What follows belongs to an exercise in optimizing a design on an open flow for small area; a production flow would make more cautious choices. Where RTL was checked, it was by simulation tests only, not by an equivalence proof against the original. The series may have gaps, and a smaller design here may also do less where the tests do not look. Function not checked in runs 2 to 8: the RTL went through the layout flow alone. The flow treats the clock pin as an ideal source, which a real chip does not have. Power is estimated from default activity; no workload was simulated.

### Nets reached from selected ports, run 1

(3 px per um)
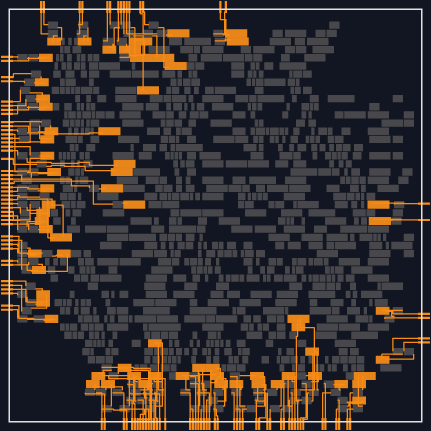
### Congestion heat map, run 1

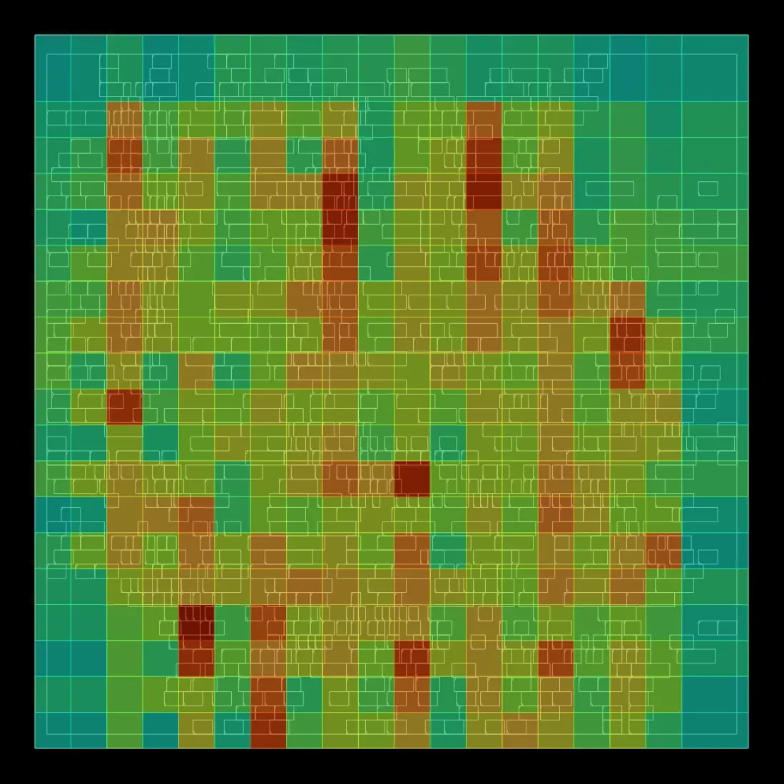
### Gate families picked out, run 1

(3 px per um)
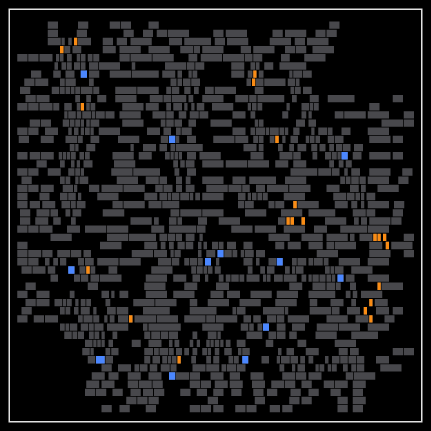
==> flow/design.v <==
module VectorAccumulate #(
    parameter vector_length = 7,
    parameter data_width = 16
) (
    input wire clk,
    input wire [vector_length*data_width-1: 0] vector_in,
    output wire [data_width+$clog2(vector_length)-1: 0] vector_sum
);
localparam expanded_vector_length = 2 ** ($clog2(vector_length));
localparam length_diff = expanded_vector_length - vector_length;
localparam left_pad_zeros = length_diff * data_width;
wire [expanded_vector_length*data_width-1:0] expanded_vector_in;
assign expanded_vector_in = {{length_diff{1'b0}}, vector_in}; 
localparam num_stages = $clog2(vector_length);
generate
    begin: adder_gen
        genvar stage; 
        for (stage=0; stage<4; stage=stage+1) begin: stage_gen
            genvar i;
                for (i=2**(stage+1)-1; i<expanded_vector_length; i=i+(2**(stage+1))) begin: stage_io
                    reg [data_width+stage: 0] sum;
                    wire [data_width+stage-1: 0] A, B;
                    if (stage == 0) begin
                        assign A = expanded_vector_in[i*data_width-1: (i-1)*data_width];
                        assign B = expanded_vector_in[(i+1)*data_width-1: i*data_width];
                    end else begin
                        assign A = stage_gen[stage-1].stage_io[i].sum;
                        assign B = stage_gen[stage-1].stage_io[i-2**stage].sum; 
                    end
                    always@(posedge clk) begin
                        sum <= A + B; 
                    end
                end
        end
    end
endgenerate
assign vector_sum = adder_gen.stage_gen[num_stages-1].stage_io[expanded_vector_length-1].sum;
endmodule
==> flow/run.sh <==
#!/bin/bash
# synth_recipe.tcl (not shown) runs the flow's synth.tcl, then flattens the netlist and writes it again
# the make line also repeats each setting of config.mk as NAME=value (left out here)
make -C /OpenROAD-flow-scripts/flow DESIGN_CONFIG=/design/flow/config.mk WORK_HOME=/design/flow/orfs CLKGATE_MAP_FILE= SYNTH_SCRIPT=/design/flow/synth_recipe.tcl finish
==> flow/config.mk <==
export PLATFORM = sky130hd
export DESIGN_NAME = VectorAccumulate
export DESIGN_NICKNAME = VectorAccumulate
export VERILOG_FILES = /design/flow/design.v
export SDC_FILE = /design/flow/constraint.sdc
export NUM_CORES = 4
export LEC_CHECK = 0
export CAP_MARGIN = 20
export CORE_MARGIN = 2
export CORE_UTILIZATION = 40
export SLEW_MARGIN = 20
==> flow/constraint.sdc <==
create_clock -name core_clock -period 4.0 [get_ports {clk}]
set_input_delay 0.8000 -clock core_clock [delete_from_list [all_inputs] [get_ports {clk}]]
set_output_delay 0.8000 -clock core_clock [all_outputs]
set_load 0.01 [all_outputs]
==> flow_metrics.tcl, run 1 <==
set metrics [dict create \
    status "timing/DRC/antenna clean" \
    powerComb_mw 2.86 \
    cp_common_cell "a21oi_1" \
    ys_async_sr_fraction_pct 0 \
    n_antenna_cell 0 \
    met2WireLength_mm 7.353 \
    holdPathStages 1 \
    hold_end "adder_gen.stage_gen[2].stage_io[7].sum[0]$_DFF_P_" \
    largest_register_ffs 122 \
    worstPathRequired_ns 4.31 \
    finalWorstSetupSlack_ns 0.9065 \
    fin_cells 1145 \
    switchingPower_mw 2.178 \
    initial_core_util_pct 40.89 \
    yosys_warnings 1 \
    rr_worst_depth 9 \
    cp-startpoint "vector_in[32]" \
    pre_cts_ws_ns 0.4850 \
    clkPwrFrac_pct 23.3 \
    synth_area_leader_cell "dfxtp_1" \
    cts_tree "built" \
    fin_nets 1125 \
    vias 5915 \
    synthCells 764 \
    rsz0062_at_grt "false" \
    wl_met3_um 651 \
    critPathKind "in2reg" \
    synth-main-ff-cell "dfxtp_1" \
    wire_per_inst_um 14.03 \
    power_leader "combinational logic" \
    p_int_mw 3.893 \
    io_buffers 131 \
    slew-limit-headroom_pct 62.30 \
    crit_cells 9 \
    end_kind "flop" \
    vias_per_cell 5.166 \
    highest-signal-layer "met4" \
    arrival_ns 3.40 \
    grt-ovfl-total 0 \
    hp-start "adder_gen.stage_gen[1].stage_io[7].sum[0]$_DFF_P_" \
    cts_buffer_depth 2 \
    placementRows 48 \
    clkTransAtPathRegs_ns 0.05 \
    syn_area_per_cell_sq_um 9.258 \
    critPathSlowestCell "fa_1" \
    cp_max_fo 3 \
    hold_viol 0 \
    coreArea_sq_um 17300 \
    grt_util_met3_pct 3.852 \
    cp-start-kind "input pin" \
    synth_top_area_share_pct 34.53 \
]
Back to the opening pictures, 'Nets reached from selected ports':
`vector_in`: drawn in orange, bits 112, direction input, edge 48 bottom, 43 left, 15 top, 6 right, end cells 67, buffers 112, wire 2020 um.

Back to the opening pictures, 'Congestion heat map':
met2 Use GR: 29.16%
GR peak layer: met2
post-layout util: 53.17%
M1 GR Usage: 23.65%

Back to the opening pictures, 'Gate families picked out':
and/or cells: drawn in blue, cells 12. inv cells: drawn in orange, cells 21.

-- run 1: placed cells by master, fill, tap and decap left out, drive strengths merged, types with 4 or more instances in the layout --
cell           count
clkinvlp           5
nor3               7
dfxtp            122
nor2              55
a211oi            15
nand2b             8
clkinv             4
o21bai             7
o31a               4
a31oi              7
o31ai              4
fa                 6
ha                99
o211ai             5
o21a              17
and2               4
xnor2             52
inv               22
o21ai             49
nand4             12
a21oi             80
nand2             44
a211o              6
o22ai              4
a21boi             6
xor2              24
clkdlybuf4s50    131
a311o              4
nor2b             11
nand3             19
clkbuf            21
a21o              36
-- run 1: synthesized netlist by cell type, types with 4 or more instances --
cell      count
dfxtp_1     122
ha_1         99
a21oi_1      80
nor2_1       55
xnor2_1      52
o21ai_0      47
nand2_1      44
a21o_1       35
xor2_1       24
inv_1        21
nand3_1      19
o21a_1       17
a211oi_1     14
nand4_1      12
nor2b_1      11
nand2b_1      8
a31oi_1       7
clkbuf_1      7
nor3_1        7
o21bai_1      7
a211o_1       6
a21boi_0      6
fa_1          6
o211ai_1      5
and2_1        4
o22ai_1       4
o31a_1        4
o31ai_1       4
-- run 1: logic make-up after synthesis --
group                      Yosys count  share of synthesized area, %
adders and majority gates          105                         19.21
AOI/OAI and AO/OA                  258                         23.67
xor gates and xnor gates            76                         9.411
buffers and inverters               28                         1.486
muxes                                1                        0.1415
DFF                                122                         34.53
and+or+nand+nor                    174                         11.55
-- run 1: final cells by class --
class,instances,area (sq um),share of cell area (%)
flip-flops and latches,122,2442,26.56
clock inverters,11,96.34,1.048
multi-input cells,614,4526,49.21
well taps,225,281.5,3.061
repair buffers,131,1311,14.26
inverters,21,78.83,0.8571
clock buffers,21,460.4,5.007
-- run 1: worst register-to-register path, stage by stage (launching register included) --
cell and delay [ns]:
dfxtp_1 0.32, ha_1 0.17, inv_1 0.06, fa_1 0.39
nand2b_1 0.18, a21oi_1 0.19, o2111ai_1 0.21, o31a_1 0.34
a21oi_1 0.19, o311ai_0 0.12
-- run 1: per-stage QoR --
stage          instance area (sq um)  total power [mW]
2_1_floorplan                   7073             3.843
3_3_place_gp                    8640             4.643
3_5_place_dp                    8640             4.678
5_1_grt                         9196             6.564
6_report                        9196             6.071
4_1_cts                         9196             6.125
### Close-up of the layout, run 1

Window x 88 to 118, y 88 to 118 um. Cells in grey, sequential cells in the stronger grey; small squares are vias.
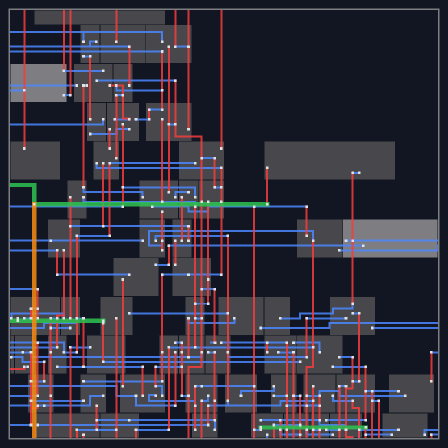

==> run 2, diff against run 1 <==
==> flow/design.v (replaced) <==
module VectorAccumulate #(
    parameter vector_length = 7,
    parameter data_width = 16
) (
    input wire clk,
    input wire [vector_length*data_width-1: 0] vector_in,
    output wire [data_width+$clog2(vector_length)-1: 0] vector_sum
);
reg [18:0] s1, s2, s3;
always @(posedge clk) begin
    s1 <= vector_in[15:0] + vector_in[31:16] + vector_in[47:32] + vector_in[63:48]
        + vector_in[79:64] + vector_in[95:80] + vector_in[111:96];
    s2 <= s1;
    s3 <= s2;
end
assign vector_sum = s3;
endmodule
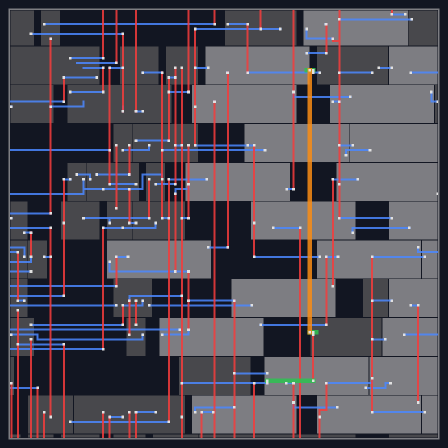
*Close-up of the layout, run 2*
Window x 65 to 95, y 65 to 95 um. Cells in grey, sequential cells in the stronger grey; small squares are vias.
metal 2: drawn in red. metal 4: drawn in orange. metal 3: drawn in green. metal 1: drawn in blue.
45 logic cells have their middle in the window. Sequential cells in the window: 18. Most frequent: dfxtp_1 (18), clkbuf_8 (4), nor2_1 (3). Netlist names of flops here include `s2` (8), `s1` (7), `s3` (3).

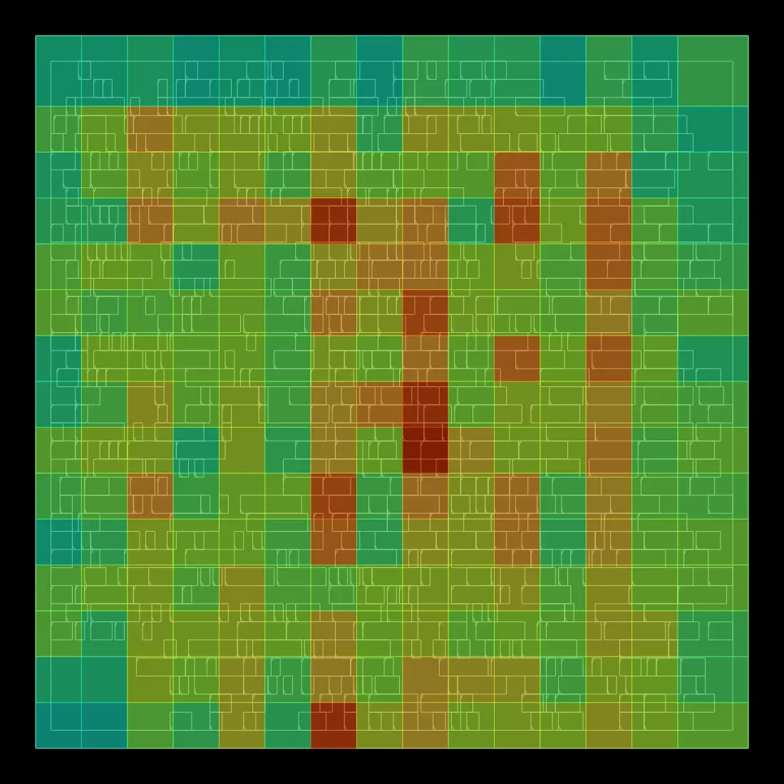
*Congestion heat map, run 2*
total track usage: 15.91%
routed wire length per instance: 10.97 um
met3 GRT Util: 2.492%
M1 GR Usage: 20.00%
met2 Use GR: 28.12%

==> run 2 against run 1 <==
Against the previous run:
- highest routed layer unchanged
- utilization grew 13 points
- wire length shrank 48%
- non-clock buffer count grew 58
- largest power group unchanged
- first-iteration DRC count shrank 84%
- the layout now fails its checks (negative setup slack)
==> flow_metrics.tcl, run 2 <==
set metrics [dict create \
    status "complete, but fails checks" \
    violations "negative setup slack" \
    reg_top3 "s1 (19), s2 (19), s3 (19)" \
    clkTransAtPathRegs_ns 0.06 \
    final_util_pct 65.74 \
    worst_slew_pin_slew_ns 0.2979 \
    max_freq_ghz 0.2467 \
    pre_cts_ws_ns -0.9189 \
    switchingPower_mw 2.964 \
    finalCritPeriodShare_pct 101.3 \
    regArea_sq_um 1141 \
    vias 3248 \
    placementRows 37 \
    fin_cells 766 \
    synth-main-ff-cell "dfxtp_1" \
    crit_chain "dlygate4sd2_1 > inv_1 > fa_1 > inv_1 > fa_1 > fa_1 > inv_2 > fa_1 > inv_2 > ha_4 > nand4_1 > buf_4 > a211oi_4 > nor3b_2 > xnor2_1" \
    ctsHoldBuffers 0 \
    power_frac_seq_pct 13.3 \
    ys_async_sr_fraction_pct 0 \
    post-route-drc-count 0 \
    cts_buffer_depth 2 \
    cts_tree "built" \
    die_area_sq_um 11500 \
    end_kind "flop" \
    pwr_density_cell_nw_per_um2 1081 \
    p_sw_share_pct 40.39 \
    cts_buffers 9 \
    io_buffers 131 \
    n_antenna_cell 0 \
    grt-ovfl-total 0 \
    fin_total_pwr_mw 7.337 \
    setup_violations 5 \
    dp.cells 724 \
    gp_congestion 0.7936 \
    netlist_area_sq_um 4262 \
    cp_common_cell "fa_1" \
    rsz0062_at_grt "true" \
    critPathKind "in2reg" \
    skew_ns 0.005585 \
    fin_nets 837 \
    multi_input_area_sq_um 3019 \
    dr.pass1.iters 4 \
    fin_area_sq_um 6787 \
    final_cell_mix "inv_1 (107), fa_1 (70), dfxtp_1 (57), inv_2 (56), buf_4 (46)" \
    clkPwrFrac_pct 7.9 \
    yosys_warnings 1 \
    hp-class "reg2reg" \
    initial_core_util_pct 41.28 \
    finalWorstSetupSlack_ns -0.05391 \
    area_growth_syn_to_layout_pct 59.25 \
    hold_viol 0 \
    place_area_sq_um 6096 \
    coreArea_sq_um 10320 \
    slew-limit-headroom_pct 80.14 \
    p_int_mw 4.373 \
    synth_nets 641 \
    insertion_delay_ns 0.31 \
    grt_max_degree 11 \
    synthCells 429 \
    synth-seq-cells 57 \
    top_usage_layer "met2" \
    fin_tns_setup_ns -0.1626 \
    peakVddDrop_v 0.0005011 \
    critPathSlowestCell "fa_1" \
    synth_top_area_share_pct 36.64 \
    synth_area_leader_cell "fa_1" \
    drt_iter0_markers 39 \
    cp-start-kind "input pin" \
    vias_per_cell 4.240 \
    syn_area_per_cell_sq_um 9.934 \
    ys_seq_area_share_pct 26.78 \
    synth-edff-count 0 \
    fp.dieH_um 107.2 \
    hold_slack_ns 0.3243 \
    synthTopCellsByCount "inv_1 (166), fa_1 (78), dfxtp_1 (57)" \
    synth_most_common_cell "inv_1" \
    worstPathRequired_ns 4.19 \
    layout_commonest_cell "inv_1" \
    cp_max_fo 4 \
    arrival_ns 4.25 \
    io_pins 132 \
]
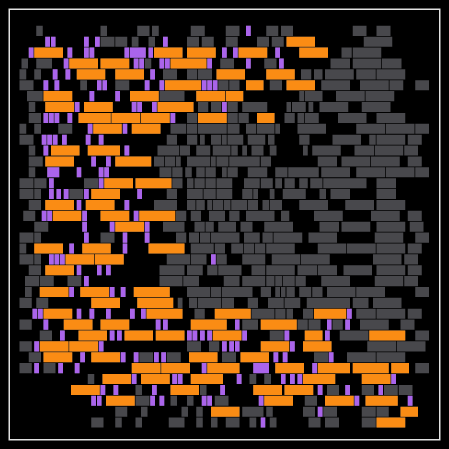
*Gate families picked out, run 2*
(4 px per um)
inv cells: drawn in purple, cells 166. fa/ha/maj cells: drawn in orange, cells 99, where all over the die.

[run 2: cell count changes in the layout (fill, tap and decap cells not counted), moves of 48 or more]
cell,change
ha_1,-93
dfxtp_1,-65
inv_1,+86
inv_2,+56
fa_1,+64
a21oi_1,-74
clkdlybuf4s50_1,-92
nor2_1,-48
[run 2: power groups by stage]
| stage | Clock [mW] | Sequential [mW] | Combinational, mW |
|---|---|---|---|
| finish | 0.579 | 0.977 | 5.78 |
| global route | 0.626 | 1.00 | 6.30 |
| CTS | 0.595 | 0.985 | 5.37 |
| detailed placement | 0 | 0.997 | 3.96 |
| global placement | 0 | 0.992 | 3.95 |
| floorplan | 0 | 1.02 | 2.57 |
[run 2: what timing repair did]
item,in CTS,in global routing
endpoints found under the setup margin,15,13
setup buffers,22,4
gates resized for setup,278,72
pin swaps,132,77
[run 2: path summary, 6_finish.rpt]
| kind | startpoint | to | slack [ns] | cells past startpoint |
|---|---|---|---|---|
| min reg2reg | s1[15]$_DFF_P_ | s2[15]$_DFF_P_ | 0.32 | 0 |
| max reg2reg | s1[12]$_DFF_P_ | s2[12]$_DFF_P_ | 3.57 | 0 |
| max | vector_in[5] | s1[14]$_DFF_P_ | -0.05 | 15 |
| min | s1[15]$_DFF_P_ | s2[15]$_DFF_P_ | 0.32 | 0 |
[run 2: layout make-up]
type / count / share of cell area, %
repair buffers: 189 / 23.34
clock inverters: 5 / 1.143
inverters: 166 / 9.476
well taps: 136 / 2.507
multi-input cells: 202 / 44.49
flip-flops and latches: 57 / 16.81
clock buffers: 11 / 2.231
[run 2: worst max-delay path: cells and delay by family]
family	cells	cell delay [ns]
buffers and inverters	6	0.57
XOR/XNOR	1	0.13
AO/OA/AOI/OAI	1	0.21
AND/OR/NAND/NOR	2	0.26
adder cells (fa/ha/maj)	5	2.27
[run 2: metal layers]
layer / vias to the layer above / part of all wire, %
met1: 1538 / 43
met4: 0 / 1.0
li1: 1624 / -
met5: - / 0
met2: 78 / 51
met3: 8 / 4.3
[run 2: cells by family after synthesis]
kind of cell             after synthesis  share of synthesized area, %
AND/OR/NAND/NOR                       44                         4.844
AO/OA/AOI/OAI                         47                         8.016
multiplexers                           1                        0.2349
XOR/XNOR                              11                         2.261
adder cells (fa/ha/maj)               99                         42.81
buffers and inverters                170                         15.06
flip-flops                            57                         26.78
### Met1 routing, run 2

(4 px per um)
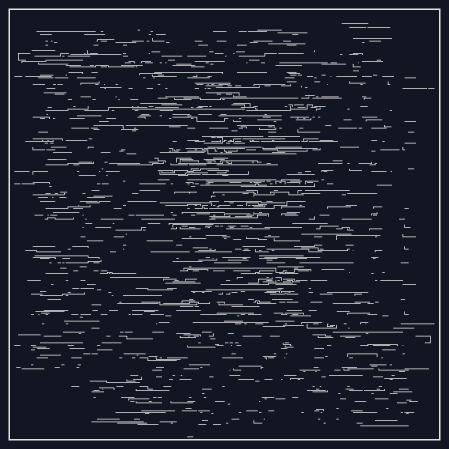

## Run 3: files that changed since run 2, shown whole
removed: flow/run.sh
==> flow/design.v <==
module VectorAccumulate #(
    parameter vector_length = 7,
    parameter data_width = 16
) (
    input wire clk,
    input wire [vector_length*data_width-1: 0] vector_in,
    output wire [data_width+$clog2(vector_length)-1: 0] vector_sum
);
wire s1 = vector_in[0] ^ vector_in[16] ^ vector_in[32];
wire c2 = (vector_in[0] & vector_in[16]) | (vector_in[0] & vector_in[32]) | (vector_in[16] & vector_in[32]);
wire s3 = vector_in[48] ^ vector_in[64] ^ vector_in[80];
wire c4 = (vector_in[48] & vector_in[64]) | (vector_in[48] & vector_in[80]) | (vector_in[64] & vector_in[80]);
wire s5 = vector_in[96] ^ s1 ^ s3;
wire c6 = (vector_in[96] & s1) | (vector_in[96] & s3) | (s1 & s3);
wire s7 = vector_in[1] ^ vector_in[17] ^ vector_in[33];
wire c8 = (vector_in[1] & vector_in[17]) | (vector_in[1] & vector_in[33]) | (vector_in[17] & vector_in[33]);
wire s9 = vector_in[49] ^ vector_in[65] ^ vector_in[81];
wire c10 = (vector_in[49] & vector_in[65]) | (vector_in[49] & vector_in[81]) | (vector_in[65] & vector_in[81]);
wire s11 = vector_in[97] ^ c2 ^ c4;
wire c12 = (vector_in[97] & c2) | (vector_in[97] & c4) | (c2 & c4);
wire s13 = s7 ^ s9 ^ s11;
wire c14 = (s7 & s9) | (s7 & s11) | (s9 & s11);
wire s15 = c6 ^ s13;
wire c16 = c6 & s13;
wire s17 = vector_in[2] ^ vector_in[18] ^ vector_in[34];
wire c18 = (vector_in[2] & vector_in[18]) | (vector_in[2] & vector_in[34]) | (vector_in[18] & vector_in[34]);
wire s19 = vector_in[50] ^ vector_in[66] ^ vector_in[82];
wire c20 = (vector_in[50] & vector_in[66]) | (vector_in[50] & vector_in[82]) | (vector_in[66] & vector_in[82]);
wire s21 = vector_in[98] ^ c8 ^ c10;
wire c22 = (vector_in[98] & c8) | (vector_in[98] & c10) | (c8 & c10);
wire s23 = s17 ^ s19 ^ c12;
wire c24 = (s17 & s19) | (s17 & c12) | (s19 & c12);
wire s25 = s21 ^ c14 ^ s23;
wire c26 = (s21 & c14) | (s21 & s23) | (c14 & s23);
wire s27 = c16 ^ s25;
wire c28 = c16 & s25;
wire s29 = vector_in[3] ^ vector_in[19] ^ vector_in[35];
wire c30 = (vector_in[3] & vector_in[19]) | (vector_in[3] & vector_in[35]) | (vector_in[19] & vector_in[35]);
wire s31 = vector_in[51] ^ vector_in[67] ^ vector_in[83];
wire c32 = (vector_in[51] & vector_in[67]) | (vector_in[51] & vector_in[83]) | (vector_in[67] & vector_in[83]);
wire s33 = vector_in[99] ^ c18 ^ c20;
wire c34 = (vector_in[99] & c18) | (vector_in[99] & c20) | (c18 & c20);
wire s35 = s29 ^ s31 ^ c22;
wire c36 = (s29 & s31) | (s29 & c22) | (s31 & c22);
wire s37 = s33 ^ c24 ^ s35;
wire c38 = (s33 & c24) | (s33 & s35) | (c24 & s35);
wire s39 = c26 ^ s37 ^ c28;
wire c40 = (c26 & s37) | (c26 & c28) | (s37 & c28);
wire s41 = vector_in[4] ^ vector_in[20] ^ vector_in[36];
wire c42 = (vector_in[4] & vector_in[20]) | (vector_in[4] & vector_in[36]) | (vector_in[20] & vector_in[36]);
wire s43 = vector_in[52] ^ vector_in[68] ^ vector_in[84];
wire c44 = (vector_in[52] & vector_in[68]) | (vector_in[52] & vector_in[84]) | (vector_in[68] & vector_in[84]);
wire s45 = vector_in[100] ^ c30 ^ c32;
wire c46 = (vector_in[100] & c30) | (vector_in[100] & c32) | (c30 & c32);
wire s47 = s41 ^ s43 ^ c34;
wire c48 = (s41 & s43) | (s41 & c34) | (s43 & c34);
wire s49 = s45 ^ c36 ^ s47;
wire c50 = (s45 & c36) | (s45 & s47) | (c36 & s47);
wire s53 = vector_in[5] ^ vector_in[21] ^ vector_in[37];
wire c54 = (vector_in[5] & vector_in[21]) | (vector_in[5] & vector_in[37]) | (vector_in[21] & vector_in[37]);
wire s55 = vector_in[53] ^ vector_in[69] ^ vector_in[85];
wire c56 = (vector_in[53] & vector_in[69]) | (vector_in[53] & vector_in[85]) | (vector_in[69] & vector_in[85]);
wire s57 = vector_in[101] ^ c42 ^ c44;
wire c58 = (vector_in[101] & c42) | (vector_in[101] & c44) | (c42 & c44);
wire s59 = s53 ^ s55 ^ c46;
wire c60 = (s53 & s55) | (s53 & c46) | (s55 & c46);
wire s61 = s57 ^ c48 ^ s59;
wire c62 = (s57 & c48) | (s57 & s59) | (c48 & s59);
wire s63 = c50 ^ s61;
wire c64 = c50 & s61;
wire s65 = vector_in[6] ^ vector_in[22] ^ vector_in[38];
wire c66 = (vector_in[6] & vector_in[22]) | (vector_in[6] & vector_in[38]) | (vector_in[22] & vector_in[38]);
wire s67 = vector_in[54] ^ vector_in[70] ^ vector_in[86];
wire c68 = (vector_in[54] & vector_in[70]) | (vector_in[54] & vector_in[86]) | (vector_in[70] & vector_in[86]);
wire s69 = vector_in[102] ^ c54 ^ c56;
wire c70 = (vector_in[102] & c54) | (vector_in[102] & c56) | (c54 & c56);
wire s71 = s65 ^ s67 ^ c58;
wire c72 = (s65 & s67) | (s65 & c58) | (s67 & c58);
wire s73 = s69 ^ c60 ^ s71;
wire c74 = (s69 & c60) | (s69 & s71) | (c60 & s71);
wire s75 = c62 ^ s73 ^ c64;
wire c76 = (c62 & s73) | (c62 & c64) | (s73 & c64);
wire s77 = vector_in[7] ^ vector_in[23] ^ vector_in[39];
wire c78 = (vector_in[7] & vector_in[23]) | (vector_in[7] & vector_in[39]) | (vector_in[23] & vector_in[39]);
wire s79 = vector_in[55] ^ vector_in[71] ^ vector_in[87];
wire c80 = (vector_in[55] & vector_in[71]) | (vector_in[55] & vector_in[87]) | (vector_in[71] & vector_in[87]);
wire s81 = vector_in[103] ^ c66 ^ c68;
wire c82 = (vector_in[103] & c66) | (vector_in[103] & c68) | (c66 & c68);
wire s83 = s77 ^ s79 ^ c70;
wire c84 = (s77 & s79) | (s77 & c70) | (s79 & c70);
wire s85 = s81 ^ c72 ^ s83;
wire c86 = (s81 & c72) | (s81 & s83) | (c72 & s83);
wire s89 = vector_in[8] ^ vector_in[24] ^ vector_in[40];
wire c90 = (vector_in[8] & vector_in[24]) | (vector_in[8] & vector_in[40]) | (vector_in[24] & vector_in[40]);
wire s91 = vector_in[56] ^ vector_in[72] ^ vector_in[88];
wire c92 = (vector_in[56] & vector_in[72]) | (vector_in[56] & vector_in[88]) | (vector_in[72] & vector_in[88]);
wire s93 = vector_in[104] ^ c78 ^ c80;
wire c94 = (vector_in[104] & c78) | (vector_in[104] & c80) | (c78 & c80);
wire s95 = s89 ^ s91 ^ c82;
wire c96 = (s89 & s91) | (s89 & c82) | (s91 & c82);
wire s97 = s93 ^ c84 ^ s95;
wire c98 = (s93 & c84) | (s93 & s95) | (c84 & s95);
wire s99 = c86 ^ s97;
wire c100 = c86 & s97;
wire s101 = vector_in[9] ^ vector_in[25] ^ vector_in[41];
wire c102 = (vector_in[9] & vector_in[25]) | (vector_in[9] & vector_in[41]) | (vector_in[25] & vector_in[41]);
wire s103 = vector_in[57] ^ vector_in[73] ^ vector_in[89];
wire c104 = (vector_in[57] & vector_in[73]) | (vector_in[57] & vector_in[89]) | (vector_in[73] & vector_in[89]);
wire s105 = vector_in[105] ^ c90 ^ c92;
wire c106 = (vector_in[105] & c90) | (vector_in[105] & c92) | (c90 & c92);
wire s107 = s101 ^ s103 ^ c94;
wire c108 = (s101 & s103) | (s101 & c94) | (s103 & c94);
wire s109 = s105 ^ c96 ^ s107;
wire c110 = (s105 & c96) | (s105 & s107) | (c96 & s107);
wire s111 = c98 ^ s109 ^ c100;
wire c112 = (c98 & s109) | (c98 & c100) | (s109 & c100);
wire s113 = vector_in[10] ^ vector_in[26] ^ vector_in[42];
wire c114 = (vector_in[10] & vector_in[26]) | (vector_in[10] & vector_in[42]) | (vector_in[26] & vector_in[42]);
wire s115 = vector_in[58] ^ vector_in[74] ^ vector_in[90];
wire c116 = (vector_in[58] & vector_in[74]) | (vector_in[58] & vector_in[90]) | (vector_in[74] & vector_in[90]);
wire s117 = vector_in[106] ^ c102 ^ c104;
wire c118 = (vector_in[106] & c102) | (vector_in[106] & c104) | (c102 & c104);
wire s119 = s113 ^ s115 ^ c106;
wire c120 = (s113 & s115) | (s113 & c106) | (s115 & c106);
wire s121 = s117 ^ c108 ^ s119;
wire c122 = (s117 & c108) | (s117 & s119) | (c108 & s119);
wire s125 = vector_in[11] ^ vector_in[27] ^ vector_in[43];
wire c126 = (vector_in[11] & vector_in[27]) | (vector_in[11] & vector_in[43]) | (vector_in[27] & vector_in[43]);
wire s127 = vector_in[59] ^ vector_in[75] ^ vector_in[91];
wire c128 = (vector_in[59] & vector_in[75]) | (vector_in[59] & vector_in[91]) | (vector_in[75] & vector_in[91]);
wire s129 = vector_in[107] ^ c114 ^ c116;
wire c130 = (vector_in[107] & c114) | (vector_in[107] & c116) | (c114 & c116);
wire s131 = s125 ^ s127 ^ c118;
wire c132 = (s125 & s127) | (s125 & c118) | (s127 & c118);
wire s133 = s129 ^ c120 ^ s131;
wire c134 = (s129 & c120) | (s129 & s131) | (c120 & s131);
wire s135 = c122 ^ s133;
wire c136 = c122 & s133;
wire s137 = vector_in[12] ^ vector_in[28] ^ vector_in[44];
wire c138 = (vector_in[12] & vector_in[28]) | (vector_in[12] & vector_in[44]) | (vector_in[28] & vector_in[44]);
wire s139 = vector_in[60] ^ vector_in[76] ^ vector_in[92];
wire c140 = (vector_in[60] & vector_in[76]) | (vector_in[60] & vector_in[92]) | (vector_in[76] & vector_in[92]);
wire s141 = vector_in[108] ^ c126 ^ c128;
wire c142 = (vector_in[108] & c126) | (vector_in[108] & c128) | (c126 & c128);
wire s143 = s137 ^ s139 ^ c130;
wire c144 = (s137 & s139) | (s137 & c130) | (s139 & c130);
wire s145 = s141 ^ c132 ^ s143;
wire c146 = (s141 & c132) | (s141 & s143) | (c132 & s143);
wire s147 = c134 ^ s145 ^ c136;
wire c148 = (c134 & s145) | (c134 & c136) | (s145 & c136);
wire s149 = vector_in[13] ^ vector_in[29] ^ vector_in[45];
wire c150 = (vector_in[13] & vector_in[29]) | (vector_in[13] & vector_in[45]) | (vector_in[29] & vector_in[45]);
wire s151 = vector_in[61] ^ vector_in[77] ^ vector_in[93];
wire c152 = (vector_in[61] & vector_in[77]) | (vector_in[61] & vector_in[93]) | (vector_in[77] & vector_in[93]);
wire s153 = vector_in[109] ^ c138 ^ c140;
wire c154 = (vector_in[109] & c138) | (vector_in[109] & c140) | (c138 & c140);
wire s155 = s149 ^ s151 ^ c142;
wire c156 = (s149 & s151) | (s149 & c142) | (s151 & c142);
wire s157 = s153 ^ c144 ^ s155;
wire c158 = (s153 & c144) | (s153 & s155) | (c144 & s155);
wire s161 = vector_in[14] ^ vector_in[30] ^ vector_in[46];
wire c162 = (vector_in[14] & vector_in[30]) | (vector_in[14] & vector_in[46]) | (vector_in[30] & vector_in[46]);
wire s163 = vector_in[62] ^ vector_in[78] ^ vector_in[94];
wire c164 = (vector_in[62] & vector_in[78]) | (vector_in[62] & vector_in[94]) | (vector_in[78] & vector_in[94]);
wire s165 = vector_in[110] ^ c150 ^ c152;
wire c166 = (vector_in[110] & c150) | (vector_in[110] & c152) | (c150 & c152);
wire s167 = s161 ^ s163 ^ c154;
wire c168 = (s161 & s163) | (s161 & c154) | (s163 & c154);
wire s169 = s165 ^ c156 ^ s167;
wire c170 = (s165 & c156) | (s165 & s167) | (c156 & s167);
wire s171 = c158 ^ s169;
wire c172 = c158 & s169;
wire s173 = vector_in[15] ^ vector_in[31] ^ vector_in[47];
wire c174 = (vector_in[15] & vector_in[31]) | (vector_in[15] & vector_in[47]) | (vector_in[31] & vector_in[47]);
wire s175 = vector_in[63] ^ vector_in[79] ^ vector_in[95];
wire c176 = (vector_in[63] & vector_in[79]) | (vector_in[63] & vector_in[95]) | (vector_in[79] & vector_in[95]);
wire s177 = vector_in[111] ^ c162 ^ c164;
wire c178 = (vector_in[111] & c162) | (vector_in[111] & c164) | (c162 & c164);
wire s179 = s173 ^ s175 ^ c166;
wire c180 = (s173 & s175) | (s173 & c166) | (s175 & c166);
wire s181 = s177 ^ c168 ^ s179;
wire c182 = (s177 & c168) | (s177 & s179) | (c168 & s179);
wire s183 = c170 ^ s181 ^ c172;
wire c184 = (c170 & s181) | (c170 & c172) | (s181 & c172);
wire s185 = c174 ^ c176 ^ c178;
wire c186 = (c174 & c176) | (c174 & c178) | (c176 & c178);
wire s187 = c180 ^ s185 ^ c182;
wire c188 = (c180 & s185) | (c180 & c182) | (s185 & c182);
reg [27:0] r1;
always @(posedge clk) begin
    r1[0] <= s5;
    r1[1] <= s15;
    r1[2] <= s27;
    r1[3] <= s39;
    r1[4] <= c38;
    r1[5] <= s49;
    r1[6] <= c40;
    r1[7] <= s63;
    r1[8] <= s75;
    r1[9] <= c74;
    r1[10] <= s85;
    r1[11] <= c76;
    r1[12] <= s99;
    r1[13] <= s111;
    r1[14] <= c110;
    r1[15] <= s121;
    r1[16] <= c112;
    r1[17] <= s135;
    r1[18] <= s147;
    r1[19] <= c146;
    r1[20] <= s157;
    r1[21] <= c148;
    r1[22] <= s171;
    r1[23] <= s183;
    r1[24] <= s187;
    r1[25] <= c184;
    r1[26] <= c186;
    r1[27] <= c188;
end
wire s191 = r1[4] ^ r1[5] ^ r1[6];
wire c192 = (r1[4] & r1[5]) | (r1[4] & r1[6]) | (r1[5] & r1[6]);
wire s193 = r1[7] ^ c192;
wire c194 = r1[7] & c192;
wire s195 = r1[8] ^ c194;
wire c196 = r1[8] & c194;
wire s197 = r1[9] ^ r1[10] ^ r1[11];
wire c198 = (r1[9] & r1[10]) | (r1[9] & r1[11]) | (r1[10] & r1[11]);
wire s199 = s197 ^ c196;
wire c200 = s197 & c196;
wire s201 = r1[12] ^ c198 ^ c200;
wire c202 = (r1[12] & c198) | (r1[12] & c200) | (c198 & c200);
wire s203 = r1[13] ^ c202;
wire c204 = r1[13] & c202;
wire s205 = r1[14] ^ r1[15] ^ r1[16];
wire c206 = (r1[14] & r1[15]) | (r1[14] & r1[16]) | (r1[15] & r1[16]);
wire s207 = s205 ^ c204;
wire c208 = s205 & c204;
wire s209 = r1[17] ^ c206 ^ c208;
wire c210 = (r1[17] & c206) | (r1[17] & c208) | (c206 & c208);
wire s211 = r1[18] ^ c210;
wire c212 = r1[18] & c210;
wire s213 = r1[19] ^ r1[20] ^ r1[21];
wire c214 = (r1[19] & r1[20]) | (r1[19] & r1[21]) | (r1[20] & r1[21]);
reg [21:0] r2;
always @(posedge clk) begin
    r2[0] <= r1[0];
    r2[1] <= r1[1];
    r2[2] <= r1[2];
    r2[3] <= r1[3];
    r2[4] <= s191;
    r2[5] <= s193;
    r2[6] <= s195;
    r2[7] <= s199;
    r2[8] <= s201;
    r2[9] <= s203;
    r2[10] <= s207;
    r2[11] <= s209;
    r2[12] <= s211;
    r2[13] <= s213;
    r2[14] <= c212;
    r2[15] <= r1[22];
    r2[16] <= c214;
    r2[17] <= r1[23];
    r2[18] <= r1[24];
    r2[19] <= r1[25];
    r2[20] <= r1[26];
    r2[21] <= r1[27];
end
wire s217 = r2[13] ^ r2[14];
wire c218 = r2[13] & r2[14];
wire s219 = r2[15] ^ r2[16] ^ c218;
wire c220 = (r2[15] & r2[16]) | (r2[15] & c218) | (r2[16] & c218);
wire s221 = r2[17] ^ c220;
wire c222 = r2[17] & c220;
wire s223 = r2[18] ^ r2[19] ^ c222;
wire c224 = (r2[18] & r2[19]) | (r2[18] & c222) | (r2[19] & c222);
wire s225 = r2[20] ^ r2[21] ^ c224;
wire c226 = (r2[20] & r2[21]) | (r2[20] & c224) | (r2[21] & c224);
reg [18:0] r3;
always @(posedge clk) begin
    r3[0] <= r2[0];
    r3[1] <= r2[1];
    r3[2] <= r2[2];
    r3[3] <= r2[3];
    r3[4] <= r2[4];
    r3[5] <= r2[5];
    r3[6] <= r2[6];
    r3[7] <= r2[7];
    r3[8] <= r2[8];
    r3[9] <= r2[9];
    r3[10] <= r2[10];
    r3[11] <= r2[11];
    r3[12] <= r2[12];
    r3[13] <= s217;
    r3[14] <= s219;
    r3[15] <= s221;
    r3[16] <= s223;
    r3[17] <= s225;
    r3[18] <= c226;
end
assign vector_sum = {r3[18], r3[17], r3[16], r3[15], r3[14], r3[13], r3[12], r3[11], r3[10], r3[9], r3[8], r3[7], r3[6], r3[5], r3[4], r3[3], r3[2], r3[1], r3[0]};
endmodule
==> flow/flow/run.sh <==
#!/bin/bash
# The standard layout (standard.sh), with two changes to how it is made:
#  - Yosys's synth runs without its early "abc -fast" pass (-noabc), so that extract_fa
#    finds the design's full and half adders in their plain form and maps them to
#    fa/ha cells without inverters on their pins;
#  - every input and output port still gets a buffer, but a buf_1 rather than the
#    delay-buffer cell buffer_ports picks by default.
set -euo pipefail
export SYNTH_ARGS="-noabc"
export BUFFER_PORTS_ARGS="-buffer_cell sky130_fd_sc_hd__buf_1"
bash standard.sh > standard.log 2>&1
==> flow/standard.sh <==
#!/bin/bash
# synth_recipe.tcl (not shown) runs the flow's synth.tcl, then flattens the netlist and writes it again
# the make line also repeats each setting of config.mk as NAME=value (left out here)
make -C /OpenROAD-flow-scripts/flow DESIGN_CONFIG=/design/flow/config.mk WORK_HOME=/design/flow/orfs CLKGATE_MAP_FILE= SYNTH_SCRIPT=/design/flow/synth_recipe.tcl "${@:-finish}"
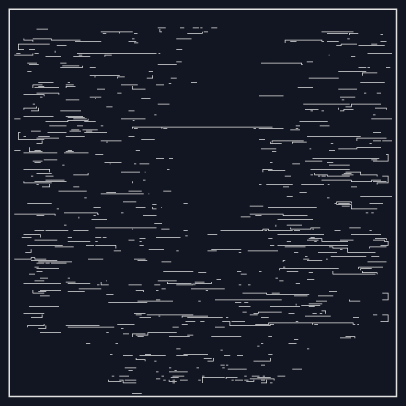
*Met1 routing, run 3*
(4 px per um)
The wires run mostly horizontal. The layer holds 37% of the routed length.

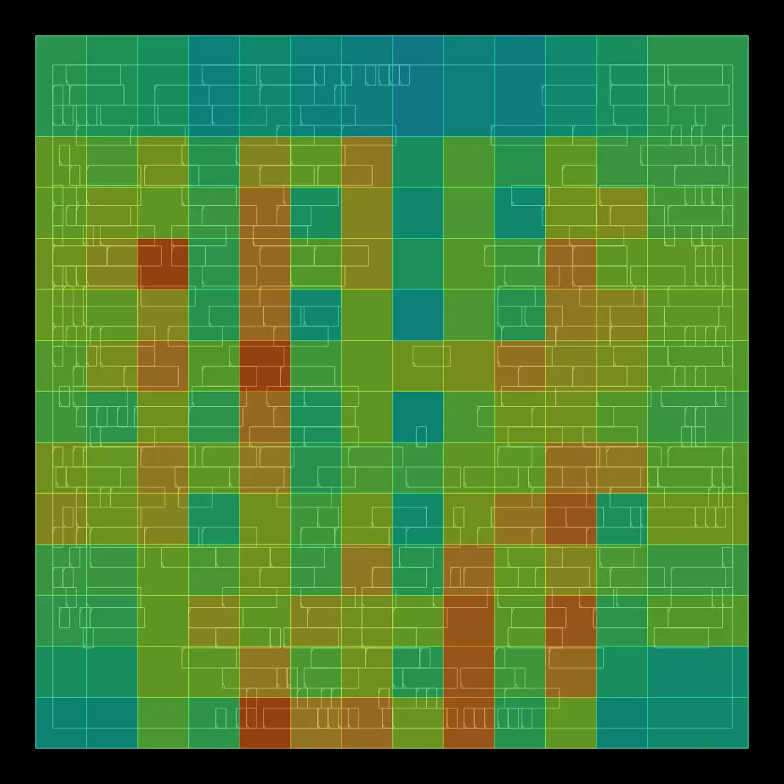
*Congestion heat map, run 3*
post-layout util: 52.09%
met3 GRT Util: 3.026%

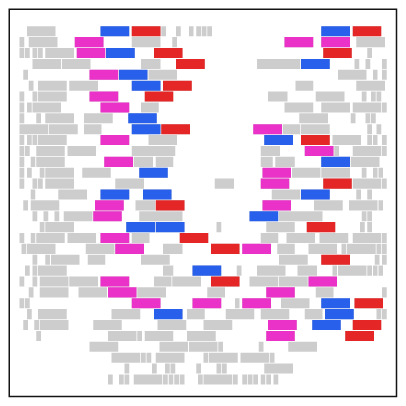
*Register map, names as in the netlist, run 3*
(4 px per um) Other cells in grey.
`r2`: drawn in blue, flops 22. `r3`: drawn in red, flops 19. `r1`: drawn in magenta, flops 28.

==> run 3 against run 2 <==
Against the previous run:
- wire length decreased by 40%
- critical path type unchanged
- clock skew increased by 0.0031 ns
- cell area decreased by 37%
- sequential power increased by 21%
- worst hold slack improved by 0.0021 ns
- largest cell class unchanged
- die area decreased by 19%
- final cell count decreased by 44%
- synthesized area decreased by 20%
- the run now finishes clean
- synthesized cell count decreased by 59%
- clock-buffer cell count decreased by 2
- global-route usage decreased by 3.4 points
- clock power increased by 24%
==> flow_metrics.tcl, run 3 <==
set metrics [dict create \
    critPathSlowestCell "fa_1" \
    hp-class "reg2reg" \
    highest-signal-layer "met4" \
    crit_family "adder cells" \
    initial_core_util_pct 41.39 \
    crit_chain "buf_1 > fa_1 > fa_1 > fa_1 > fa_1 > ha_1 > fa_1" \
    holdPathStages 0 \
    coreArea_sq_um 8258 \
    synth_nets 396 \
    reg2reg_to "r2[12]$_DFF_P_" \
    yosys_warnings 1 \
    pwr_density_cell_nw_per_um2 642.8 \
    dr.pass1.iters 3 \
    rr_worst_depth 9 \
    drt_iter0_markers 12 \
    io_buffers 131 \
    worstPathRequired_ns 4.21 \
    vias 1815 \
    fin_tns_setup_ns 0 \
    cp-start-kind "input pin" \
    synthTopCellsByCount "fa_1 (93), dfxtp_1 (69), ha_1 (14)" \
    critPathKind "in2reg" \
    met2WireLength_mm 2.579 \
    grt_pass1_wl_mm 8.493 \
    fin_cells 427 \
    reg_top3 "r1 (28), r2 (22), r3 (19)" \
    finalCritPeriodShare_pct 80.41 \
    ff2ff_setup_slack_ns 1.12 \
    insertion_delay_ns 0.33 \
    io_pins 132 \
    regMostFlops "r1" \
    synth_top_area_share_pct 54.47 \
    cts_buffer_depth 2 \
    gp_congestion 0.7758 \
    largest_register_ffs 28 \
    ys_seq_area_share_pct 40.41 \
    status "timing/DRC/antenna clean" \
    max_cap_violations 0 \
    post-route-min-period_ns 3.216 \
    slew_violations 0 \
    synth_area_leader_cell "fa_1" \
    hold_viol 0 \
    slew-limit-headroom_pct 86.40 \
    met1_length_mm 1.839 \
    fp.dieH_um 96.44 \
    grt-ovfl-total 0 \
    postCtsSetupBuffers 0 \
    cts_resized 0 \
    synth-seq-cells 69 \
    fin_nets 538 \
    worstPathBufferInverterCount 1 \
    r2r-start "r1[4]$_DFF_P_" \
    hp-start "r2[1]$_DFF_P_" \
    use_met1_pct 13.81 \
    final_cell_mix "buf_1 (131), fa_1 (93), dfxtp_1 (69), ha_1 (14), clkbuf_8 (9)" \
    layout_commonest_cell "buf_1" \
    synth-main-ff-cell "dfxtp_1" \
    peakVddDrop_v 0.0002077 \
    netlist_area_sq_um 3418 \
    n_antenna_cell 0 \
    worst_slew_pin_slew_ns 0.2048 \
    die_area_sq_um 9301 \
    synthTopCellsByArea "fa_1 (54%), dfxtp_1 (40%), ha_1 (5.1%)" \
    met2_usage_pct 22.45 \
    skew_ns 0.008692 \
    wire_per_inst_um 11.76 \
    placementRows 33 \
    clkTransAtPathRegs_ns 0.07 \
    max_freq_ghz 0.3109 \
    hold_end "r3[1]$_DFF_P_" \
    synth_most_common_cell "fa_1" \
    arrival_ns 3.42 \
    cts_buffers 9 \
    end_kind "flop" \
    ctsHoldBuffers 0 \
    synthCells 176 \
    top_usage_layer "met2" \
    vias_per_cell 4.251 \
    cp_max_fo 1 \
    wl_met3_um 508 \
    area_growth_syn_to_layout_pct 25.84 \
    rsz0062_at_grt "false" \
    grt_usage_pct 12.53 \
]
run 3: cell count changes after synthesis, sizes merged, moves of 5 or more:
cell    previous run  this run
fa                78        93
inv              166         0
a21oi             16         0
xnor2              8         0
a21o               7         0
o21ai              5         0
a211oi             6         0
nor2              12         0
nand2             14         0
ha                21        14
dfxtp             57        69
run 3: logic make-up after synthesis:
| group | count (synthesis) | synth area share [%] |
|---|---|---|
| adders and majority gates | 107 | 59.59 |
| DFF | 69 | 40.41 |
run 3: worst max path at each step:
| stage | from | slack [ns] | end | cells after the start |
|---|---|---|---|---|
| 5_1_grt | vector_in[3] | 0.69 | r1[8]$_DFF_P_ | 7 |
| 4_1_cts | vector_in[11] | 0.79 | r1[23]$_DFF_P_ | 7 |
| 3_3_place_gp | vector_in[0] | 0.46 | r1[3]$_DFF_P_ | 7 |
| 3_5_place_dp | vector_in[11] | 0.41 | r1[23]$_DFF_P_ | 7 |
| 2_1_floorplan | vector_in[0] | 0.62 | r1[3]$_DFF_P_ | 6 |
| 6_report | vector_in[11] | 0.78 | r1[23]$_DFF_P_ | 7 |
run 3: metrics by stage:
| stage | hold slack (ns) | instance area [sq um] | power [mW] | setup WS [ns] | utilization [%] |
|---|---|---|---|---|---|
| 2_1_floorplan | 0.3096 | 3418 | 1.750 | 0.6206 | - |
| 3_3_place_gp | 0.3110 | 4041 | 2.071 | 0.4646 | 48.94 |
| 3_5_place_dp | 0.3121 | 4041 | 2.107 | 0.4064 | 48.94 |
| 4_1_cts | 0.3296 | 4302 | 2.855 | 0.7911 | 52.09 |
| 5_1_grt | 0.3343 | 4302 | 3.090 | 0.6899 | 52.09 |
| 6_report | 0.3264 | 4302 | 2.765 | 0.7837 | 52.09 |
run 3: area by class of cell:
| class | count | area, sq um |
|---|---|---|
| Clock buffer | 9 | 123.9 |
| Clock inverter | 6 | 136.4 |
| Fill cell | 722 | 3956 |
| Multi-Input combinational cell | 107 | 2037 |
| Sequential cell | 69 | 1381 |
| Tap cell | 105 | 131.4 |
| Timing Repair Buffer | 131 | 491.7 |
run 3: power breakdown:
| part | internal (mW) | switching, mW | leakage, nW |
|---|---|---|---|
| registers | 1.07 | 0.109 | 0.582 |
| clock network | 0.475 | 0.243 | 0.126 |
| logic | 0.413 | 0.459 | 0.961 |
| total | 1.95 | 0.811 | 1.67 |
### Nets reached from selected ports, run 3

(4 px per um)
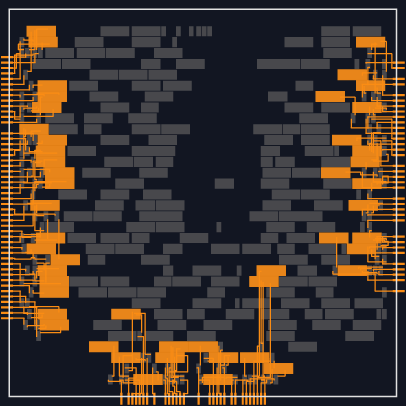

==> run 4, diff against run 3 <==
--- a/flow/flow/run.sh
+++ b/flow/flow/run.sh
@@ -8,4 +8,5 @@
 set -euo pipefail
 export SYNTH_ARGS="-noabc"
 export BUFFER_PORTS_ARGS="-buffer_cell sky130_fd_sc_hd__buf_1"
+export CTS_ARGS="-sink_clustering_enable -repair_clock_nets -dont_use_dummy_load -buf_list sky130_fd_sc_hd__clkbuf_4 -root_buf sky130_fd_sc_hd__clkbuf_4"
 bash standard.sh > standard.log 2>&1
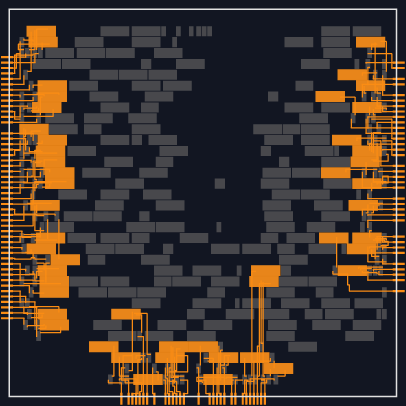
*Nets reached from selected ports, run 4*
(4 px per um)
`vector_in`: drawn in orange, bits 112, direction input, edge 48 left, 35 right, 29 bottom, end cells 48, buffers 112, wire 1490 um.

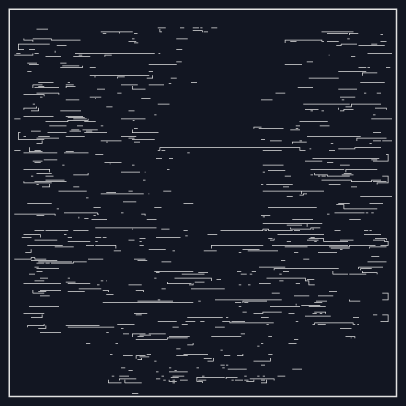
*Met1 routing, run 4*
(4 px per um)
The layer holds 37% of the routed length. 423 nets have wire on it. The wires run mostly horizontal. The longest straight run is 35.0 um.

==> run 4 against run 3 <==
Against the previous run:
- clock power down 58%
- wire length down 1.2%
- worst hold slack lost 0.0017 ns
- non-clock buffer count unchanged
- register-to-register slack about the same
- combinational power is essentially flat
- sequential share of layout area grew 1.5 points
- fmax up 1.4%
- cell area is 4.5% lower
- critical endpoint is now r1[3]$_DFF_P_
- largest cell class unchanged
- largest power group unchanged
==> flow_metrics.tcl, run 4 <==
set metrics [dict create \
    status "timing/DRC/antenna clean" \
    synth-seq-cells 69 \
    hold_end "r3[3]$_DFF_P_" \
    hp-class "reg2reg" \
    area_growth_syn_to_layout_pct 20.20 \
    nFillCells 743 \
    ys_seq_area_share_pct 40.41 \
    p_sw_share_pct 32.43 \
    final_util_pct 49.76 \
    pwr_density_cell_nw_per_um2 569.8 \
    cts_tree "built" \
    largest_register_ffs 28 \
    hold_viol 0 \
    holdPathStages 0 \
    fin_nets 538 \
    cts_resized 0 \
    post-route-min-period_ns 3.172 \
    p_int_mw 1.582 \
    syn_area_per_cell_sq_um 19.42 \
    critPathSlowestCell "fa_1" \
    reg_top3 "r1 (28), r2 (22), r3 (19)" \
    grt_pass1_wl_mm 8.321 \
    vias 1801 \
    die_area_sq_um 9301 \
    post-route-drc-count 0 \
    grt_usage_pct 12.23 \
    hp-start "r2[3]$_DFF_P_" \
    fin_area_sq_um 4109 \
    cp-start-kind "input pin" \
    fp.dieH_um 96.44 \
    worst_slew_pin_slew_ns 0.2054 \
    combinationalPowerShare_pct 37.2 \
    yosys_warnings 1 \
    place_area_sq_um 4041 \
    crit_chain "buf_1 > fa_1 > fa_1 > fa_1 > fa_1 > ha_1 > fa_1" \
    use_met1_pct 13.61 \
    n_antenna_cell 0 \
    layout_commonest_cell "buf_1" \
    insertion_delay_ns 0.39 \
    reg2reg_to "r2[12]$_DFF_P_" \
    peakVddDrop_v 0.0001787 \
    wire_per_inst_um 11.79 \
    slew-limit-headroom_pct 86.36 \
    ff2ff_setup_slack_ns 1.11 \
    synthTopCellsByArea "fa_1 (54%), dfxtp_1 (40%), ha_1 (5.1%)" \
    ctsHoldBuffers 0 \
    clkTransAtPathRegs_ns 0.09 \
    cp_max_fo 1 \
    grt_max_degree 13 \
]
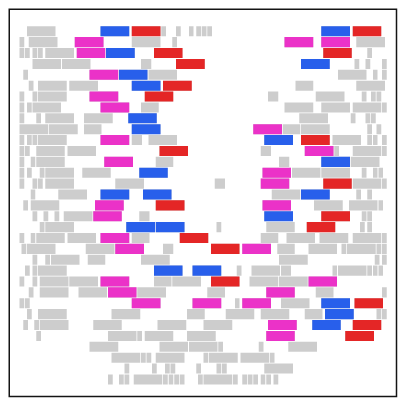
*Register map, names as in the netlist, run 4*
(4 px per um) Other cells in grey.
`r2`: drawn in blue, flops 22. `r1`: drawn in magenta, flops 28. `r3`: drawn in red, flops 19.
sequential share of cell area: 33.62%
Seq group: 1.17 mW

## run 4: cells by family after synthesis
kind of cell	count (synthesis)	synth area share [%]
flip-flops	69	40.41
adder cells (fa/ha/maj)	107	59.59
## run 4: worst max-delay path: cells and delay by family
kind / cells / cell delay [ns]
buf+inv: 1 / 0.09
fa+ha+maj: 6 / 2.51
## run 4: metrics by stage
| step | setup WS, ns | hold slack [ns] | instances |
|---|---|---|---|
| 5_1_grt | 0.7530 | 0.3369 | 421 |
| 3_3_place_gp | 0.4646 | 0.3110 | 412 |
| 3_5_place_dp | 0.4064 | 0.3121 | 412 |
| 6_report | 0.8283 | 0.3247 | 421 |
| 4_1_cts | 0.8416 | 0.3330 | 421 |
| 2_1_floorplan | 0.6206 | 0.3096 | 176 |
## run 4: layout make-up
cell class                 count  area, sq um  area share [%]
tap                          105        131.4           3.197
clock buffer                   9        67.56           1.644
multi-input combinational    107         2037           49.57
timing repair buffer         131        491.7           11.97
sequential                    69         1381           33.62
## run 4: power by group through the flow
stage	clock network [mW]	logic, mW	registers, mW
global placement	0	0.881	1.19
global route	0.344	1.10	1.21
detailed placement	0	0.907	1.20
floorplan	0	0.523	1.23
CTS	0.319	0.921	1.18
finish	0.300	0.870	1.17
## run 4: routing by layer
metal	share of wire [%]	up-vias
met5	0	-
met1	37	868
met4	2.0	0
li1	-	824
met3	10	9
met2	51	100
## run 4: worst max-delay path by stage
| stage | endpoint | cells past startpoint | from |
|---|---|---|---|
| after floorplan | r1[3]$_DFF_P_ | 6 | vector_in[0] |
| after global placement | r1[3]$_DFF_P_ | 7 | vector_in[0] |
| after detailed placement | r1[23]$_DFF_P_ | 7 | vector_in[11] |
| after CTS | r1[3]$_DFF_P_ | 7 | vector_in[0] |
| after global routing | r1[13]$_DFF_P_ | 7 | vector_in[5] |
| final | r1[3]$_DFF_P_ | 7 | vector_in[0] |
==> run 5, diff against run 4 <==
--- a/flow/flow/run.sh
+++ b/flow/flow/run.sh
@@ -8,5 +8,5 @@
 set -euo pipefail
 export SYNTH_ARGS="-noabc"
 export BUFFER_PORTS_ARGS="-buffer_cell sky130_fd_sc_hd__buf_1"
-export CTS_ARGS="-sink_clustering_enable -repair_clock_nets -dont_use_dummy_load -buf_list sky130_fd_sc_hd__clkbuf_4 -root_buf sky130_fd_sc_hd__clkbuf_4"
+export CTS_ARGS="-sink_clustering_enable -repair_clock_nets -dont_use_dummy_load -buf_list sky130_fd_sc_hd__clkbuf_2 -root_buf sky130_fd_sc_hd__clkbuf_4 -sink_clustering_size 20"
 bash standard.sh > standard.log 2>&1
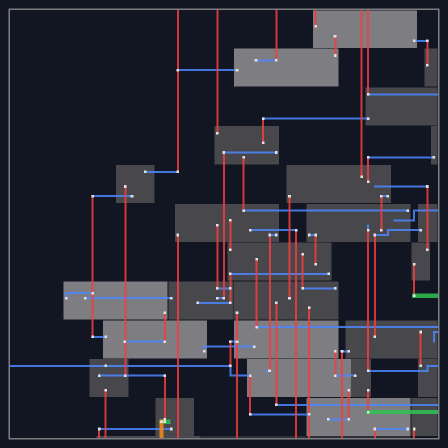
*Close-up of the layout, run 5*
Window x 57 to 87, y 57 to 87 um. Cells in grey, sequential cells in the stronger grey; small squares are vias.
metal 2: drawn in red. metal 4: drawn in orange. metal 1: drawn in blue. metal 3: drawn in green.
Netlist names of flops here include `r2` (3), `r1` (2), `r3` (2). Most frequent: fa_1 (7), dfxtp_1 (7). 22 logic cells have their middle in the window. Sequential cells in the window: 7.

==> run 5 against run 4 <==
Against the previous run:
- register-to-register slack is essentially flat
- sequential power is essentially flat
- critical endpoint unchanged
- synthesized cell count is the same
- clock power is essentially flat
- via count is the same
- first-iteration DRC count is the same
- still clean
- wire length is the same
- sequential cell count is the same
==> flow_metrics.tcl, run 5 <==
set metrics [dict create \
    yosys_warnings 1 \
    synth_most_common_cell "fa_1" \
    grt_max_degree 13 \
    status "timing/DRC/antenna clean" \
    rr_worst_depth 9 \
    synthTopCellsByCount "fa_1 (93), dfxtp_1 (69), ha_1 (14)" \
    die_area_sq_um 9301 \
    worstPathRequired_ns 4.24 \
    syn_area_per_cell_sq_um 19.42 \
    largest_register_ffs 28 \
    clkPwrFrac_pct 12.8 \
    hold_viol 0 \
    io_buffers 131 \
    insertion_delay_ns 0.39 \
    pwr_density_cell_nw_per_um2 569.8 \
    synth_area_leader_cell "fa_1" \
    netlist_area_sq_um 3418 \
    reg_top3 "r1 (28), r2 (22), r3 (19)" \
    post-route-drc-count 0 \
    cp-start-kind "input pin" \
    p_sw_share_pct 32.43 \
    p_int_mw 1.582 \
    final_cell_mix "buf_1 (131), fa_1 (93), dfxtp_1 (69), ha_1 (14), clkbuf_4 (9)" \
    cts_tree "built" \
    reg2reg_to "r2[12]$_DFF_P_" \
    hold_end "r3[3]$_DFF_P_" \
    post-route-min-period_ns 3.172 \
    setup_violations 0 \
    ys_async_sr_fraction_pct 0 \
    slew-limit-headroom_pct 86.36 \
    max_cap_violations 0 \
    skew_ns 0.03154 \
    r2r-start "r1[4]$_DFF_P_" \
    regMostFlops "r1" \
    ctsHoldBuffers 0 \
    fin_nets 538 \
    ff2ff_setup_slack_ns 1.11 \
    synth-edff-count 0 \
    grt-ovfl-total 0 \
    vias_per_cell 4.278 \
    max_freq_ghz 0.3153 \
    grt_pass1_wl_mm 8.321 \
    area_growth_syn_to_layout_pct 20.20 \
]
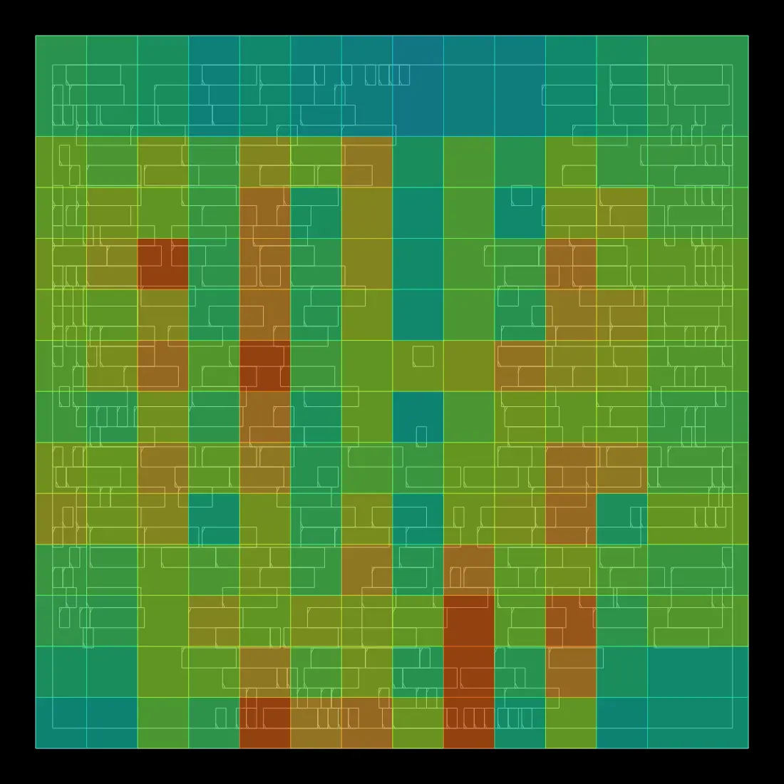
*Congestion heat map, run 5*
total track usage: 12.23%
met2 Use GR: 21.82%
post-layout util: 49.76%
met3 GRT Util: 2.793%

run 5: worst max-delay path by stage:
stage,slack [ns],startpoint,end,depth (start not counted)
CTS,0.84,vector_in[0],r1[3]$_DFF_P_,7
global route,0.75,vector_in[5],r1[13]$_DFF_P_,7
floorplan,0.62,vector_in[0],r1[3]$_DFF_P_,6
finish,0.83,vector_in[0],r1[3]$_DFF_P_,7
global placement,0.46,vector_in[0],r1[3]$_DFF_P_,7
detailed placement,0.41,vector_in[11],r1[23]$_DFF_P_,7
run 5: final cells by class:
cell class	instances	area, sq um
Fill cell	743	4149
Sequential cell	69	1381
Clock buffer	9	67.56
Multi-Input combinational cell	107	2037
Timing Repair Buffer	131	491.7
Tap cell	105	131.4
run 5: routing by layer:
metal / GRT usage [%] / up-vias / wire [um]
met5: 0 / - / 0
met4: 6.338 / 0 / 98
met3: 2.793 / 9 / 510
met2: 21.82 / 100 / 2506
met1: 13.61 / 868 / 1846
li1: - / 824 / -
run 5: stage by stage:
step | worst slack (ns) | util [%] | std cells | total power [mW] | hold slack, ns
global route | 0.7530 | 49.76 | 421 | 2.648 | 0.3369
CTS | 0.8416 | 49.76 | 421 | 2.421 | 0.3330
detailed placement | 0.4064 | 48.94 | 412 | 2.107 | 0.3121
finish | 0.8283 | 49.76 | 421 | 2.341 | 0.3247
global placement | 0.4646 | 48.94 | 412 | 2.071 | 0.3110
floorplan | 0.6206 | - | 176 | 1.750 | 0.3096
run 5: cells by family (layout without fill, tap and decap cells):
| kind of cell | count (synthesis) | after routing | synth area share, % |
|---|---|---|---|
| buffers and inverters | 0 | 140 | 0 |
| DFF | 69 | 69 | 40.41 |
| adders and majority gates | 107 | 107 | 59.59 |
run 5: critical path, cell delays in order:
cell and delay [ns]:
buf_1 0.09, fa_1 0.44, fa_1 0.43, fa_1 0.56, fa_1 0.42, ha_1 0.21, fa_1 0.45
run 5: power groups by stage:
stage                     logic, mW  clock network (mW)  registers [mW]
after floorplan               0.523                   0            1.23
after global placement        0.881                   0            1.19
after detailed placement      0.907                   0            1.20
after CTS                     0.921               0.319            1.18
after global routing           1.10               0.344            1.21
final                         0.870               0.300            1.17
==> run 6: a larger rewrite; changed files in full <==
==> flow/design.v <==
module VectorAccumulate #(
    parameter vector_length = 7,
    parameter data_width = 16
) (
    input wire clk,
    input wire [vector_length*data_width-1: 0] vector_in,
    output wire [data_width+$clog2(vector_length)-1: 0] vector_sum
);
reg [24:0] r1;
reg [18:0] r2;
reg [18:0] r3;
wire n1 = vector_in[0] ^ vector_in[16] ^ vector_in[32];
wire n2 = (vector_in[0] & vector_in[16]) | (vector_in[0] & vector_in[32]) | (vector_in[16] & vector_in[32]);
wire n3 = vector_in[48] ^ vector_in[64] ^ vector_in[80];
wire n4 = (vector_in[48] & vector_in[64]) | (vector_in[48] & vector_in[80]) | (vector_in[64] & vector_in[80]);
wire n5 = vector_in[96] ^ n1 ^ n3;
wire n6 = (vector_in[96] & n1) | (vector_in[96] & n3) | (n1 & n3);
wire n7 = vector_in[1] ^ vector_in[17] ^ vector_in[33];
wire n8 = (vector_in[1] & vector_in[17]) | (vector_in[1] & vector_in[33]) | (vector_in[17] & vector_in[33]);
wire n9 = vector_in[49] ^ vector_in[65] ^ vector_in[81];
wire n10 = (vector_in[49] & vector_in[65]) | (vector_in[49] & vector_in[81]) | (vector_in[65] & vector_in[81]);
wire n11 = vector_in[97] ^ n2 ^ n4;
wire n12 = (vector_in[97] & n2) | (vector_in[97] & n4) | (n2 & n4);
wire n13 = n7 ^ n9 ^ n6;
wire n14 = (n7 & n9) | (n7 & n6) | (n9 & n6);
wire n15 = n11 ^ n13;
wire n16 = n11 & n13;
wire n17 = vector_in[2] ^ vector_in[18] ^ vector_in[34];
wire n18 = (vector_in[2] & vector_in[18]) | (vector_in[2] & vector_in[34]) | (vector_in[18] & vector_in[34]);
wire n19 = vector_in[50] ^ vector_in[66] ^ vector_in[82];
wire n20 = (vector_in[50] & vector_in[66]) | (vector_in[50] & vector_in[82]) | (vector_in[66] & vector_in[82]);
wire n21 = vector_in[98] ^ n8 ^ n10;
wire n22 = (vector_in[98] & n8) | (vector_in[98] & n10) | (n8 & n10);
wire n23 = n17 ^ n19 ^ n12;
wire n24 = (n17 & n19) | (n17 & n12) | (n19 & n12);
wire n25 = n21 ^ n23 ^ n14;
wire n26 = (n21 & n23) | (n21 & n14) | (n23 & n14);
wire n27 = n16 ^ n25;
wire n28 = n16 & n25;
wire n29 = vector_in[3] ^ vector_in[19] ^ vector_in[35];
wire n30 = (vector_in[3] & vector_in[19]) | (vector_in[3] & vector_in[35]) | (vector_in[19] & vector_in[35]);
wire n31 = vector_in[51] ^ vector_in[67] ^ vector_in[83];
wire n32 = (vector_in[51] & vector_in[67]) | (vector_in[51] & vector_in[83]) | (vector_in[67] & vector_in[83]);
wire n33 = vector_in[99] ^ n18 ^ n20;
wire n34 = (vector_in[99] & n18) | (vector_in[99] & n20) | (n18 & n20);
wire n35 = n29 ^ n31 ^ n22;
wire n36 = (n29 & n31) | (n29 & n22) | (n31 & n22);
wire n37 = n33 ^ n24 ^ n35;
wire n38 = (n33 & n24) | (n33 & n35) | (n24 & n35);
wire n39 = n26 ^ n37 ^ n28;
wire n40 = (n26 & n37) | (n26 & n28) | (n37 & n28);
wire n41 = vector_in[4] ^ vector_in[20] ^ vector_in[36];
wire n42 = (vector_in[4] & vector_in[20]) | (vector_in[4] & vector_in[36]) | (vector_in[20] & vector_in[36]);
wire n43 = vector_in[52] ^ vector_in[68] ^ vector_in[84];
wire n44 = (vector_in[52] & vector_in[68]) | (vector_in[52] & vector_in[84]) | (vector_in[68] & vector_in[84]);
wire n45 = vector_in[100] ^ n30 ^ n32;
wire n46 = (vector_in[100] & n30) | (vector_in[100] & n32) | (n30 & n32);
wire n47 = n41 ^ n43 ^ n34;
wire n48 = (n41 & n43) | (n41 & n34) | (n43 & n34);
wire n49 = n45 ^ n36 ^ n47;
wire n50 = (n45 & n36) | (n45 & n47) | (n36 & n47);
wire n51 = n38 ^ n49 ^ n40;
wire n52 = (n38 & n49) | (n38 & n40) | (n49 & n40);
wire n53 = vector_in[5] ^ vector_in[21] ^ vector_in[37];
wire n54 = (vector_in[5] & vector_in[21]) | (vector_in[5] & vector_in[37]) | (vector_in[21] & vector_in[37]);
wire n55 = vector_in[53] ^ vector_in[69] ^ vector_in[85];
wire n56 = (vector_in[53] & vector_in[69]) | (vector_in[53] & vector_in[85]) | (vector_in[69] & vector_in[85]);
wire n57 = vector_in[101] ^ n42 ^ n44;
wire n58 = (vector_in[101] & n42) | (vector_in[101] & n44) | (n42 & n44);
wire n59 = n53 ^ n55 ^ n46;
wire n60 = (n53 & n55) | (n53 & n46) | (n55 & n46);
wire n61 = n57 ^ n48 ^ n59;
wire n62 = (n57 & n48) | (n57 & n59) | (n48 & n59);
wire n63 = n50 ^ n61 ^ n52;
wire n64 = (n50 & n61) | (n50 & n52) | (n61 & n52);
wire n65 = vector_in[6] ^ vector_in[22] ^ vector_in[38];
wire n66 = (vector_in[6] & vector_in[22]) | (vector_in[6] & vector_in[38]) | (vector_in[22] & vector_in[38]);
wire n67 = vector_in[54] ^ vector_in[70] ^ vector_in[86];
wire n68 = (vector_in[54] & vector_in[70]) | (vector_in[54] & vector_in[86]) | (vector_in[70] & vector_in[86]);
wire n69 = vector_in[102] ^ n54 ^ n56;
wire n70 = (vector_in[102] & n54) | (vector_in[102] & n56) | (n54 & n56);
wire n71 = n65 ^ n67 ^ n58;
wire n72 = (n65 & n67) | (n65 & n58) | (n67 & n58);
wire n73 = n69 ^ n60 ^ n71;
wire n74 = (n69 & n60) | (n69 & n71) | (n60 & n71);
wire n75 = n62 ^ n73 ^ n64;
wire n76 = (n62 & n73) | (n62 & n64) | (n73 & n64);
wire n77 = vector_in[7] ^ vector_in[23] ^ vector_in[39];
wire n78 = (vector_in[7] & vector_in[23]) | (vector_in[7] & vector_in[39]) | (vector_in[23] & vector_in[39]);
wire n79 = vector_in[55] ^ vector_in[71] ^ vector_in[87];
wire n80 = (vector_in[55] & vector_in[71]) | (vector_in[55] & vector_in[87]) | (vector_in[71] & vector_in[87]);
wire n81 = vector_in[103] ^ n66 ^ n68;
wire n82 = (vector_in[103] & n66) | (vector_in[103] & n68) | (n66 & n68);
wire n83 = n77 ^ n79 ^ n70;
wire n84 = (n77 & n79) | (n77 & n70) | (n79 & n70);
wire n85 = n81 ^ n72 ^ n83;
wire n86 = (n81 & n72) | (n81 & n83) | (n72 & n83);
wire n87 = vector_in[8] ^ vector_in[24] ^ vector_in[40];
wire n88 = (vector_in[8] & vector_in[24]) | (vector_in[8] & vector_in[40]) | (vector_in[24] & vector_in[40]);
wire n89 = vector_in[56] ^ vector_in[72] ^ vector_in[88];
wire n90 = (vector_in[56] & vector_in[72]) | (vector_in[56] & vector_in[88]) | (vector_in[72] & vector_in[88]);
wire n91 = vector_in[104] ^ n78 ^ n80;
wire n92 = (vector_in[104] & n78) | (vector_in[104] & n80) | (n78 & n80);
wire n93 = n87 ^ n89 ^ n82;
wire n94 = (n87 & n89) | (n87 & n82) | (n89 & n82);
wire n95 = n91 ^ n84 ^ n93;
wire n96 = (n91 & n84) | (n91 & n93) | (n84 & n93);
wire n97 = vector_in[9] ^ vector_in[25] ^ vector_in[41];
wire n98 = (vector_in[9] & vector_in[25]) | (vector_in[9] & vector_in[41]) | (vector_in[25] & vector_in[41]);
wire n99 = vector_in[57] ^ vector_in[73] ^ vector_in[89];
wire n100 = (vector_in[57] & vector_in[73]) | (vector_in[57] & vector_in[89]) | (vector_in[73] & vector_in[89]);
wire n101 = vector_in[105] ^ n88 ^ n90;
wire n102 = (vector_in[105] & n88) | (vector_in[105] & n90) | (n88 & n90);
wire n103 = n97 ^ n99 ^ n92;
wire n104 = (n97 & n99) | (n97 & n92) | (n99 & n92);
wire n105 = n101 ^ n94 ^ n103;
wire n106 = (n101 & n94) | (n101 & n103) | (n94 & n103);
wire n107 = vector_in[10] ^ vector_in[26] ^ vector_in[42];
wire n108 = (vector_in[10] & vector_in[26]) | (vector_in[10] & vector_in[42]) | (vector_in[26] & vector_in[42]);
wire n109 = vector_in[58] ^ vector_in[74] ^ vector_in[90];
wire n110 = (vector_in[58] & vector_in[74]) | (vector_in[58] & vector_in[90]) | (vector_in[74] & vector_in[90]);
wire n111 = vector_in[106] ^ n98 ^ n100;
wire n112 = (vector_in[106] & n98) | (vector_in[106] & n100) | (n98 & n100);
wire n113 = n107 ^ n109 ^ n102;
wire n114 = (n107 & n109) | (n107 & n102) | (n109 & n102);
wire n115 = n111 ^ n104 ^ n113;
wire n116 = (n111 & n104) | (n111 & n113) | (n104 & n113);
wire n117 = vector_in[11] ^ vector_in[27] ^ vector_in[43];
wire n118 = (vector_in[11] & vector_in[27]) | (vector_in[11] & vector_in[43]) | (vector_in[27] & vector_in[43]);
wire n119 = vector_in[59] ^ vector_in[75] ^ vector_in[91];
wire n120 = (vector_in[59] & vector_in[75]) | (vector_in[59] & vector_in[91]) | (vector_in[75] & vector_in[91]);
wire n121 = vector_in[107] ^ n108 ^ n110;
wire n122 = (vector_in[107] & n108) | (vector_in[107] & n110) | (n108 & n110);
wire n123 = n117 ^ n119 ^ n112;
wire n124 = (n117 & n119) | (n117 & n112) | (n119 & n112);
wire n125 = n121 ^ n114 ^ n123;
wire n126 = (n121 & n114) | (n121 & n123) | (n114 & n123);
wire n127 = n116 ^ n125;
wire n128 = n116 & n125;
wire n129 = vector_in[12] ^ vector_in[28] ^ vector_in[44];
wire n130 = (vector_in[12] & vector_in[28]) | (vector_in[12] & vector_in[44]) | (vector_in[28] & vector_in[44]);
wire n131 = vector_in[60] ^ vector_in[76] ^ vector_in[92];
wire n132 = (vector_in[60] & vector_in[76]) | (vector_in[60] & vector_in[92]) | (vector_in[76] & vector_in[92]);
wire n133 = vector_in[108] ^ n118 ^ n120;
wire n134 = (vector_in[108] & n118) | (vector_in[108] & n120) | (n118 & n120);
wire n135 = n129 ^ n131 ^ n122;
wire n136 = (n129 & n131) | (n129 & n122) | (n131 & n122);
wire n137 = n133 ^ n124 ^ n135;
wire n138 = (n133 & n124) | (n133 & n135) | (n124 & n135);
wire n139 = n126 ^ n137 ^ n128;
wire n140 = (n126 & n137) | (n126 & n128) | (n137 & n128);
wire n141 = vector_in[13] ^ vector_in[29] ^ vector_in[45];
wire n142 = (vector_in[13] & vector_in[29]) | (vector_in[13] & vector_in[45]) | (vector_in[29] & vector_in[45]);
wire n143 = vector_in[61] ^ vector_in[77] ^ vector_in[93];
wire n144 = (vector_in[61] & vector_in[77]) | (vector_in[61] & vector_in[93]) | (vector_in[77] & vector_in[93]);
wire n145 = vector_in[109] ^ n130 ^ n132;
wire n146 = (vector_in[109] & n130) | (vector_in[109] & n132) | (n130 & n132);
wire n147 = n141 ^ n143 ^ n134;
wire n148 = (n141 & n143) | (n141 & n134) | (n143 & n134);
wire n149 = n145 ^ n136 ^ n147;
wire n150 = (n145 & n136) | (n145 & n147) | (n136 & n147);
wire n151 = n138 ^ n149 ^ n140;
wire n152 = (n138 & n149) | (n138 & n140) | (n149 & n140);
wire n153 = vector_in[14] ^ vector_in[30] ^ vector_in[46];
wire n154 = (vector_in[14] & vector_in[30]) | (vector_in[14] & vector_in[46]) | (vector_in[30] & vector_in[46]);
wire n155 = vector_in[62] ^ vector_in[78] ^ vector_in[94];
wire n156 = (vector_in[62] & vector_in[78]) | (vector_in[62] & vector_in[94]) | (vector_in[78] & vector_in[94]);
wire n157 = vector_in[110] ^ n142 ^ n144;
wire n158 = (vector_in[110] & n142) | (vector_in[110] & n144) | (n142 & n144);
wire n159 = n153 ^ n155 ^ n146;
wire n160 = (n153 & n155) | (n153 & n146) | (n155 & n146);
wire n161 = n157 ^ n148 ^ n159;
wire n162 = (n157 & n148) | (n157 & n159) | (n148 & n159);
wire n163 = n150 ^ n161 ^ n152;
wire n164 = (n150 & n161) | (n150 & n152) | (n161 & n152);
wire n165 = vector_in[15] ^ vector_in[31] ^ vector_in[47];
wire n166 = (vector_in[15] & vector_in[31]) | (vector_in[15] & vector_in[47]) | (vector_in[31] & vector_in[47]);
wire n167 = vector_in[63] ^ vector_in[79] ^ vector_in[95];
wire n168 = (vector_in[63] & vector_in[79]) | (vector_in[63] & vector_in[95]) | (vector_in[79] & vector_in[95]);
wire n169 = vector_in[111] ^ n154 ^ n156;
wire n170 = (vector_in[111] & n154) | (vector_in[111] & n156) | (n154 & n156);
wire n171 = n165 ^ n167 ^ n158;
wire n172 = (n165 & n167) | (n165 & n158) | (n167 & n158);
wire n173 = n169 ^ n160 ^ n171;
wire n174 = (n169 & n160) | (n169 & n171) | (n160 & n171);
wire n175 = n162 ^ n173 ^ n164;
wire n176 = (n162 & n173) | (n162 & n164) | (n173 & n164);
wire n177 = n166 ^ n168 ^ n170;
wire n178 = (n166 & n168) | (n166 & n170) | (n168 & n170);
wire n179 = n172 ^ n177 ^ n174;
wire n180 = (n172 & n177) | (n172 & n174) | (n177 & n174);
always @(posedge clk) begin
    r1[0] <= n5;
    r1[1] <= n15;
    r1[2] <= n27;
    r1[3] <= n39;
    r1[4] <= n51;
    r1[5] <= n63;
    r1[6] <= n75;
    r1[7] <= n74;
    r1[8] <= n85;
    r1[9] <= n76;
    r1[10] <= n86;
    r1[11] <= n95;
    r1[12] <= n96;
    r1[13] <= n105;
    r1[14] <= n106;
    r1[15] <= n115;
    r1[16] <= n127;
    r1[17] <= n139;
    r1[18] <= n151;
    r1[19] <= n163;
    r1[20] <= n175;
    r1[21] <= n179;
    r1[22] <= n176;
    r1[23] <= n178;
    r1[24] <= n180;
end
wire n181 = r1[7] ^ r1[8] ^ r1[9];
wire n182 = (r1[7] & r1[8]) | (r1[7] & r1[9]) | (r1[8] & r1[9]);
wire n183 = r1[10] ^ r1[11] ^ n182;
wire n184 = (r1[10] & r1[11]) | (r1[10] & n182) | (r1[11] & n182);
wire n185 = r1[12] ^ r1[13] ^ n184;
wire n186 = (r1[12] & r1[13]) | (r1[12] & n184) | (r1[13] & n184);
wire n187 = r1[14] ^ r1[15] ^ n186;
wire n188 = (r1[14] & r1[15]) | (r1[14] & n186) | (r1[15] & n186);
wire n189 = r1[16] ^ n188;
wire n190 = r1[16] & n188;
wire n191 = r1[17] ^ n190;
wire n192 = r1[17] & n190;
wire n193 = r1[18] ^ n192;
wire n194 = r1[18] & n192;
wire n195 = r1[19] ^ n194;
wire n196 = r1[19] & n194;
wire n197 = r1[20] ^ n196;
wire n198 = r1[20] & n196;
wire n199 = r1[21] ^ r1[22] ^ n198;
wire n200 = (r1[21] & r1[22]) | (r1[21] & n198) | (r1[22] & n198);
wire n201 = r1[23] ^ r1[24] ^ n200;
wire n202 = (r1[23] & r1[24]) | (r1[23] & n200) | (r1[24] & n200);
always @(posedge clk) begin
    r2[0] <= r1[0];
    r2[1] <= r1[1];
    r2[2] <= r1[2];
    r2[3] <= r1[3];
    r2[4] <= r1[4];
    r2[5] <= r1[5];
    r2[6] <= r1[6];
    r2[7] <= n181;
    r2[8] <= n183;
    r2[9] <= n185;
    r2[10] <= n187;
    r2[11] <= n189;
    r2[12] <= n191;
    r2[13] <= n193;
    r2[14] <= n195;
    r2[15] <= n197;
    r2[16] <= n199;
    r2[17] <= n201;
    r2[18] <= n202;
end
always @(posedge clk) begin
    r3[0] <= r2[0];
    r3[1] <= r2[1];
    r3[2] <= r2[2];
    r3[3] <= r2[3];
    r3[4] <= r2[4];
    r3[5] <= r2[5];
    r3[6] <= r2[6];
    r3[7] <= r2[7];
    r3[8] <= r2[8];
    r3[9] <= r2[9];
    r3[10] <= r2[10];
    r3[11] <= r2[11];
    r3[12] <= r2[12];
    r3[13] <= r2[13];
    r3[14] <= r2[14];
    r3[15] <= r2[15];
    r3[16] <= r2[16];
    r3[17] <= r2[17];
    r3[18] <= r2[18];
end
assign vector_sum = {r3[18], r3[17], r3[16], r3[15], r3[14], r3[13], r3[12], r3[11], r3[10], r3[9], r3[8], r3[7], r3[6], r3[5], r3[4], r3[3], r3[2], r3[1], r3[0]};
endmodule
==> flow/flow/run.sh <==
#!/bin/bash
# The standard layout (standard.sh) with these changes to how it is made:
#  - Yosys's synth runs without its early "abc -fast" pass (-noabc), so that extract_fa
#    finds the design's full and half adders in their plain form and maps them to
#    fa/ha cells without inverters on their pins;
#  - every input and output port still gets a buffer, but a buf_1 rather than the
#    delay-buffer cell buffer_ports picks by default;
#  - clock tree synthesis uses clkbuf_4 buffers and no dummy loads.
# standard.sh's make output goes to standard.log; ORFS writes each step's log under orfs/logs.
set -euo pipefail
export SYNTH_ARGS="-noabc"
export BUFFER_PORTS_ARGS="-buffer_cell sky130_fd_sc_hd__buf_1"
export CTS_ARGS="-sink_clustering_enable -repair_clock_nets -dont_use_dummy_load -buf_list sky130_fd_sc_hd__clkbuf_4 -root_buf sky130_fd_sc_hd__clkbuf_4"
bash standard.sh > standard.log 2>&1
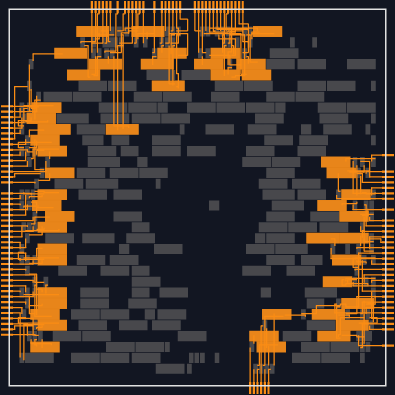
*Nets reached from selected ports, run 6*
(4 px per um)
`vector_in`: drawn in orange, bits 112, direction input, edge 42 left, 34 top, 30 right, 6 bottom, end cells 48, buffers 112, wire 1660 um.
IO buf count: 131
Boundary Pins: 132

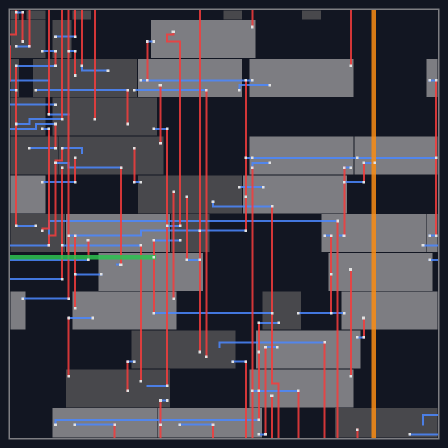
*Close-up of the layout, run 6*
Window x 55 to 85, y 55 to 85 um. Cells in grey, sequential cells in the stronger grey; small squares are vias.
metal 2: drawn in red. metal 1: drawn in blue. metal 4: drawn in orange. metal 3: drawn in green.
Most frequent: dfxtp_1 (16), fa_1 (8), clkbuf_4 (2). Netlist names of flops here include `r1` (6), `r2` (6), `r3` (4). 27 logic cells have their middle in the window. Sequential cells in the window: 16.

==> run 6 against run 5 <==
Against the previous run:
- the layout now fails its checks (negative setup slack)
- synthesized area fell by 5.7%
- cell area fell by 3.0%
- sequential cell count fell by 6
- combinational power rose by 6.4%
- critical path depth rose by 3
- clock-buffer cell count did not move
- global-route usage rose by 0.22 points
- utilization rose by 1.5 points
- critical endpoint is now r1[6]$_DFF_P_
==> flow_metrics.tcl, run 6 <==
set metrics [dict create \
    status "complete, but fails checks" \
    violations "negative setup slack" \
    die_area_sq_um 8792 \
    rr_worst_depth 11 \
    fin_total_pwr_mw 2.279 \
    gp_congestion 0.7061 \
    worstPathRequired_ns 4.25 \
    wl_met3_um 458 \
    grt-ovfl-total 0 \
    fin_cells 406 \
    synth_nets 378 \
    rsz0062_at_grt "true" \
    slew-limit-headroom_pct 87.64 \
    grt_usage_pct 12.45 \
    clkPwrFrac_pct 12.2 \
    synth-edff-count 0 \
    cp_max_fo 1 \
    setup_violations 1 \
    drt_iter0_markers 19 \
    dr.pass1.iters 4 \
    fin_nets 520 \
    skew_ns 0.02587 \
    power_frac_seq_pct 47.1 \
    finalWorstSetupSlack_ns -0.008610 \
    met1_length_mm 1.702 \
    clkTransAtPathRegs_ns 0.08 \
    synthCells 164 \
    post-route-drc-count 0 \
    cts_tree "built" \
    wire_per_inst_um 12.20 \
    ctsHoldBuffers 0 \
    max_freq_ghz 0.2495 \
    vias_per_cell 4.266 \
    reg_top3 "r1 (25), r2 (19), r3 (19)" \
    hp-class "reg2reg" \
    highest-signal-layer "met4" \
    n_antenna_cell 0 \
    met2WireLength_mm 2.728 \
    arrival_ns 4.26 \
    ys_seq_area_share_pct 39.13 \
    holdPathStages 0 \
    max_cap_violations 0 \
    netlist_area_sq_um 3223 \
    postCtsSetupBuffers 0 \
    syn_area_per_cell_sq_um 19.65 \
    insertion_delay_ns 0.38 \
    combinationalPowerShare_pct 40.6 \
    fp.dieH_um 93.77 \
    synth_most_common_cell "fa_1" \
    placementRows 32 \
    worst_slew_pin_slew_ns 0.1862 \
    slew_violations 0 \
    cts_buffers 9 \
    peakVddDrop_v 0.0001843 \
    area_growth_syn_to_layout_pct 23.64 \
    final_util_pct 51.30 \
    coreArea_sq_um 7767 \
    vias 1732 \
    synth_top_area_share_pct 57.76 \
    largest_register_ffs 25 \
    hold_viol 0 \
    p_int_mw 1.534 \
    initial_core_util_pct 41.49 \
    synth_area_leader_cell "fa_1" \
    critPathKind "in2reg" \
    dp.cells 397 \
    end_kind "flop" \
    p_sw_share_pct 32.69 \
]
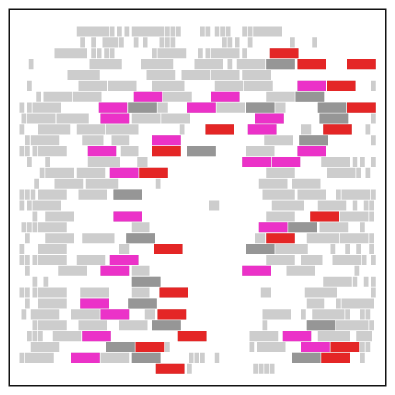
*Register map, names as in the netlist, run 6*
(4 px per um) Other sequential cells in the stronger grey, the rest of the logic in the fainter grey.
`r3`: drawn in red, flops 19. `r1`: drawn in magenta, flops 25.
Another 19 sequential cells are not coloured.

-- run 6: cell count changes in the layout (fill, tap and decap cells not counted), sizes merged --
cell	before	now
ha	14	8
dfxtp	69	63
-- run 6: cells by family (layout without fill, tap and decap cells) --
group                      count (synthesis)  in the layout  synth area share (%)
DFF                                       63             63                 39.13
buffers and inverters                      0            140                     0
adders and majority gates                101            101                 60.87
-- run 6: worst paths after layout --
kind                            slack, ns           from              to
worst max-delay path               -0.009   vector_in[0]   r1[6]$_DFF_P_
worst min register to register       0.30  r2[3]$_DFF_P_   r3[3]$_DFF_P_
worst max register to register       0.23  r1[7]$_DFF_P_  r2[17]$_DFF_P_
worst min-delay path                 0.30  r2[3]$_DFF_P_   r3[3]$_DFF_P_
-- run 6: worst max-delay path, cell delays in order --
cell and delay [ns]:
buf_6 0.09, fa_2 0.39, fa_2 0.40, fa_1 0.51
fa_1 0.42, ha_2 0.19, fa_2 0.34, fa_2 0.35
fa_2 0.34, fa_1 0.43
-- run 6: through the flow --
step	TNS (ns)	area, sq um	worst slack, ns	hold WS [ns]
after floorplan	-0.8854	3268	-0.2575	0.3096
after global placement	-1.844	3887	-0.4299	0.3097
after detailed placement	-2.024	3887	-0.4604	0.3121
after CTS	-0.01167	3970	-0.007433	0.3002
after global routing	-0.06296	3985	-0.05333	0.3185
final	-0.008610	3985	-0.008610	0.3023
-- run 6: per-layer routing --
metal  global-route usage (%)  up-vias
met4                    5.072        0
met5                        0        -
met1                    13.62      852
met3                    5.056        5
met2                    21.43       88
li1                         -      787
-- run 6: repair_timing --
| action | CTS | global route |
|---|---|---|
| gates resized for setup | 5 | 5 |
| pin swaps | 8 | 7 |
| endpoints found under the setup margin | 2 | 3 |
-- run 6: layout make-up --
class	instances	area [sq um]
clock buffers	9	67.56
fillers	685	3782
multi-input cells	101	2022
flip-flops and latches	63	1261
well taps	102	127.6
repair buffers	131	506.7
-- run 6: power by group through the flow --
stage / combinational (mW) / sequential (mW) / clock (mW)
after global placement: 0.924 / 1.09 / 0
final: 0.926 / 1.07 / 0.279
after floorplan: 0.568 / 1.13 / 0
after CTS: 0.975 / 1.08 / 0.299
after global routing: 1.12 / 1.11 / 0.330
after detailed placement: 0.966 / 1.10 / 0
### Met1 routing, run 6

(4 px per um)
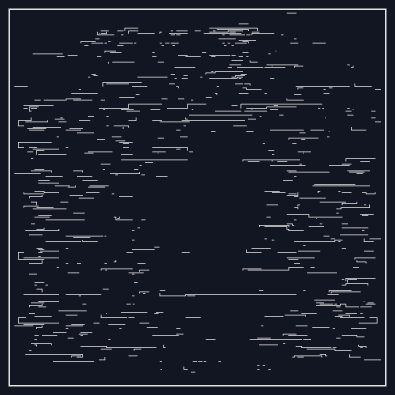

==> run 7, diff against run 6 <==
--- a/flow/flow/run.sh
+++ b/flow/flow/run.sh
@@ -9,6 +9,7 @@
 # standard.sh's make output goes to standard.log; ORFS writes each step's log under orfs/logs.
 set -euo pipefail
 export SYNTH_ARGS="-noabc"
+export REMOVE_ABC_BUFFERS=1
 export BUFFER_PORTS_ARGS="-buffer_cell sky130_fd_sc_hd__buf_1"
 export CTS_ARGS="-sink_clustering_enable -repair_clock_nets -dont_use_dummy_load -buf_list sky130_fd_sc_hd__clkbuf_4 -root_buf sky130_fd_sc_hd__clkbuf_4"
 bash standard.sh > standard.log 2>&1
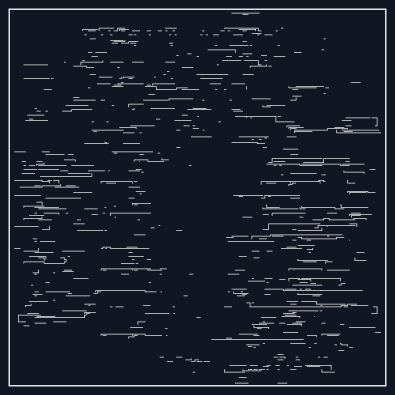
*Met1 routing, run 7*
(4 px per um)
The wires run mostly horizontal. 413 nets have wire on it. The longest straight run is 23.0 um. The layer holds 34% of the routed length.
M1 GR Usage: 13.45%
Detailed Route WL: 4.921 mm
via count: 1722

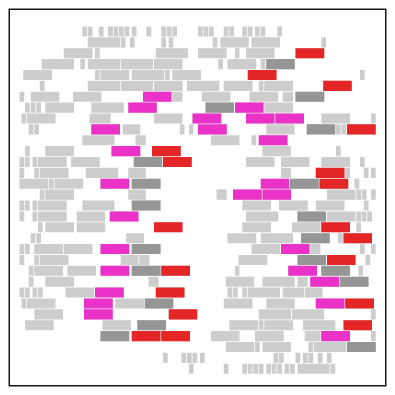
*Register map, names as in the netlist, run 7*
(4 px per um) Other sequential cells in the stronger grey, the rest of the logic in the fainter grey.
`r3`: drawn in red, flops 19. `r1`: drawn in magenta, flops 25.
post-layout util: 51.21%
sequential share of cell area: 31.71%
Seq group: 1.07 mW
FF/Latch Area: 1261 sq um

==> run 7 against run 6 <==
Against the previous run:
- the layout still fails its checks (negative setup slack)
- clock skew is 0.0082 ns higher
- fmax down 0.12%
- critical path depth unchanged
- non-clock buffer count unchanged
- via count decreased by 0.58%
- register-to-register slack is essentially flat
- total power down 1.1%
- cell area down 0.19%
==> flow_metrics.tcl, run 7 <==
set metrics [dict create \
    rsz0062_at_grt "true" \
    synth-main-ff-cell "dfxtp_1" \
    coreArea_sq_um 7767 \
    slew_violations 0 \
    hold_end "r3[10]$_DFF_P_" \
    grt_pass1_wl_mm 8.335 \
    io_pins 132 \
    postCtsSetupBuffers 0 \
    reg_top3 "r1 (25), r2 (19), r3 (19)" \
    yosys_warnings 1 \
    finalWorstSetupSlack_ns -0.01359 \
    grt-ovfl-total 0 \
    hp-start "r2[10]$_DFF_P_" \
    critPathKind "in2reg" \
    arrival_ns 4.26 \
    ff2ff_setup_slack_ns 0.24 \
    holdPathStages 0 \
    rr_worst_depth 11 \
    synth_area_leader_cell "fa_1" \
    synth_top_area_share_pct 57.76 \
    hp-class "reg2reg" \
    synth-edff-count 0 \
    cts_tree "built" \
    post-route-min-period_ns 4.014 \
    wire_per_inst_um 12.12 \
    syn_area_per_cell_sq_um 19.65 \
    skew_ns 0.03407 \
    hold_viol 0 \
    regMostFlops "r1" \
    vias_per_cell 4.241 \
    die_area_sq_um 8792 \
    setup_violations 1 \
    synth-seq-cells 63 \
    dp.cells 397 \
    cp-start-kind "input pin" \
    reg2reg_to "r2[17]$_DFF_P_" \
    slew-limit-headroom_pct 89.25 \
    synth_most_common_cell "fa_1" \
    insertion_delay_ns 0.38 \
    ys_async_sr_fraction_pct 0 \
    cts_buffers 9 \
    initial_core_util_pct 41.49 \
    ctsHoldBuffers 0 \
    gp_congestion 0.7516 \
    fin_nets 520 \
    fin_cells 406 \
    finalCritPeriodShare_pct 100.3 \
    status "complete, but fails checks" \
    cts_buffer_depth 2 \
    largest_register_ffs 25 \
    final_cell_mix "buf_1 (130), fa_1 (71), dfxtp_1 (63), fa_2 (22), clkbuf_4 (9)" \
    fp.dieH_um 93.77 \
    violations "negative setup slack" \
    grt_max_degree 11 \
    peakVddDrop_v 0.0001769 \
    layout_commonest_cell "buf_1" \
    post-route-drc-count 0 \
    clkTransAtPathRegs_ns 0.10 \
    worst_slew_pin_slew_ns 0.1608 \
    dr.pass1.iters 4 \
    placementRows 32 \
    pre_cts_ws_ns -0.8857 \
    multi_input_area_sq_um 2022 \
    max_cap_violations 0 \
    synthCells 164 \
    r2r-start "r1[8]$_DFF_P_" \
]
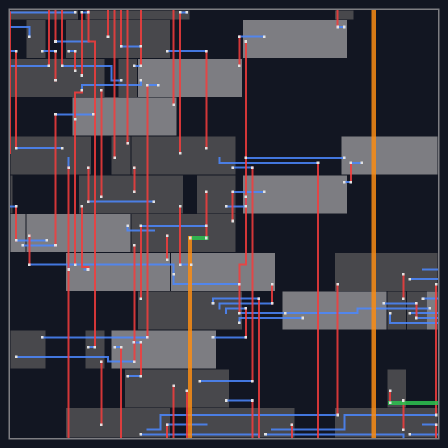
*Close-up of the layout, run 7*
Window x 55 to 85, y 55 to 85 um. Cells in grey, sequential cells in the stronger grey; small squares are vias.
metal 4: drawn in orange. metal 1: drawn in blue. metal 3: drawn in green. metal 2: drawn in red.
Netlist names of flops here include `r1` (4), `r2` (3), `r3` (3). 30 logic cells have their middle in the window. Sequential cells in the window: 10. Most frequent: fa_1 (12), dfxtp_1 (10), buf_1 (7).

run 7: cell counts after synthesis:
Identical to the previous run, type by type.
run 7: stage by stage:
stage	TNS (ns)	hold slack (ns)	utilization, %	power [mW]	area, sq um
6_report	-0.01359	0.3001	51.21	2.253	3978
5_1_grt	-0.09029	0.3066	51.21	2.525	3978
4_1_cts	0	0.2999	51.11	2.319	3970
3_5_place_dp	-4.231	0.3121	49.47	1.999	3842
3_3_place_gp	-4.097	0.3100	49.47	1.961	3842
2_1_floorplan	-2.940	0.3096	-	1.662	3223
run 7: cells by family (layout without fill, tap and decap cells):
group	Yosys count	count (layout)	share of synthesized area, %
buffers and inverters	0	140	0
flip-flops	63	63	39.13
adder cells (fa/ha/maj)	101	101	60.87
run 7: worst max-delay path by stage:
stage	from	slack [ns]	depth (start not counted)	to
5_1_grt	vector_in[0]	-0.05	10	r1[6]$_DFF_P_
6_report	vector_in[0]	-0.01	10	r1[6]$_DFF_P_
4_1_cts	vector_in[80]	0.009	10	r1[6]$_DFF_P_
2_1_floorplan	vector_in[0]	-0.67	9	r1[6]$_DFF_P_
3_3_place_gp	vector_in[0]	-0.85	10	r1[6]$_DFF_P_
3_5_place_dp	vector_in[9]	-0.89	10	r1[20]$_DFF_P_
run 7: worst max-delay path, cell delays in order:
cell,delay (ns)
buf_6,0.09
fa_2,0.39
fa_2,0.37
fa_1,0.51
fa_1,0.42
ha_2,0.19
fa_2,0.36
fa_2,0.34
fa_2,0.34
fa_1,0.44
run 7: cell type report:
type,instances,share of cell area [%]
multi-input combinational,101,50.83
sequential,63,31.71
timing repair buffer,131,12.55
tap,102,3.209
clock buffer,9,1.699
run 7: timing repair:
item,in CTS,in global routing
pin swaps,16,0
resized for setup,24,2
setup endpoints to repair,6,3
run 7: layer usage:
metal	wire [um]	vias to the layer above	track usage [%]
li1	-	781	-
met1	1692	861	13.45
met2	2798	71	23.39
met3	320	9	3.210
met4	110	0	7.488
met5	0	-	0
run 7: power breakdown:
part,switching [mW],internal (mW),total [mW]
combinational,0.465,0.436,0.901
sequential,0.0896,0.981,1.07
clock,0.177,0.104,0.281
### Congestion heat map, run 7

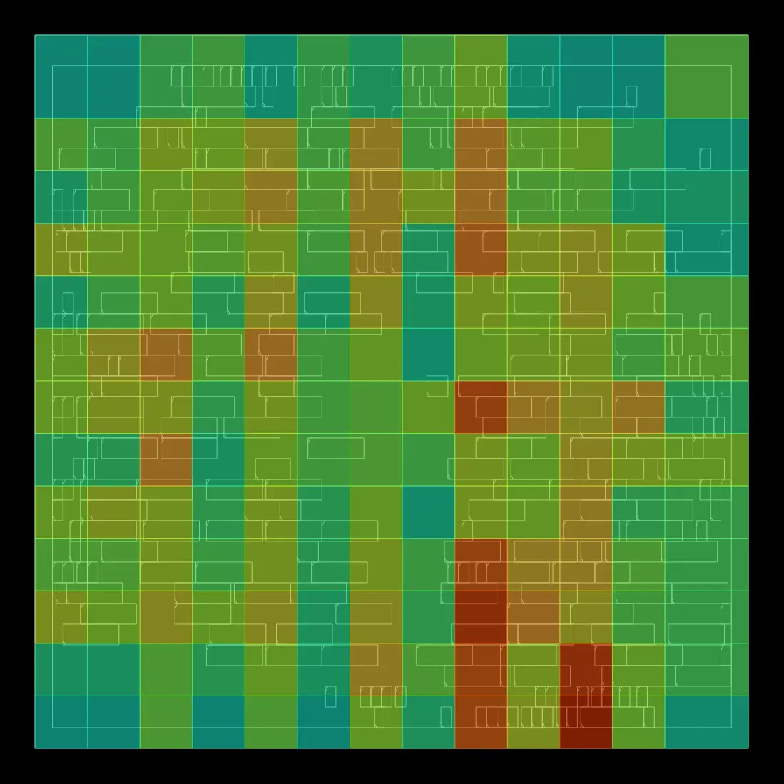

==> run 8, diff against run 7 <==
--- a/flow/flow/run.sh
+++ b/flow/flow/run.sh
@@ -3,6 +3,10 @@
 #  - Yosys's synth runs without its early "abc -fast" pass (-noabc), so that extract_fa
 #    finds the design's full and half adders in their plain form and maps them to
 #    fa/ha cells without inverters on their pins;
+#  - the floorplan step skips its pre-placement timing repair (REMOVE_ABC_BUFFERS=1; the
+#    netlist has no abc buffers to remove). That repair sees ideal clocks and no wires and
+#    upsizes adders that the later, propagated-clock repairs after CTS and global routing
+#    find they do not need;
 #  - every input and output port still gets a buffer, but a buf_1 rather than the
 #    delay-buffer cell buffer_ports picks by default;
 #  - clock tree synthesis uses clkbuf_4 buffers and no dummy loads.
--- a/flow/config.mk
+++ b/flow/config.mk
@@ -7,5 +7,6 @@
 export LEC_CHECK = 0
 export CAP_MARGIN = 20
 export CORE_MARGIN = 2
-export CORE_UTILIZATION = 40
+export CORE_UTILIZATION = 60
+export PLACE_DENSITY = 0.75
 export SLEW_MARGIN = 20
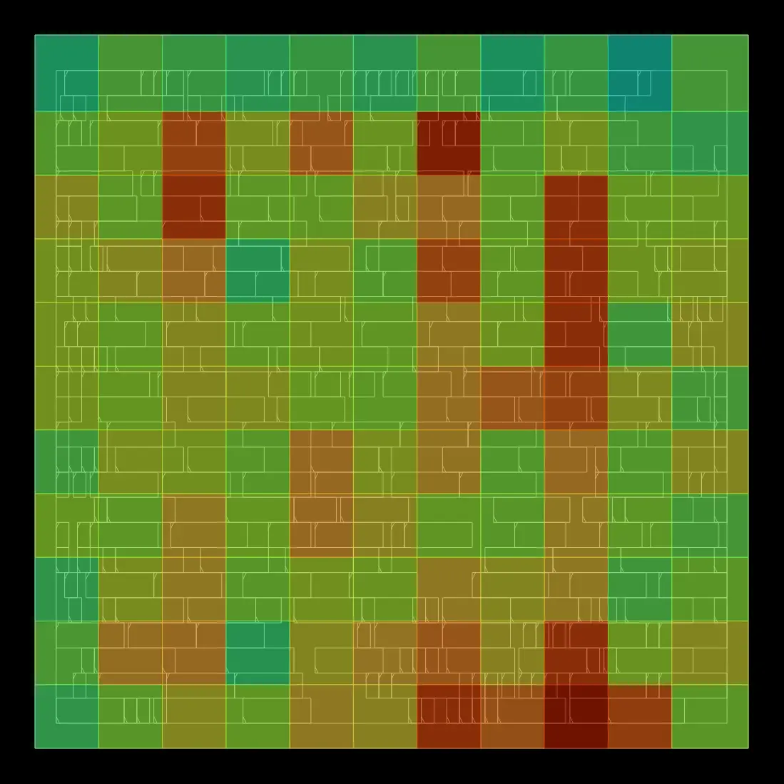
*Congestion heat map, run 8*
met2 Use GR: 36.87%
met3 GRT Util: 4.000%
routed wire length per instance: 13.36 um
M1 GR Usage: 21.21%

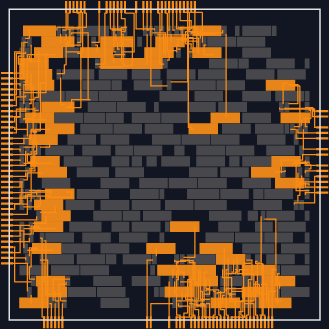
*Nets reached from selected ports, run 8*
(4 px per um)
`vector_in`: drawn in orange, bits 112, direction input, edge 36 left, 35 bottom, 28 top, 13 right, end cells 48, buffers 112, wire 1860 um.

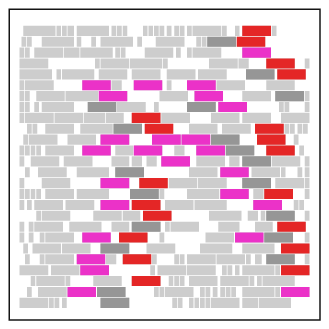
*Register map, names as in the netlist, run 8*
(4 px per um) Other sequential cells in the stronger grey, the rest of the logic in the fainter grey.
`r3`: drawn in red, flops 19. `r1`: drawn in magenta, flops 25.
Another 19 sequential cells are not coloured.
sequential share of cell area: 31.93%
post-layout util: 76.85%

==> run 8 against run 7 <==
Against the previous run:
- the layout still fails its checks (negative setup slack)
- die area is 32% lower
- final cell count decreased by 7.9%
- utilization grew 26 points
- sequential share of layout area is 0.22 points higher
- critical path type unchanged
- highest routed layer unchanged
==> flow_metrics.tcl, run 8 <==
set metrics [dict create \
    finalWorstSetupSlack_ns -0.09741 \
    end_kind "flop" \
    hp-class "reg2reg" \
    synth_most_common_cell "fa_1" \
    pwr_density_cell_nw_per_um2 574.6 \
    status "complete, but fails checks" \
    postCtsSetupBuffers 0 \
    clkPwrFrac_pct 11.9 \
    worstPathRequired_ns 4.23 \
    io_pins 132 \
    coreArea_sq_um 5140 \
    synth_top_area_share_pct 57.76 \
    hold_viol 0 \
    critPathKind "in2reg" \
    violations "negative setup slack" \
    synthTopCellsByCount "fa_1 (93), dfxtp_1 (63), ha_1 (8)" \
    dp.cells 365 \
    ff2ff_setup_slack_ns 0.21 \
    reg_top3 "r1 (25), r2 (19), r3 (19)" \
    ys_seq_area_share_pct 39.13 \
    cts_buffer_depth 2 \
    ys_async_sr_fraction_pct 0 \
    setup_violations 3 \
    post-route-drc-count 0 \
    max_freq_ghz 0.2441 \
    skew_ns 0.03009 \
    fin_nets 520 \
    gp_congestion 0.7623 \
    synth-edff-count 0 \
    grt_pass1_wl_mm 8.921 \
    synthCells 164 \
    synth_area_leader_cell "fa_1" \
    syn_area_per_cell_sq_um 19.65 \
    cp_max_fo 1 \
    initial_core_util_pct 62.71 \
    synthTopCellsByArea "fa_1 (58%), dfxtp_1 (39%), ha_1 (3.1%)" \
    drt_iter0_markers 26 \
    totalWireLength_mm 4.998 \
    fin_total_pwr_mw 2.270 \
    layout_commonest_cell "buf_1" \
    synth-seq-cells 63 \
    grt_usage_pct 20.21 \
    area_growth_syn_to_layout_pct 22.55 \
    n_antenna_cell 0 \
]
-- run 8: cell count changes in the layout (fill, tap and decap cells not counted), sizes merged --
cell,change
buf,-2
clkbuf,+2
-- run 8: kinds of logic (layout without fill, tap and decap cells) --
kind of cell / Yosys count / after routing / synth area share [%]
adder cells (fa/ha/maj): 101 / 101 / 60.87
buffers and inverters: 0 / 140 / 0
flip-flops: 63 / 63 / 39.13
-- run 8: metrics by stage --
stage               setup slack (ns)  hold WS, ns  cell area (sq um)
floorplan                    -0.6672       0.3096               3223
CTS                          -0.1008       0.3174               3940
global route                 -0.1439       0.3163               3950
detailed placement           -0.9043       0.3121               3802
global placement             -0.8369       0.3103               3802
finish                      -0.09741       0.3141               3950
-- run 8: area by class of cell --
type	instances	area share [%]
flip-flops and latches	63	31.93
clock buffers	9	1.710
multi-input cells	101	51.25
repair buffers	131	12.89
well taps	70	2.217
-- run 8: worst paths after layout --
path	from	endpoint	depth (start not counted)
setup / recovery	vector_in[80]	r1[6]$_DFF_P_	10
hold / removal	r1[3]$_DFF_P_	r2[3]$_DFF_P_	0
setup reg to reg	r1[7]$_DFF_P_	r2[17]$_DFF_P_	11
hold reg to reg	r1[3]$_DFF_P_	r2[3]$_DFF_P_	0
-- run 8: repair_timing --
item                                    in CTS  in global routing
resized for setup                           26                  5
pin swaps                                   20                  5
endpoints found under the setup margin       6                  4
-- run 8: layer usage --
metal,global-route usage (%),part of all wire [%],vias to the layer above
met1,21.21,32,924
met2,36.87,60,77
met4,12.50,3.5,0
met3,4.000,4.9,15
met5,0,0,-
li1,-,-,783
-- run 8: power groups by stage --
| stage | clock [mW] | sequential, mW | combinational [mW] |
|---|---|---|---|
| CTS | 0.284 | 1.08 | 0.964 |
| finish | 0.271 | 1.07 | 0.924 |
| detailed placement | 0 | 1.10 | 0.924 |
| global placement | 0 | 1.08 | 0.864 |
| global route | 0.309 | 1.11 | 1.12 |
| floorplan | 0 | 1.13 | 0.536 |
-- run 8: critical path: stages --
cell   delay (ns)
buf_6        0.09
fa_2         0.38
fa_2         0.37
fa_1         0.54
fa_1         0.43
ha_2         0.20
fa_2         0.33
fa_2         0.34
fa_2         0.35
fa_1         0.48
### Met1 routing, run 8

(6 px per um)
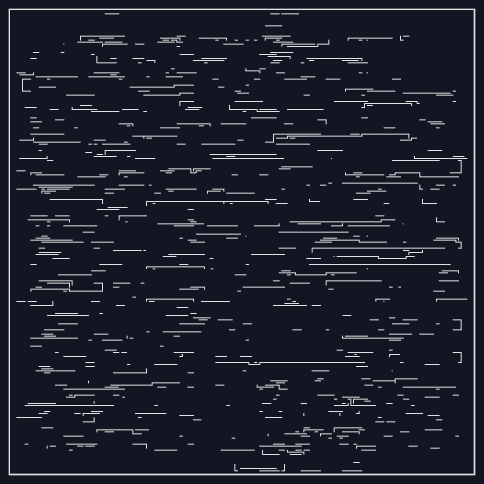

## Run 9: large edit since run 8, in outline
flow/design.v: 284 -> 288 lines; modules unchanged: 0
  VectorAccumulate: edited, 284 -> 288 lines
==> flow/flow/run.sh (replaced) <==
#!/bin/bash
# The standard layout (standard.sh) with these changes to how it is made:
#  - Yosys's synth runs without its early "abc -fast" pass (-noabc), so that extract_fa
#    finds the design's full and half adders in their plain form and maps them to
#    fa/ha cells without inverters on their pins;
#  - every input and output port still gets a buffer, but a buf_1 rather than the
#    delay-buffer cell buffer_ports picks by default;
#  - clock tree synthesis uses clkbuf_4 buffers and no dummy loads.
# standard.sh's make output goes to standard.log; ORFS writes each step's log under orfs/logs.
set -euo pipefail
export SYNTH_ARGS="-noabc"
export BUFFER_PORTS_ARGS="-buffer_cell sky130_fd_sc_hd__buf_1"
export CTS_ARGS="-sink_clustering_enable -repair_clock_nets -dont_use_dummy_load -buf_list sky130_fd_sc_hd__clkbuf_4 -root_buf sky130_fd_sc_hd__clkbuf_4"
bash standard.sh > standard.log 2>&1
--- a/flow/config.mk
+++ b/flow/config.mk
@@ -9,4 +9,3 @@
 export CORE_MARGIN = 2
 export CORE_UTILIZATION = 60
-export PLACE_DENSITY = 0.75
 export SLEW_MARGIN = 20
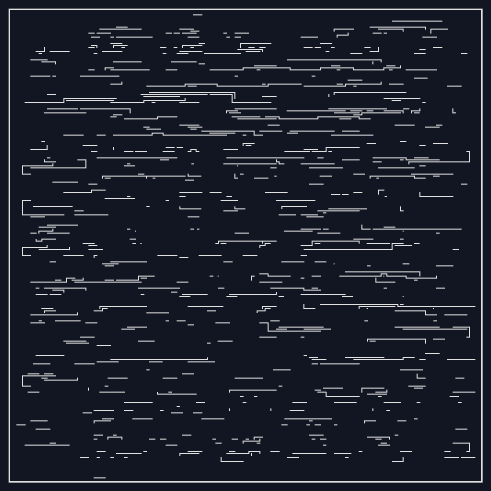
*Met1 routing, run 9*
(6 px per um)
The layer carries 1740 um of wire. The layer holds 37% of the routed length.
Detailed Route WL: 4.669 mm
via count: 1747

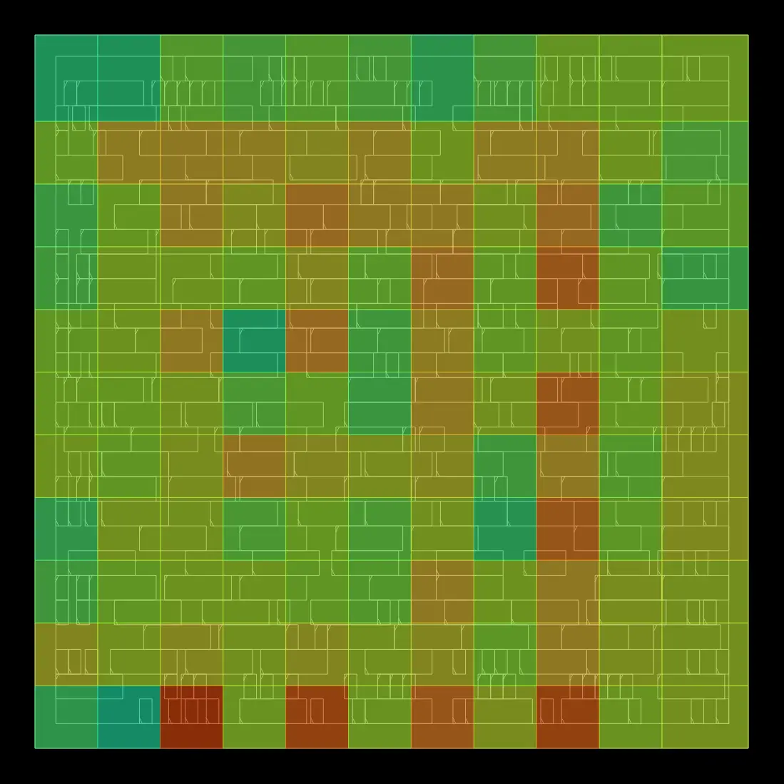
*Congestion heat map, run 9*
post-layout util: 73.18%
routed wire length per instance: 12.25 um
total track usage: 18.29%

==> run 9 against run 8 <==
Against the previous run:
- now clean on timing, DRC and antenna
- sequential power is about 10% higher
- clock skew is 0.0061 ns lower
- register-to-register slack better by 0.51 ns
- non-clock buffer count stayed put
- setup slack better by 0.46 ns
- cell area is 0.76% higher
- fmax is 13% higher
- global-route usage is 1.9 points lower
- sequential cell count is 6 higher
- critical path type unchanged
==> flow_metrics.tcl, run 9 <==
set metrics [dict create \
    crit_family "adder cells" \
    fp.dieH_um 78.51 \
    r2r-start "r1[5]$_DFF_P_" \
    fin_cells 381 \
    cts_tree "built" \
    peakVddDrop_v 0.0002939 \
    cts_buffer_depth 2 \
    ys_async_sr_fraction_pct 0 \
    place_area_sq_um 3913 \
    fin_total_pwr_mw 2.281 \
    max_cap_violations 0 \
    skew_ns 0.02403 \
    status "timing/DRC/antenna clean" \
    gp_congestion 0.6912 \
    setup_violations 0 \
    io_pins 132 \
    worstPathRequired_ns 4.24 \
    grt_max_degree 13 \
    synthTopCellsByArea "fa_1 (56%), dfxtp_1 (41%), ha_1 (2.6%)" \
    critPathSlowestCell "fa_1" \
    n_antenna_cell 0 \
    grt-ovfl-total 0 \
    cp_common_cell "fa_1" \
    insertion_delay_ns 0.38 \
    worst_slew_pin_slew_ns 0.1860 \
    critPathKind "in2reg" \
    pwr_density_cell_nw_per_um2 573.0 \
    layout_commonest_cell "buf_1" \
    fin_nets 524 \
    finalCritPeriodShare_pct 90.93 \
    fin_area_sq_um 3980 \
    crit_chain "buf_1 > fa_1 > fa_1 > fa_1 > fa_1 > ha_1 > fa_1 > fa_1" \
    netlist_area_sq_um 3331 \
    arrival_ns 3.88 \
    dr.pass1.iters 4 \
    ff2ff_setup_slack_ns 0.72 \
    nFillCells 366 \
    cts_resized 0 \
    ys_seq_area_share_pct 41.47 \
    die_area_sq_um 6163 \
    synth-main-ff-cell "dfxtp_1" \
    hold_viol 0 \
    grt_pass1_wl_mm 8.162 \
    finalWorstSetupSlack_ns 0.3626 \
    post-route-min-period_ns 3.637 \
    placementRows 27 \
]
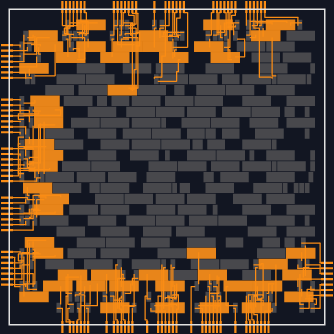
*Nets reached from selected ports, run 9*
(4 px per um)
`vector_in`: drawn in orange, bits 112, direction input, edge 36 bottom, 35 left, 34 top, 7 right, end cells 48, buffers 112, wire 1510 um.

==> run 9: cell count changes in the layout (fill, tap and decap cells not counted) <==
cell,delta
buf_1,+4
fa_1,+23
dfxtp_1,+6
ha_1,+1
buf_6,-2
fa_2,-23
clkbuf_2,-2
ha_2,-2
==> run 9: worst min path at each step <==
stage,startpoint,to,slack [ns],cells past startpoint
2_1_floorplan,r1[0]$_DFF_P_,r2[0]$_DFF_P_,0.31,0
3_3_place_gp,r2[8]$_DFF_P_,r3[8]$_DFF_P_,0.31,0
3_5_place_dp,r1[20]$_DFF_P_,r2[12]$_DFF_P_,0.31,0
4_1_cts,r1[28]$_DFF_P_,r2[20]$_DFF_P_,0.31,0
5_1_grt,r1[28]$_DFF_P_,r2[20]$_DFF_P_,0.31,0
6_report,r1[28]$_DFF_P_,r2[20]$_DFF_P_,0.31,0
==> run 9: worst reg2reg max path: stages (launching register included) <==
cell	delay, ns
dfxtp_1	0.33
fa_1	0.42
fa_1	0.38
fa_1	0.39
fa_1	0.40
fa_1	0.39
fa_1	0.40
fa_1	0.43
==> run 9: through the flow <==
stage | setup TNS, ns | hold WS, ns
after global routing | 0 | 0.3096
after detailed placement | -0.07670 | 0.3121
after CTS | 0 | 0.3115
after global placement | 0 | 0.3099
final | 0 | 0.3111
after floorplan | 0 | 0.3096
==> run 9: final cells by class <==
type                            count  area (sq um)  share of cell area (%)
Clock buffer                        9         67.56                   1.698
Tap cell                           72         90.09                   2.263
Timing Repair Buffer              131         491.7                   12.35
Multi-Input combinational cell    100          1949                   48.98
Sequential cell                    69          1381                   34.71
==> run 9: report_power, final <==
group	switching (mW)	internal, mW
registers	0.113	1.06
clock network	0.178	0.105
logic	0.433	0.389
total	0.724	1.56
==> run 9: per-layer routing <==
| metal | vias up | track usage (%) | share of wire, % |
|---|---|---|---|
| li1 | 797 | - | - |
| met1 | 879 | 22.72 | 37 |
| met2 | 69 | 30.17 | 55 |
| met3 | 2 | 5.977 | 6.7 |
| met4 | 0 | 6.842 | 0.51 |
| met5 | - | 0 | 0 |
==> run 9: cell families (layout without fill, tap and decap cells) <==
logic type	count (synthesis)	count (layout)	synth area share [%]
flip-flops	69	69	41.47
buffers and inverters	0	140	0
adder cells (fa/ha/maj)	100	100	58.53
### Register map, names as in the netlist, run 9

(4 px per um) Other cells in grey.
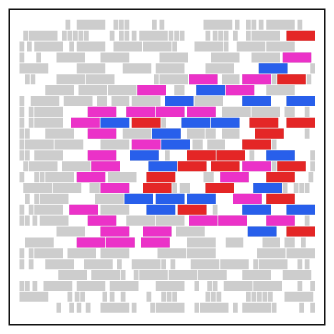

==> run 10, diff against run 9 <==
--- a/flow/config.mk
+++ b/flow/config.mk
@@ -7,5 +7,5 @@
 export LEC_CHECK = 0
 export CAP_MARGIN = 20
 export CORE_MARGIN = 2
-export CORE_UTILIZATION = 60
+export CORE_UTILIZATION = 40
 export SLEW_MARGIN = 20
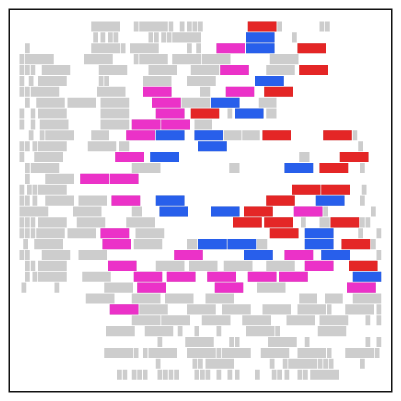
*Register map, names as in the netlist, run 10*
(4 px per um) Other cells in grey.
`r1`: drawn in magenta, flops 29. `r2`: drawn in blue, flops 21. `r3`: drawn in red, flops 19.

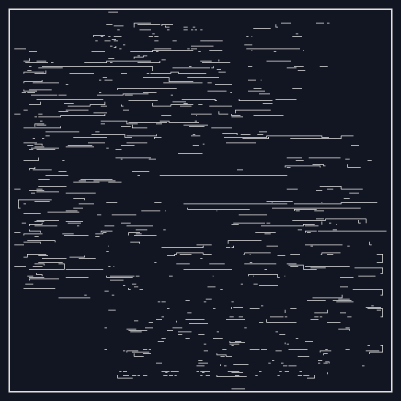
*Met1 routing, run 10*
(4 px per um)
The layer holds 40% of the routed length. The longest straight run is 31.7 um. The wires run mostly horizontal. 424 nets have wire on it. The layer carries 1840 um of wire.
M1 GR Usage: 14.78%
Detailed Route WL: 4.648 mm
via count: 1719

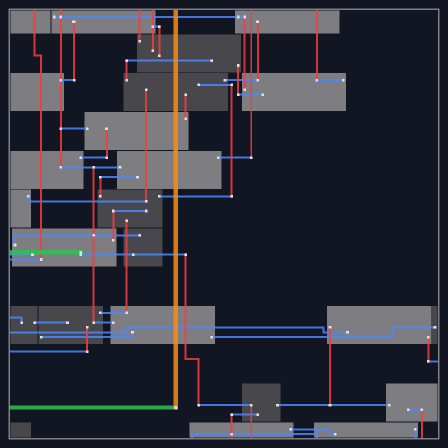
*Close-up of the layout, run 10*
Window x 56 to 86, y 56 to 86 um. Cells in grey, sequential cells in the stronger grey; small squares are vias.
metal 4: drawn in orange. metal 1: drawn in blue. metal 2: drawn in red. metal 3: drawn in green.
Most frequent: dfxtp_1 (10). 16 logic cells have their middle in the window. Netlist names of flops here include `r3` (5), `r2` (3), `r1` (2). Sequential cells in the window: 10.

==> run 10 against run 9 <==
Against the previous run:
- sequential cell count stayed put
- sequential power about the same
- sequential share of layout area down 0.36 points
- largest cell class unchanged
- largest power group unchanged
==> flow_metrics.tcl, run 10 <==
set metrics [dict create \
    cts_buffers 9 \
    grt_usage_pct 12.21 \
    synth-simple-area-share_pct 0 \
    fin_cells 414 \
    pwr_density_cell_nw_per_um2 568.2 \
    setup_violations 0 \
    coreArea_sq_um 8134 \
    fin_tns_setup_ns 0 \
    rsz0062_at_grt "false" \
    ff2ff_setup_slack_ns 0.70 \
    synth-edff-count 0 \
    ctsHoldBuffers 0 \
    synth_most_common_cell "fa_1" \
    grt_pass1_wl_mm 8.314 \
    critPathKind "in2reg" \
    slew-limit-headroom_pct 89.01 \
    netlist_area_sq_um 3331 \
    initial_core_util_pct 40.95 \
    die_area_sq_um 9073 \
    cp_common_cell "fa_1" \
    fin_nets 524 \
    critPathSlowestCell "fa_1" \
    clkTransAtPathRegs_ns 0.10 \
    layout_commonest_cell "buf_1" \
    cp-startpoint "vector_in[0]" \
    ys_seq_area_share_pct 41.47 \
    max_cap_violations 0 \
    ys_async_sr_fraction_pct 0 \
    cts_resized 0 \
    synth_nets 382 \
    n_antenna_cell 0 \
    syn_area_per_cell_sq_um 19.71 \
    peakVddDrop_v 0.0001798 \
    max_freq_ghz 0.2780 \
    area_growth_syn_to_layout_pct 20.74 \
    status "timing/DRC/antenna clean" \
    grt_max_degree 13 \
    synthAdderAreaFrac_pct 58.53 \
    reg_top3 "r1 (29), r2 (21), r3 (19)" \
    fp.dieH_um 95.25 \
    slew_violations 0 \
    fin_area_sq_um 4021 \
    postCtsSetupBuffers 0 \
    arrival_ns 3.86 \
    cp-start-kind "input pin" \
    hp-start "r1[2]$_DFF_P_" \
    gp_congestion 0.7008 \
    drt_iter0_markers 15 \
    synthCells 169 \
    insertion_delay_ns 0.38 \
    grt-ovfl-total 0 \
    grt_util_met3_pct 3.953 \
    cts_tree "built" \
    hold_slack_ns 0.3142 \
    skew_ns 0.03143 \
    synth_top_family_by_area "adder cells" \
    final_cell_mix "buf_1 (131), fa_1 (93), dfxtp_1 (69), clkbuf_4 (9), ha_1 (7)" \
    synthMuxAreaShare_pct 0 \
    r2r-start "r1[5]$_DFF_P_" \
    regMostFlops "r1" \
    dp.cells 405 \
    synthXorXnorAreaFrac_pct 0 \
    io_buffers 131 \
    io_pins 132 \
    cts_buffer_depth 2 \
    dr.pass1.iters 2 \
    synth_compound_area_share_pct 0 \
    synth-main-ff-cell "dfxtp_1" \
    worst_slew_pin_slew_ns 0.1656 \
    synth-seq-cells 69 \
    placementRows 33 \
    synthTopCellsByCount "fa_1 (93), dfxtp_1 (69), ha_1 (7)" \
    yosys_warnings 1 \
    post-route-min-period_ns 3.598 \
    worstPathRequired_ns 4.26 \
    post-route-drc-count 0 \
    wire_per_inst_um 11.23 \
    hold_viol 0 \
    crit_chain "buf_1 > fa_1 > fa_1 > fa_1 > fa_1 > ha_1 > fa_1 > fa_1" \
    end_kind "flop" \
    met2_usage_pct 20.54 \
    cp_slowest_stage_delay_ns 0.50 \
    finalCritPeriodShare_pct 89.94 \
    synth_top_area_share_pct 55.90 \
    vias_per_cell 4.152 \
    synth_area_leader_cell "fa_1" \
    hp-class "reg2reg" \
    top_usage_layer "met2" \
    place_area_sq_um 3954 \
    synthTopCellsByArea "fa_1 (56%), dfxtp_1 (41%), ha_1 (2.6%)" \
    cp_max_fo 1 \
]
[run 10: cell counts in the layout (fill, tap and decap cells not counted)]
No cell type changed its count.
[run 10: power breakdown]
part	leakage, nW	switching [mW]	internal (mW)
logic	0.897	0.427	0.390
clock network	0.0414	0.181	0.105
registers	0.582	0.118	1.06
[run 10: per-layer routing]
| layer | wire length (um) | share of wire [%] | up-vias |
|---|---|---|---|
| met3 | 346 | 7.4 | 4 |
| met5 | 0 | 0 | - |
| met4 | 47 | 1.0 | 0 |
| met2 | 2413 | 52 | 75 |
| li1 | - | - | 798 |
| met1 | 1840 | 40 | 842 |
[run 10: cell type report]
type	count	area [sq um]
Timing Repair Buffer	131	491.7
Sequential cell	69	1381
Multi-Input combinational cell	100	1949
Clock buffer	9	67.56
Fill cell	732	4113
Tap cell	105	131.4
[run 10: path summary, 6_finish.rpt]
check,endpoint,depth (start not counted)
worst max-delay path,r1[4]$_DFF_P_,8
worst min-delay path,r2[2]$_DFF_P_,0
worst max register to register,r2[11]$_DFF_P_,7
worst min register to register,r2[2]$_DFF_P_,0
[run 10: critical path, delay by kind of cell]
kind	cells	cell delay (ns)
buffers and inverters	1	0.09
adders and majority gates	7	2.98
[run 10: cells by family after synthesis]
logic type,count (synthesis)
adders and majority gates,100
DFF,69
[run 10: stage by stage]
step	total power [mW]	setup WS (ns)	utilization [%]
floorplan	1.702	0.1714	-
global placement	2.029	0.01598	48.61
detailed placement	2.068	-0.04324	48.61
CTS	2.362	0.4099	49.44
global route	2.567	0.2934	49.44
finish	2.285	0.4024	49.44

==> notes/layouts.md <==
Pictures saved along the way, in no particular order.

Nets reached from selected ports.
shot_01.png
(4 px per um)
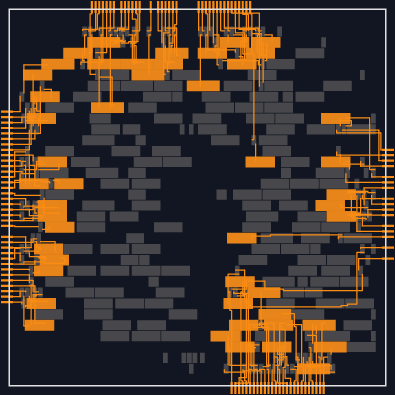
shot_02.png
(4 px per um)
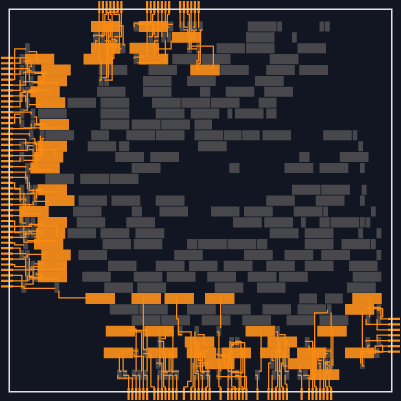
shot_03.png
(3 px per um)
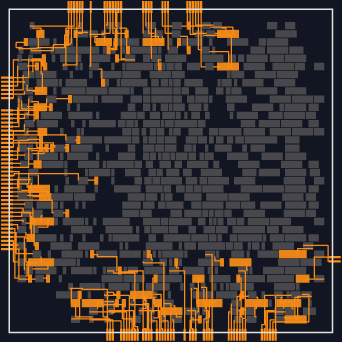
| picture | from |
|---|---|
| shot_02.png | run 10 |
| shot_03.png | run 2 |
| shot_01.png | run 7 |
Of these, largest die: shot_03.png
Of these, most cells: shot_03.png

-- what the ideal ports hide --
In the flow no input, the clock included, has a driving cell. The finished layouts below were timed again as built, in two steps. Step 1: set_driving_cell puts a clkbuf_16 on clk and a buf_2 on each other input, an assumption about the parent block. Step 2 also shifts input and output timing later by t, the mid clock arrival at the registers, as if the neighbouring blocks saw the same clock. a / b / c = ideal / step 1 / step 2; a / b = the first two.
run	t (ns)	setup WS [ns]	worst hold slack (ns)	slew at the worst register clock pin (ns)	pins driven straight from the clock port
run 1	0.456	0.906 / 0.919 / 0.463	0.456 / 0.456 / 0.456	0.06 / 0.06	1
run 2	0.332	-0.054 / -0.059 / -0.391	0.324 / 0.324 / 0.324	0.06 / 0.06	1
run 3	0.354	0.784 / 0.789 / 0.435	0.326 / 0.326 / 0.326	0.07 / 0.07	1
run 4	0.402	0.828 / 0.834 / 0.432	0.325 / 0.325 / 0.325	0.12 / 0.12	1
run 5	0.402	0.828 / 0.834 / 0.432	0.325 / 0.325 / 0.325	0.12 / 0.12	1
run 6	0.393	-0.009 / -0.015 / -0.409	0.302 / 0.302 / 0.302	0.10 / 0.10	1
run 7	0.393	-0.014 / -0.022 / -0.415	0.300 / 0.300 / 0.300	0.10 / 0.10	1
run 8	0.385	-0.097 / -0.105 / -0.490	0.314 / 0.314 / 0.314	0.10 / 0.10	1
run 9	0.390	0.363 / 0.365 / -0.024	0.311 / 0.311 / 0.311	0.10 / 0.10	1
run 10	0.392	0.402 / 0.402 / 0.010	0.314 / 0.314 / 0.314	0.10 / 0.10	1
Met with ideal ports but missed after step 2: setup timing in run 9. For run 1, which loses most, drivers alone change the setup slack by +0.013 ns; drivers and shift together by -0.443 ns.
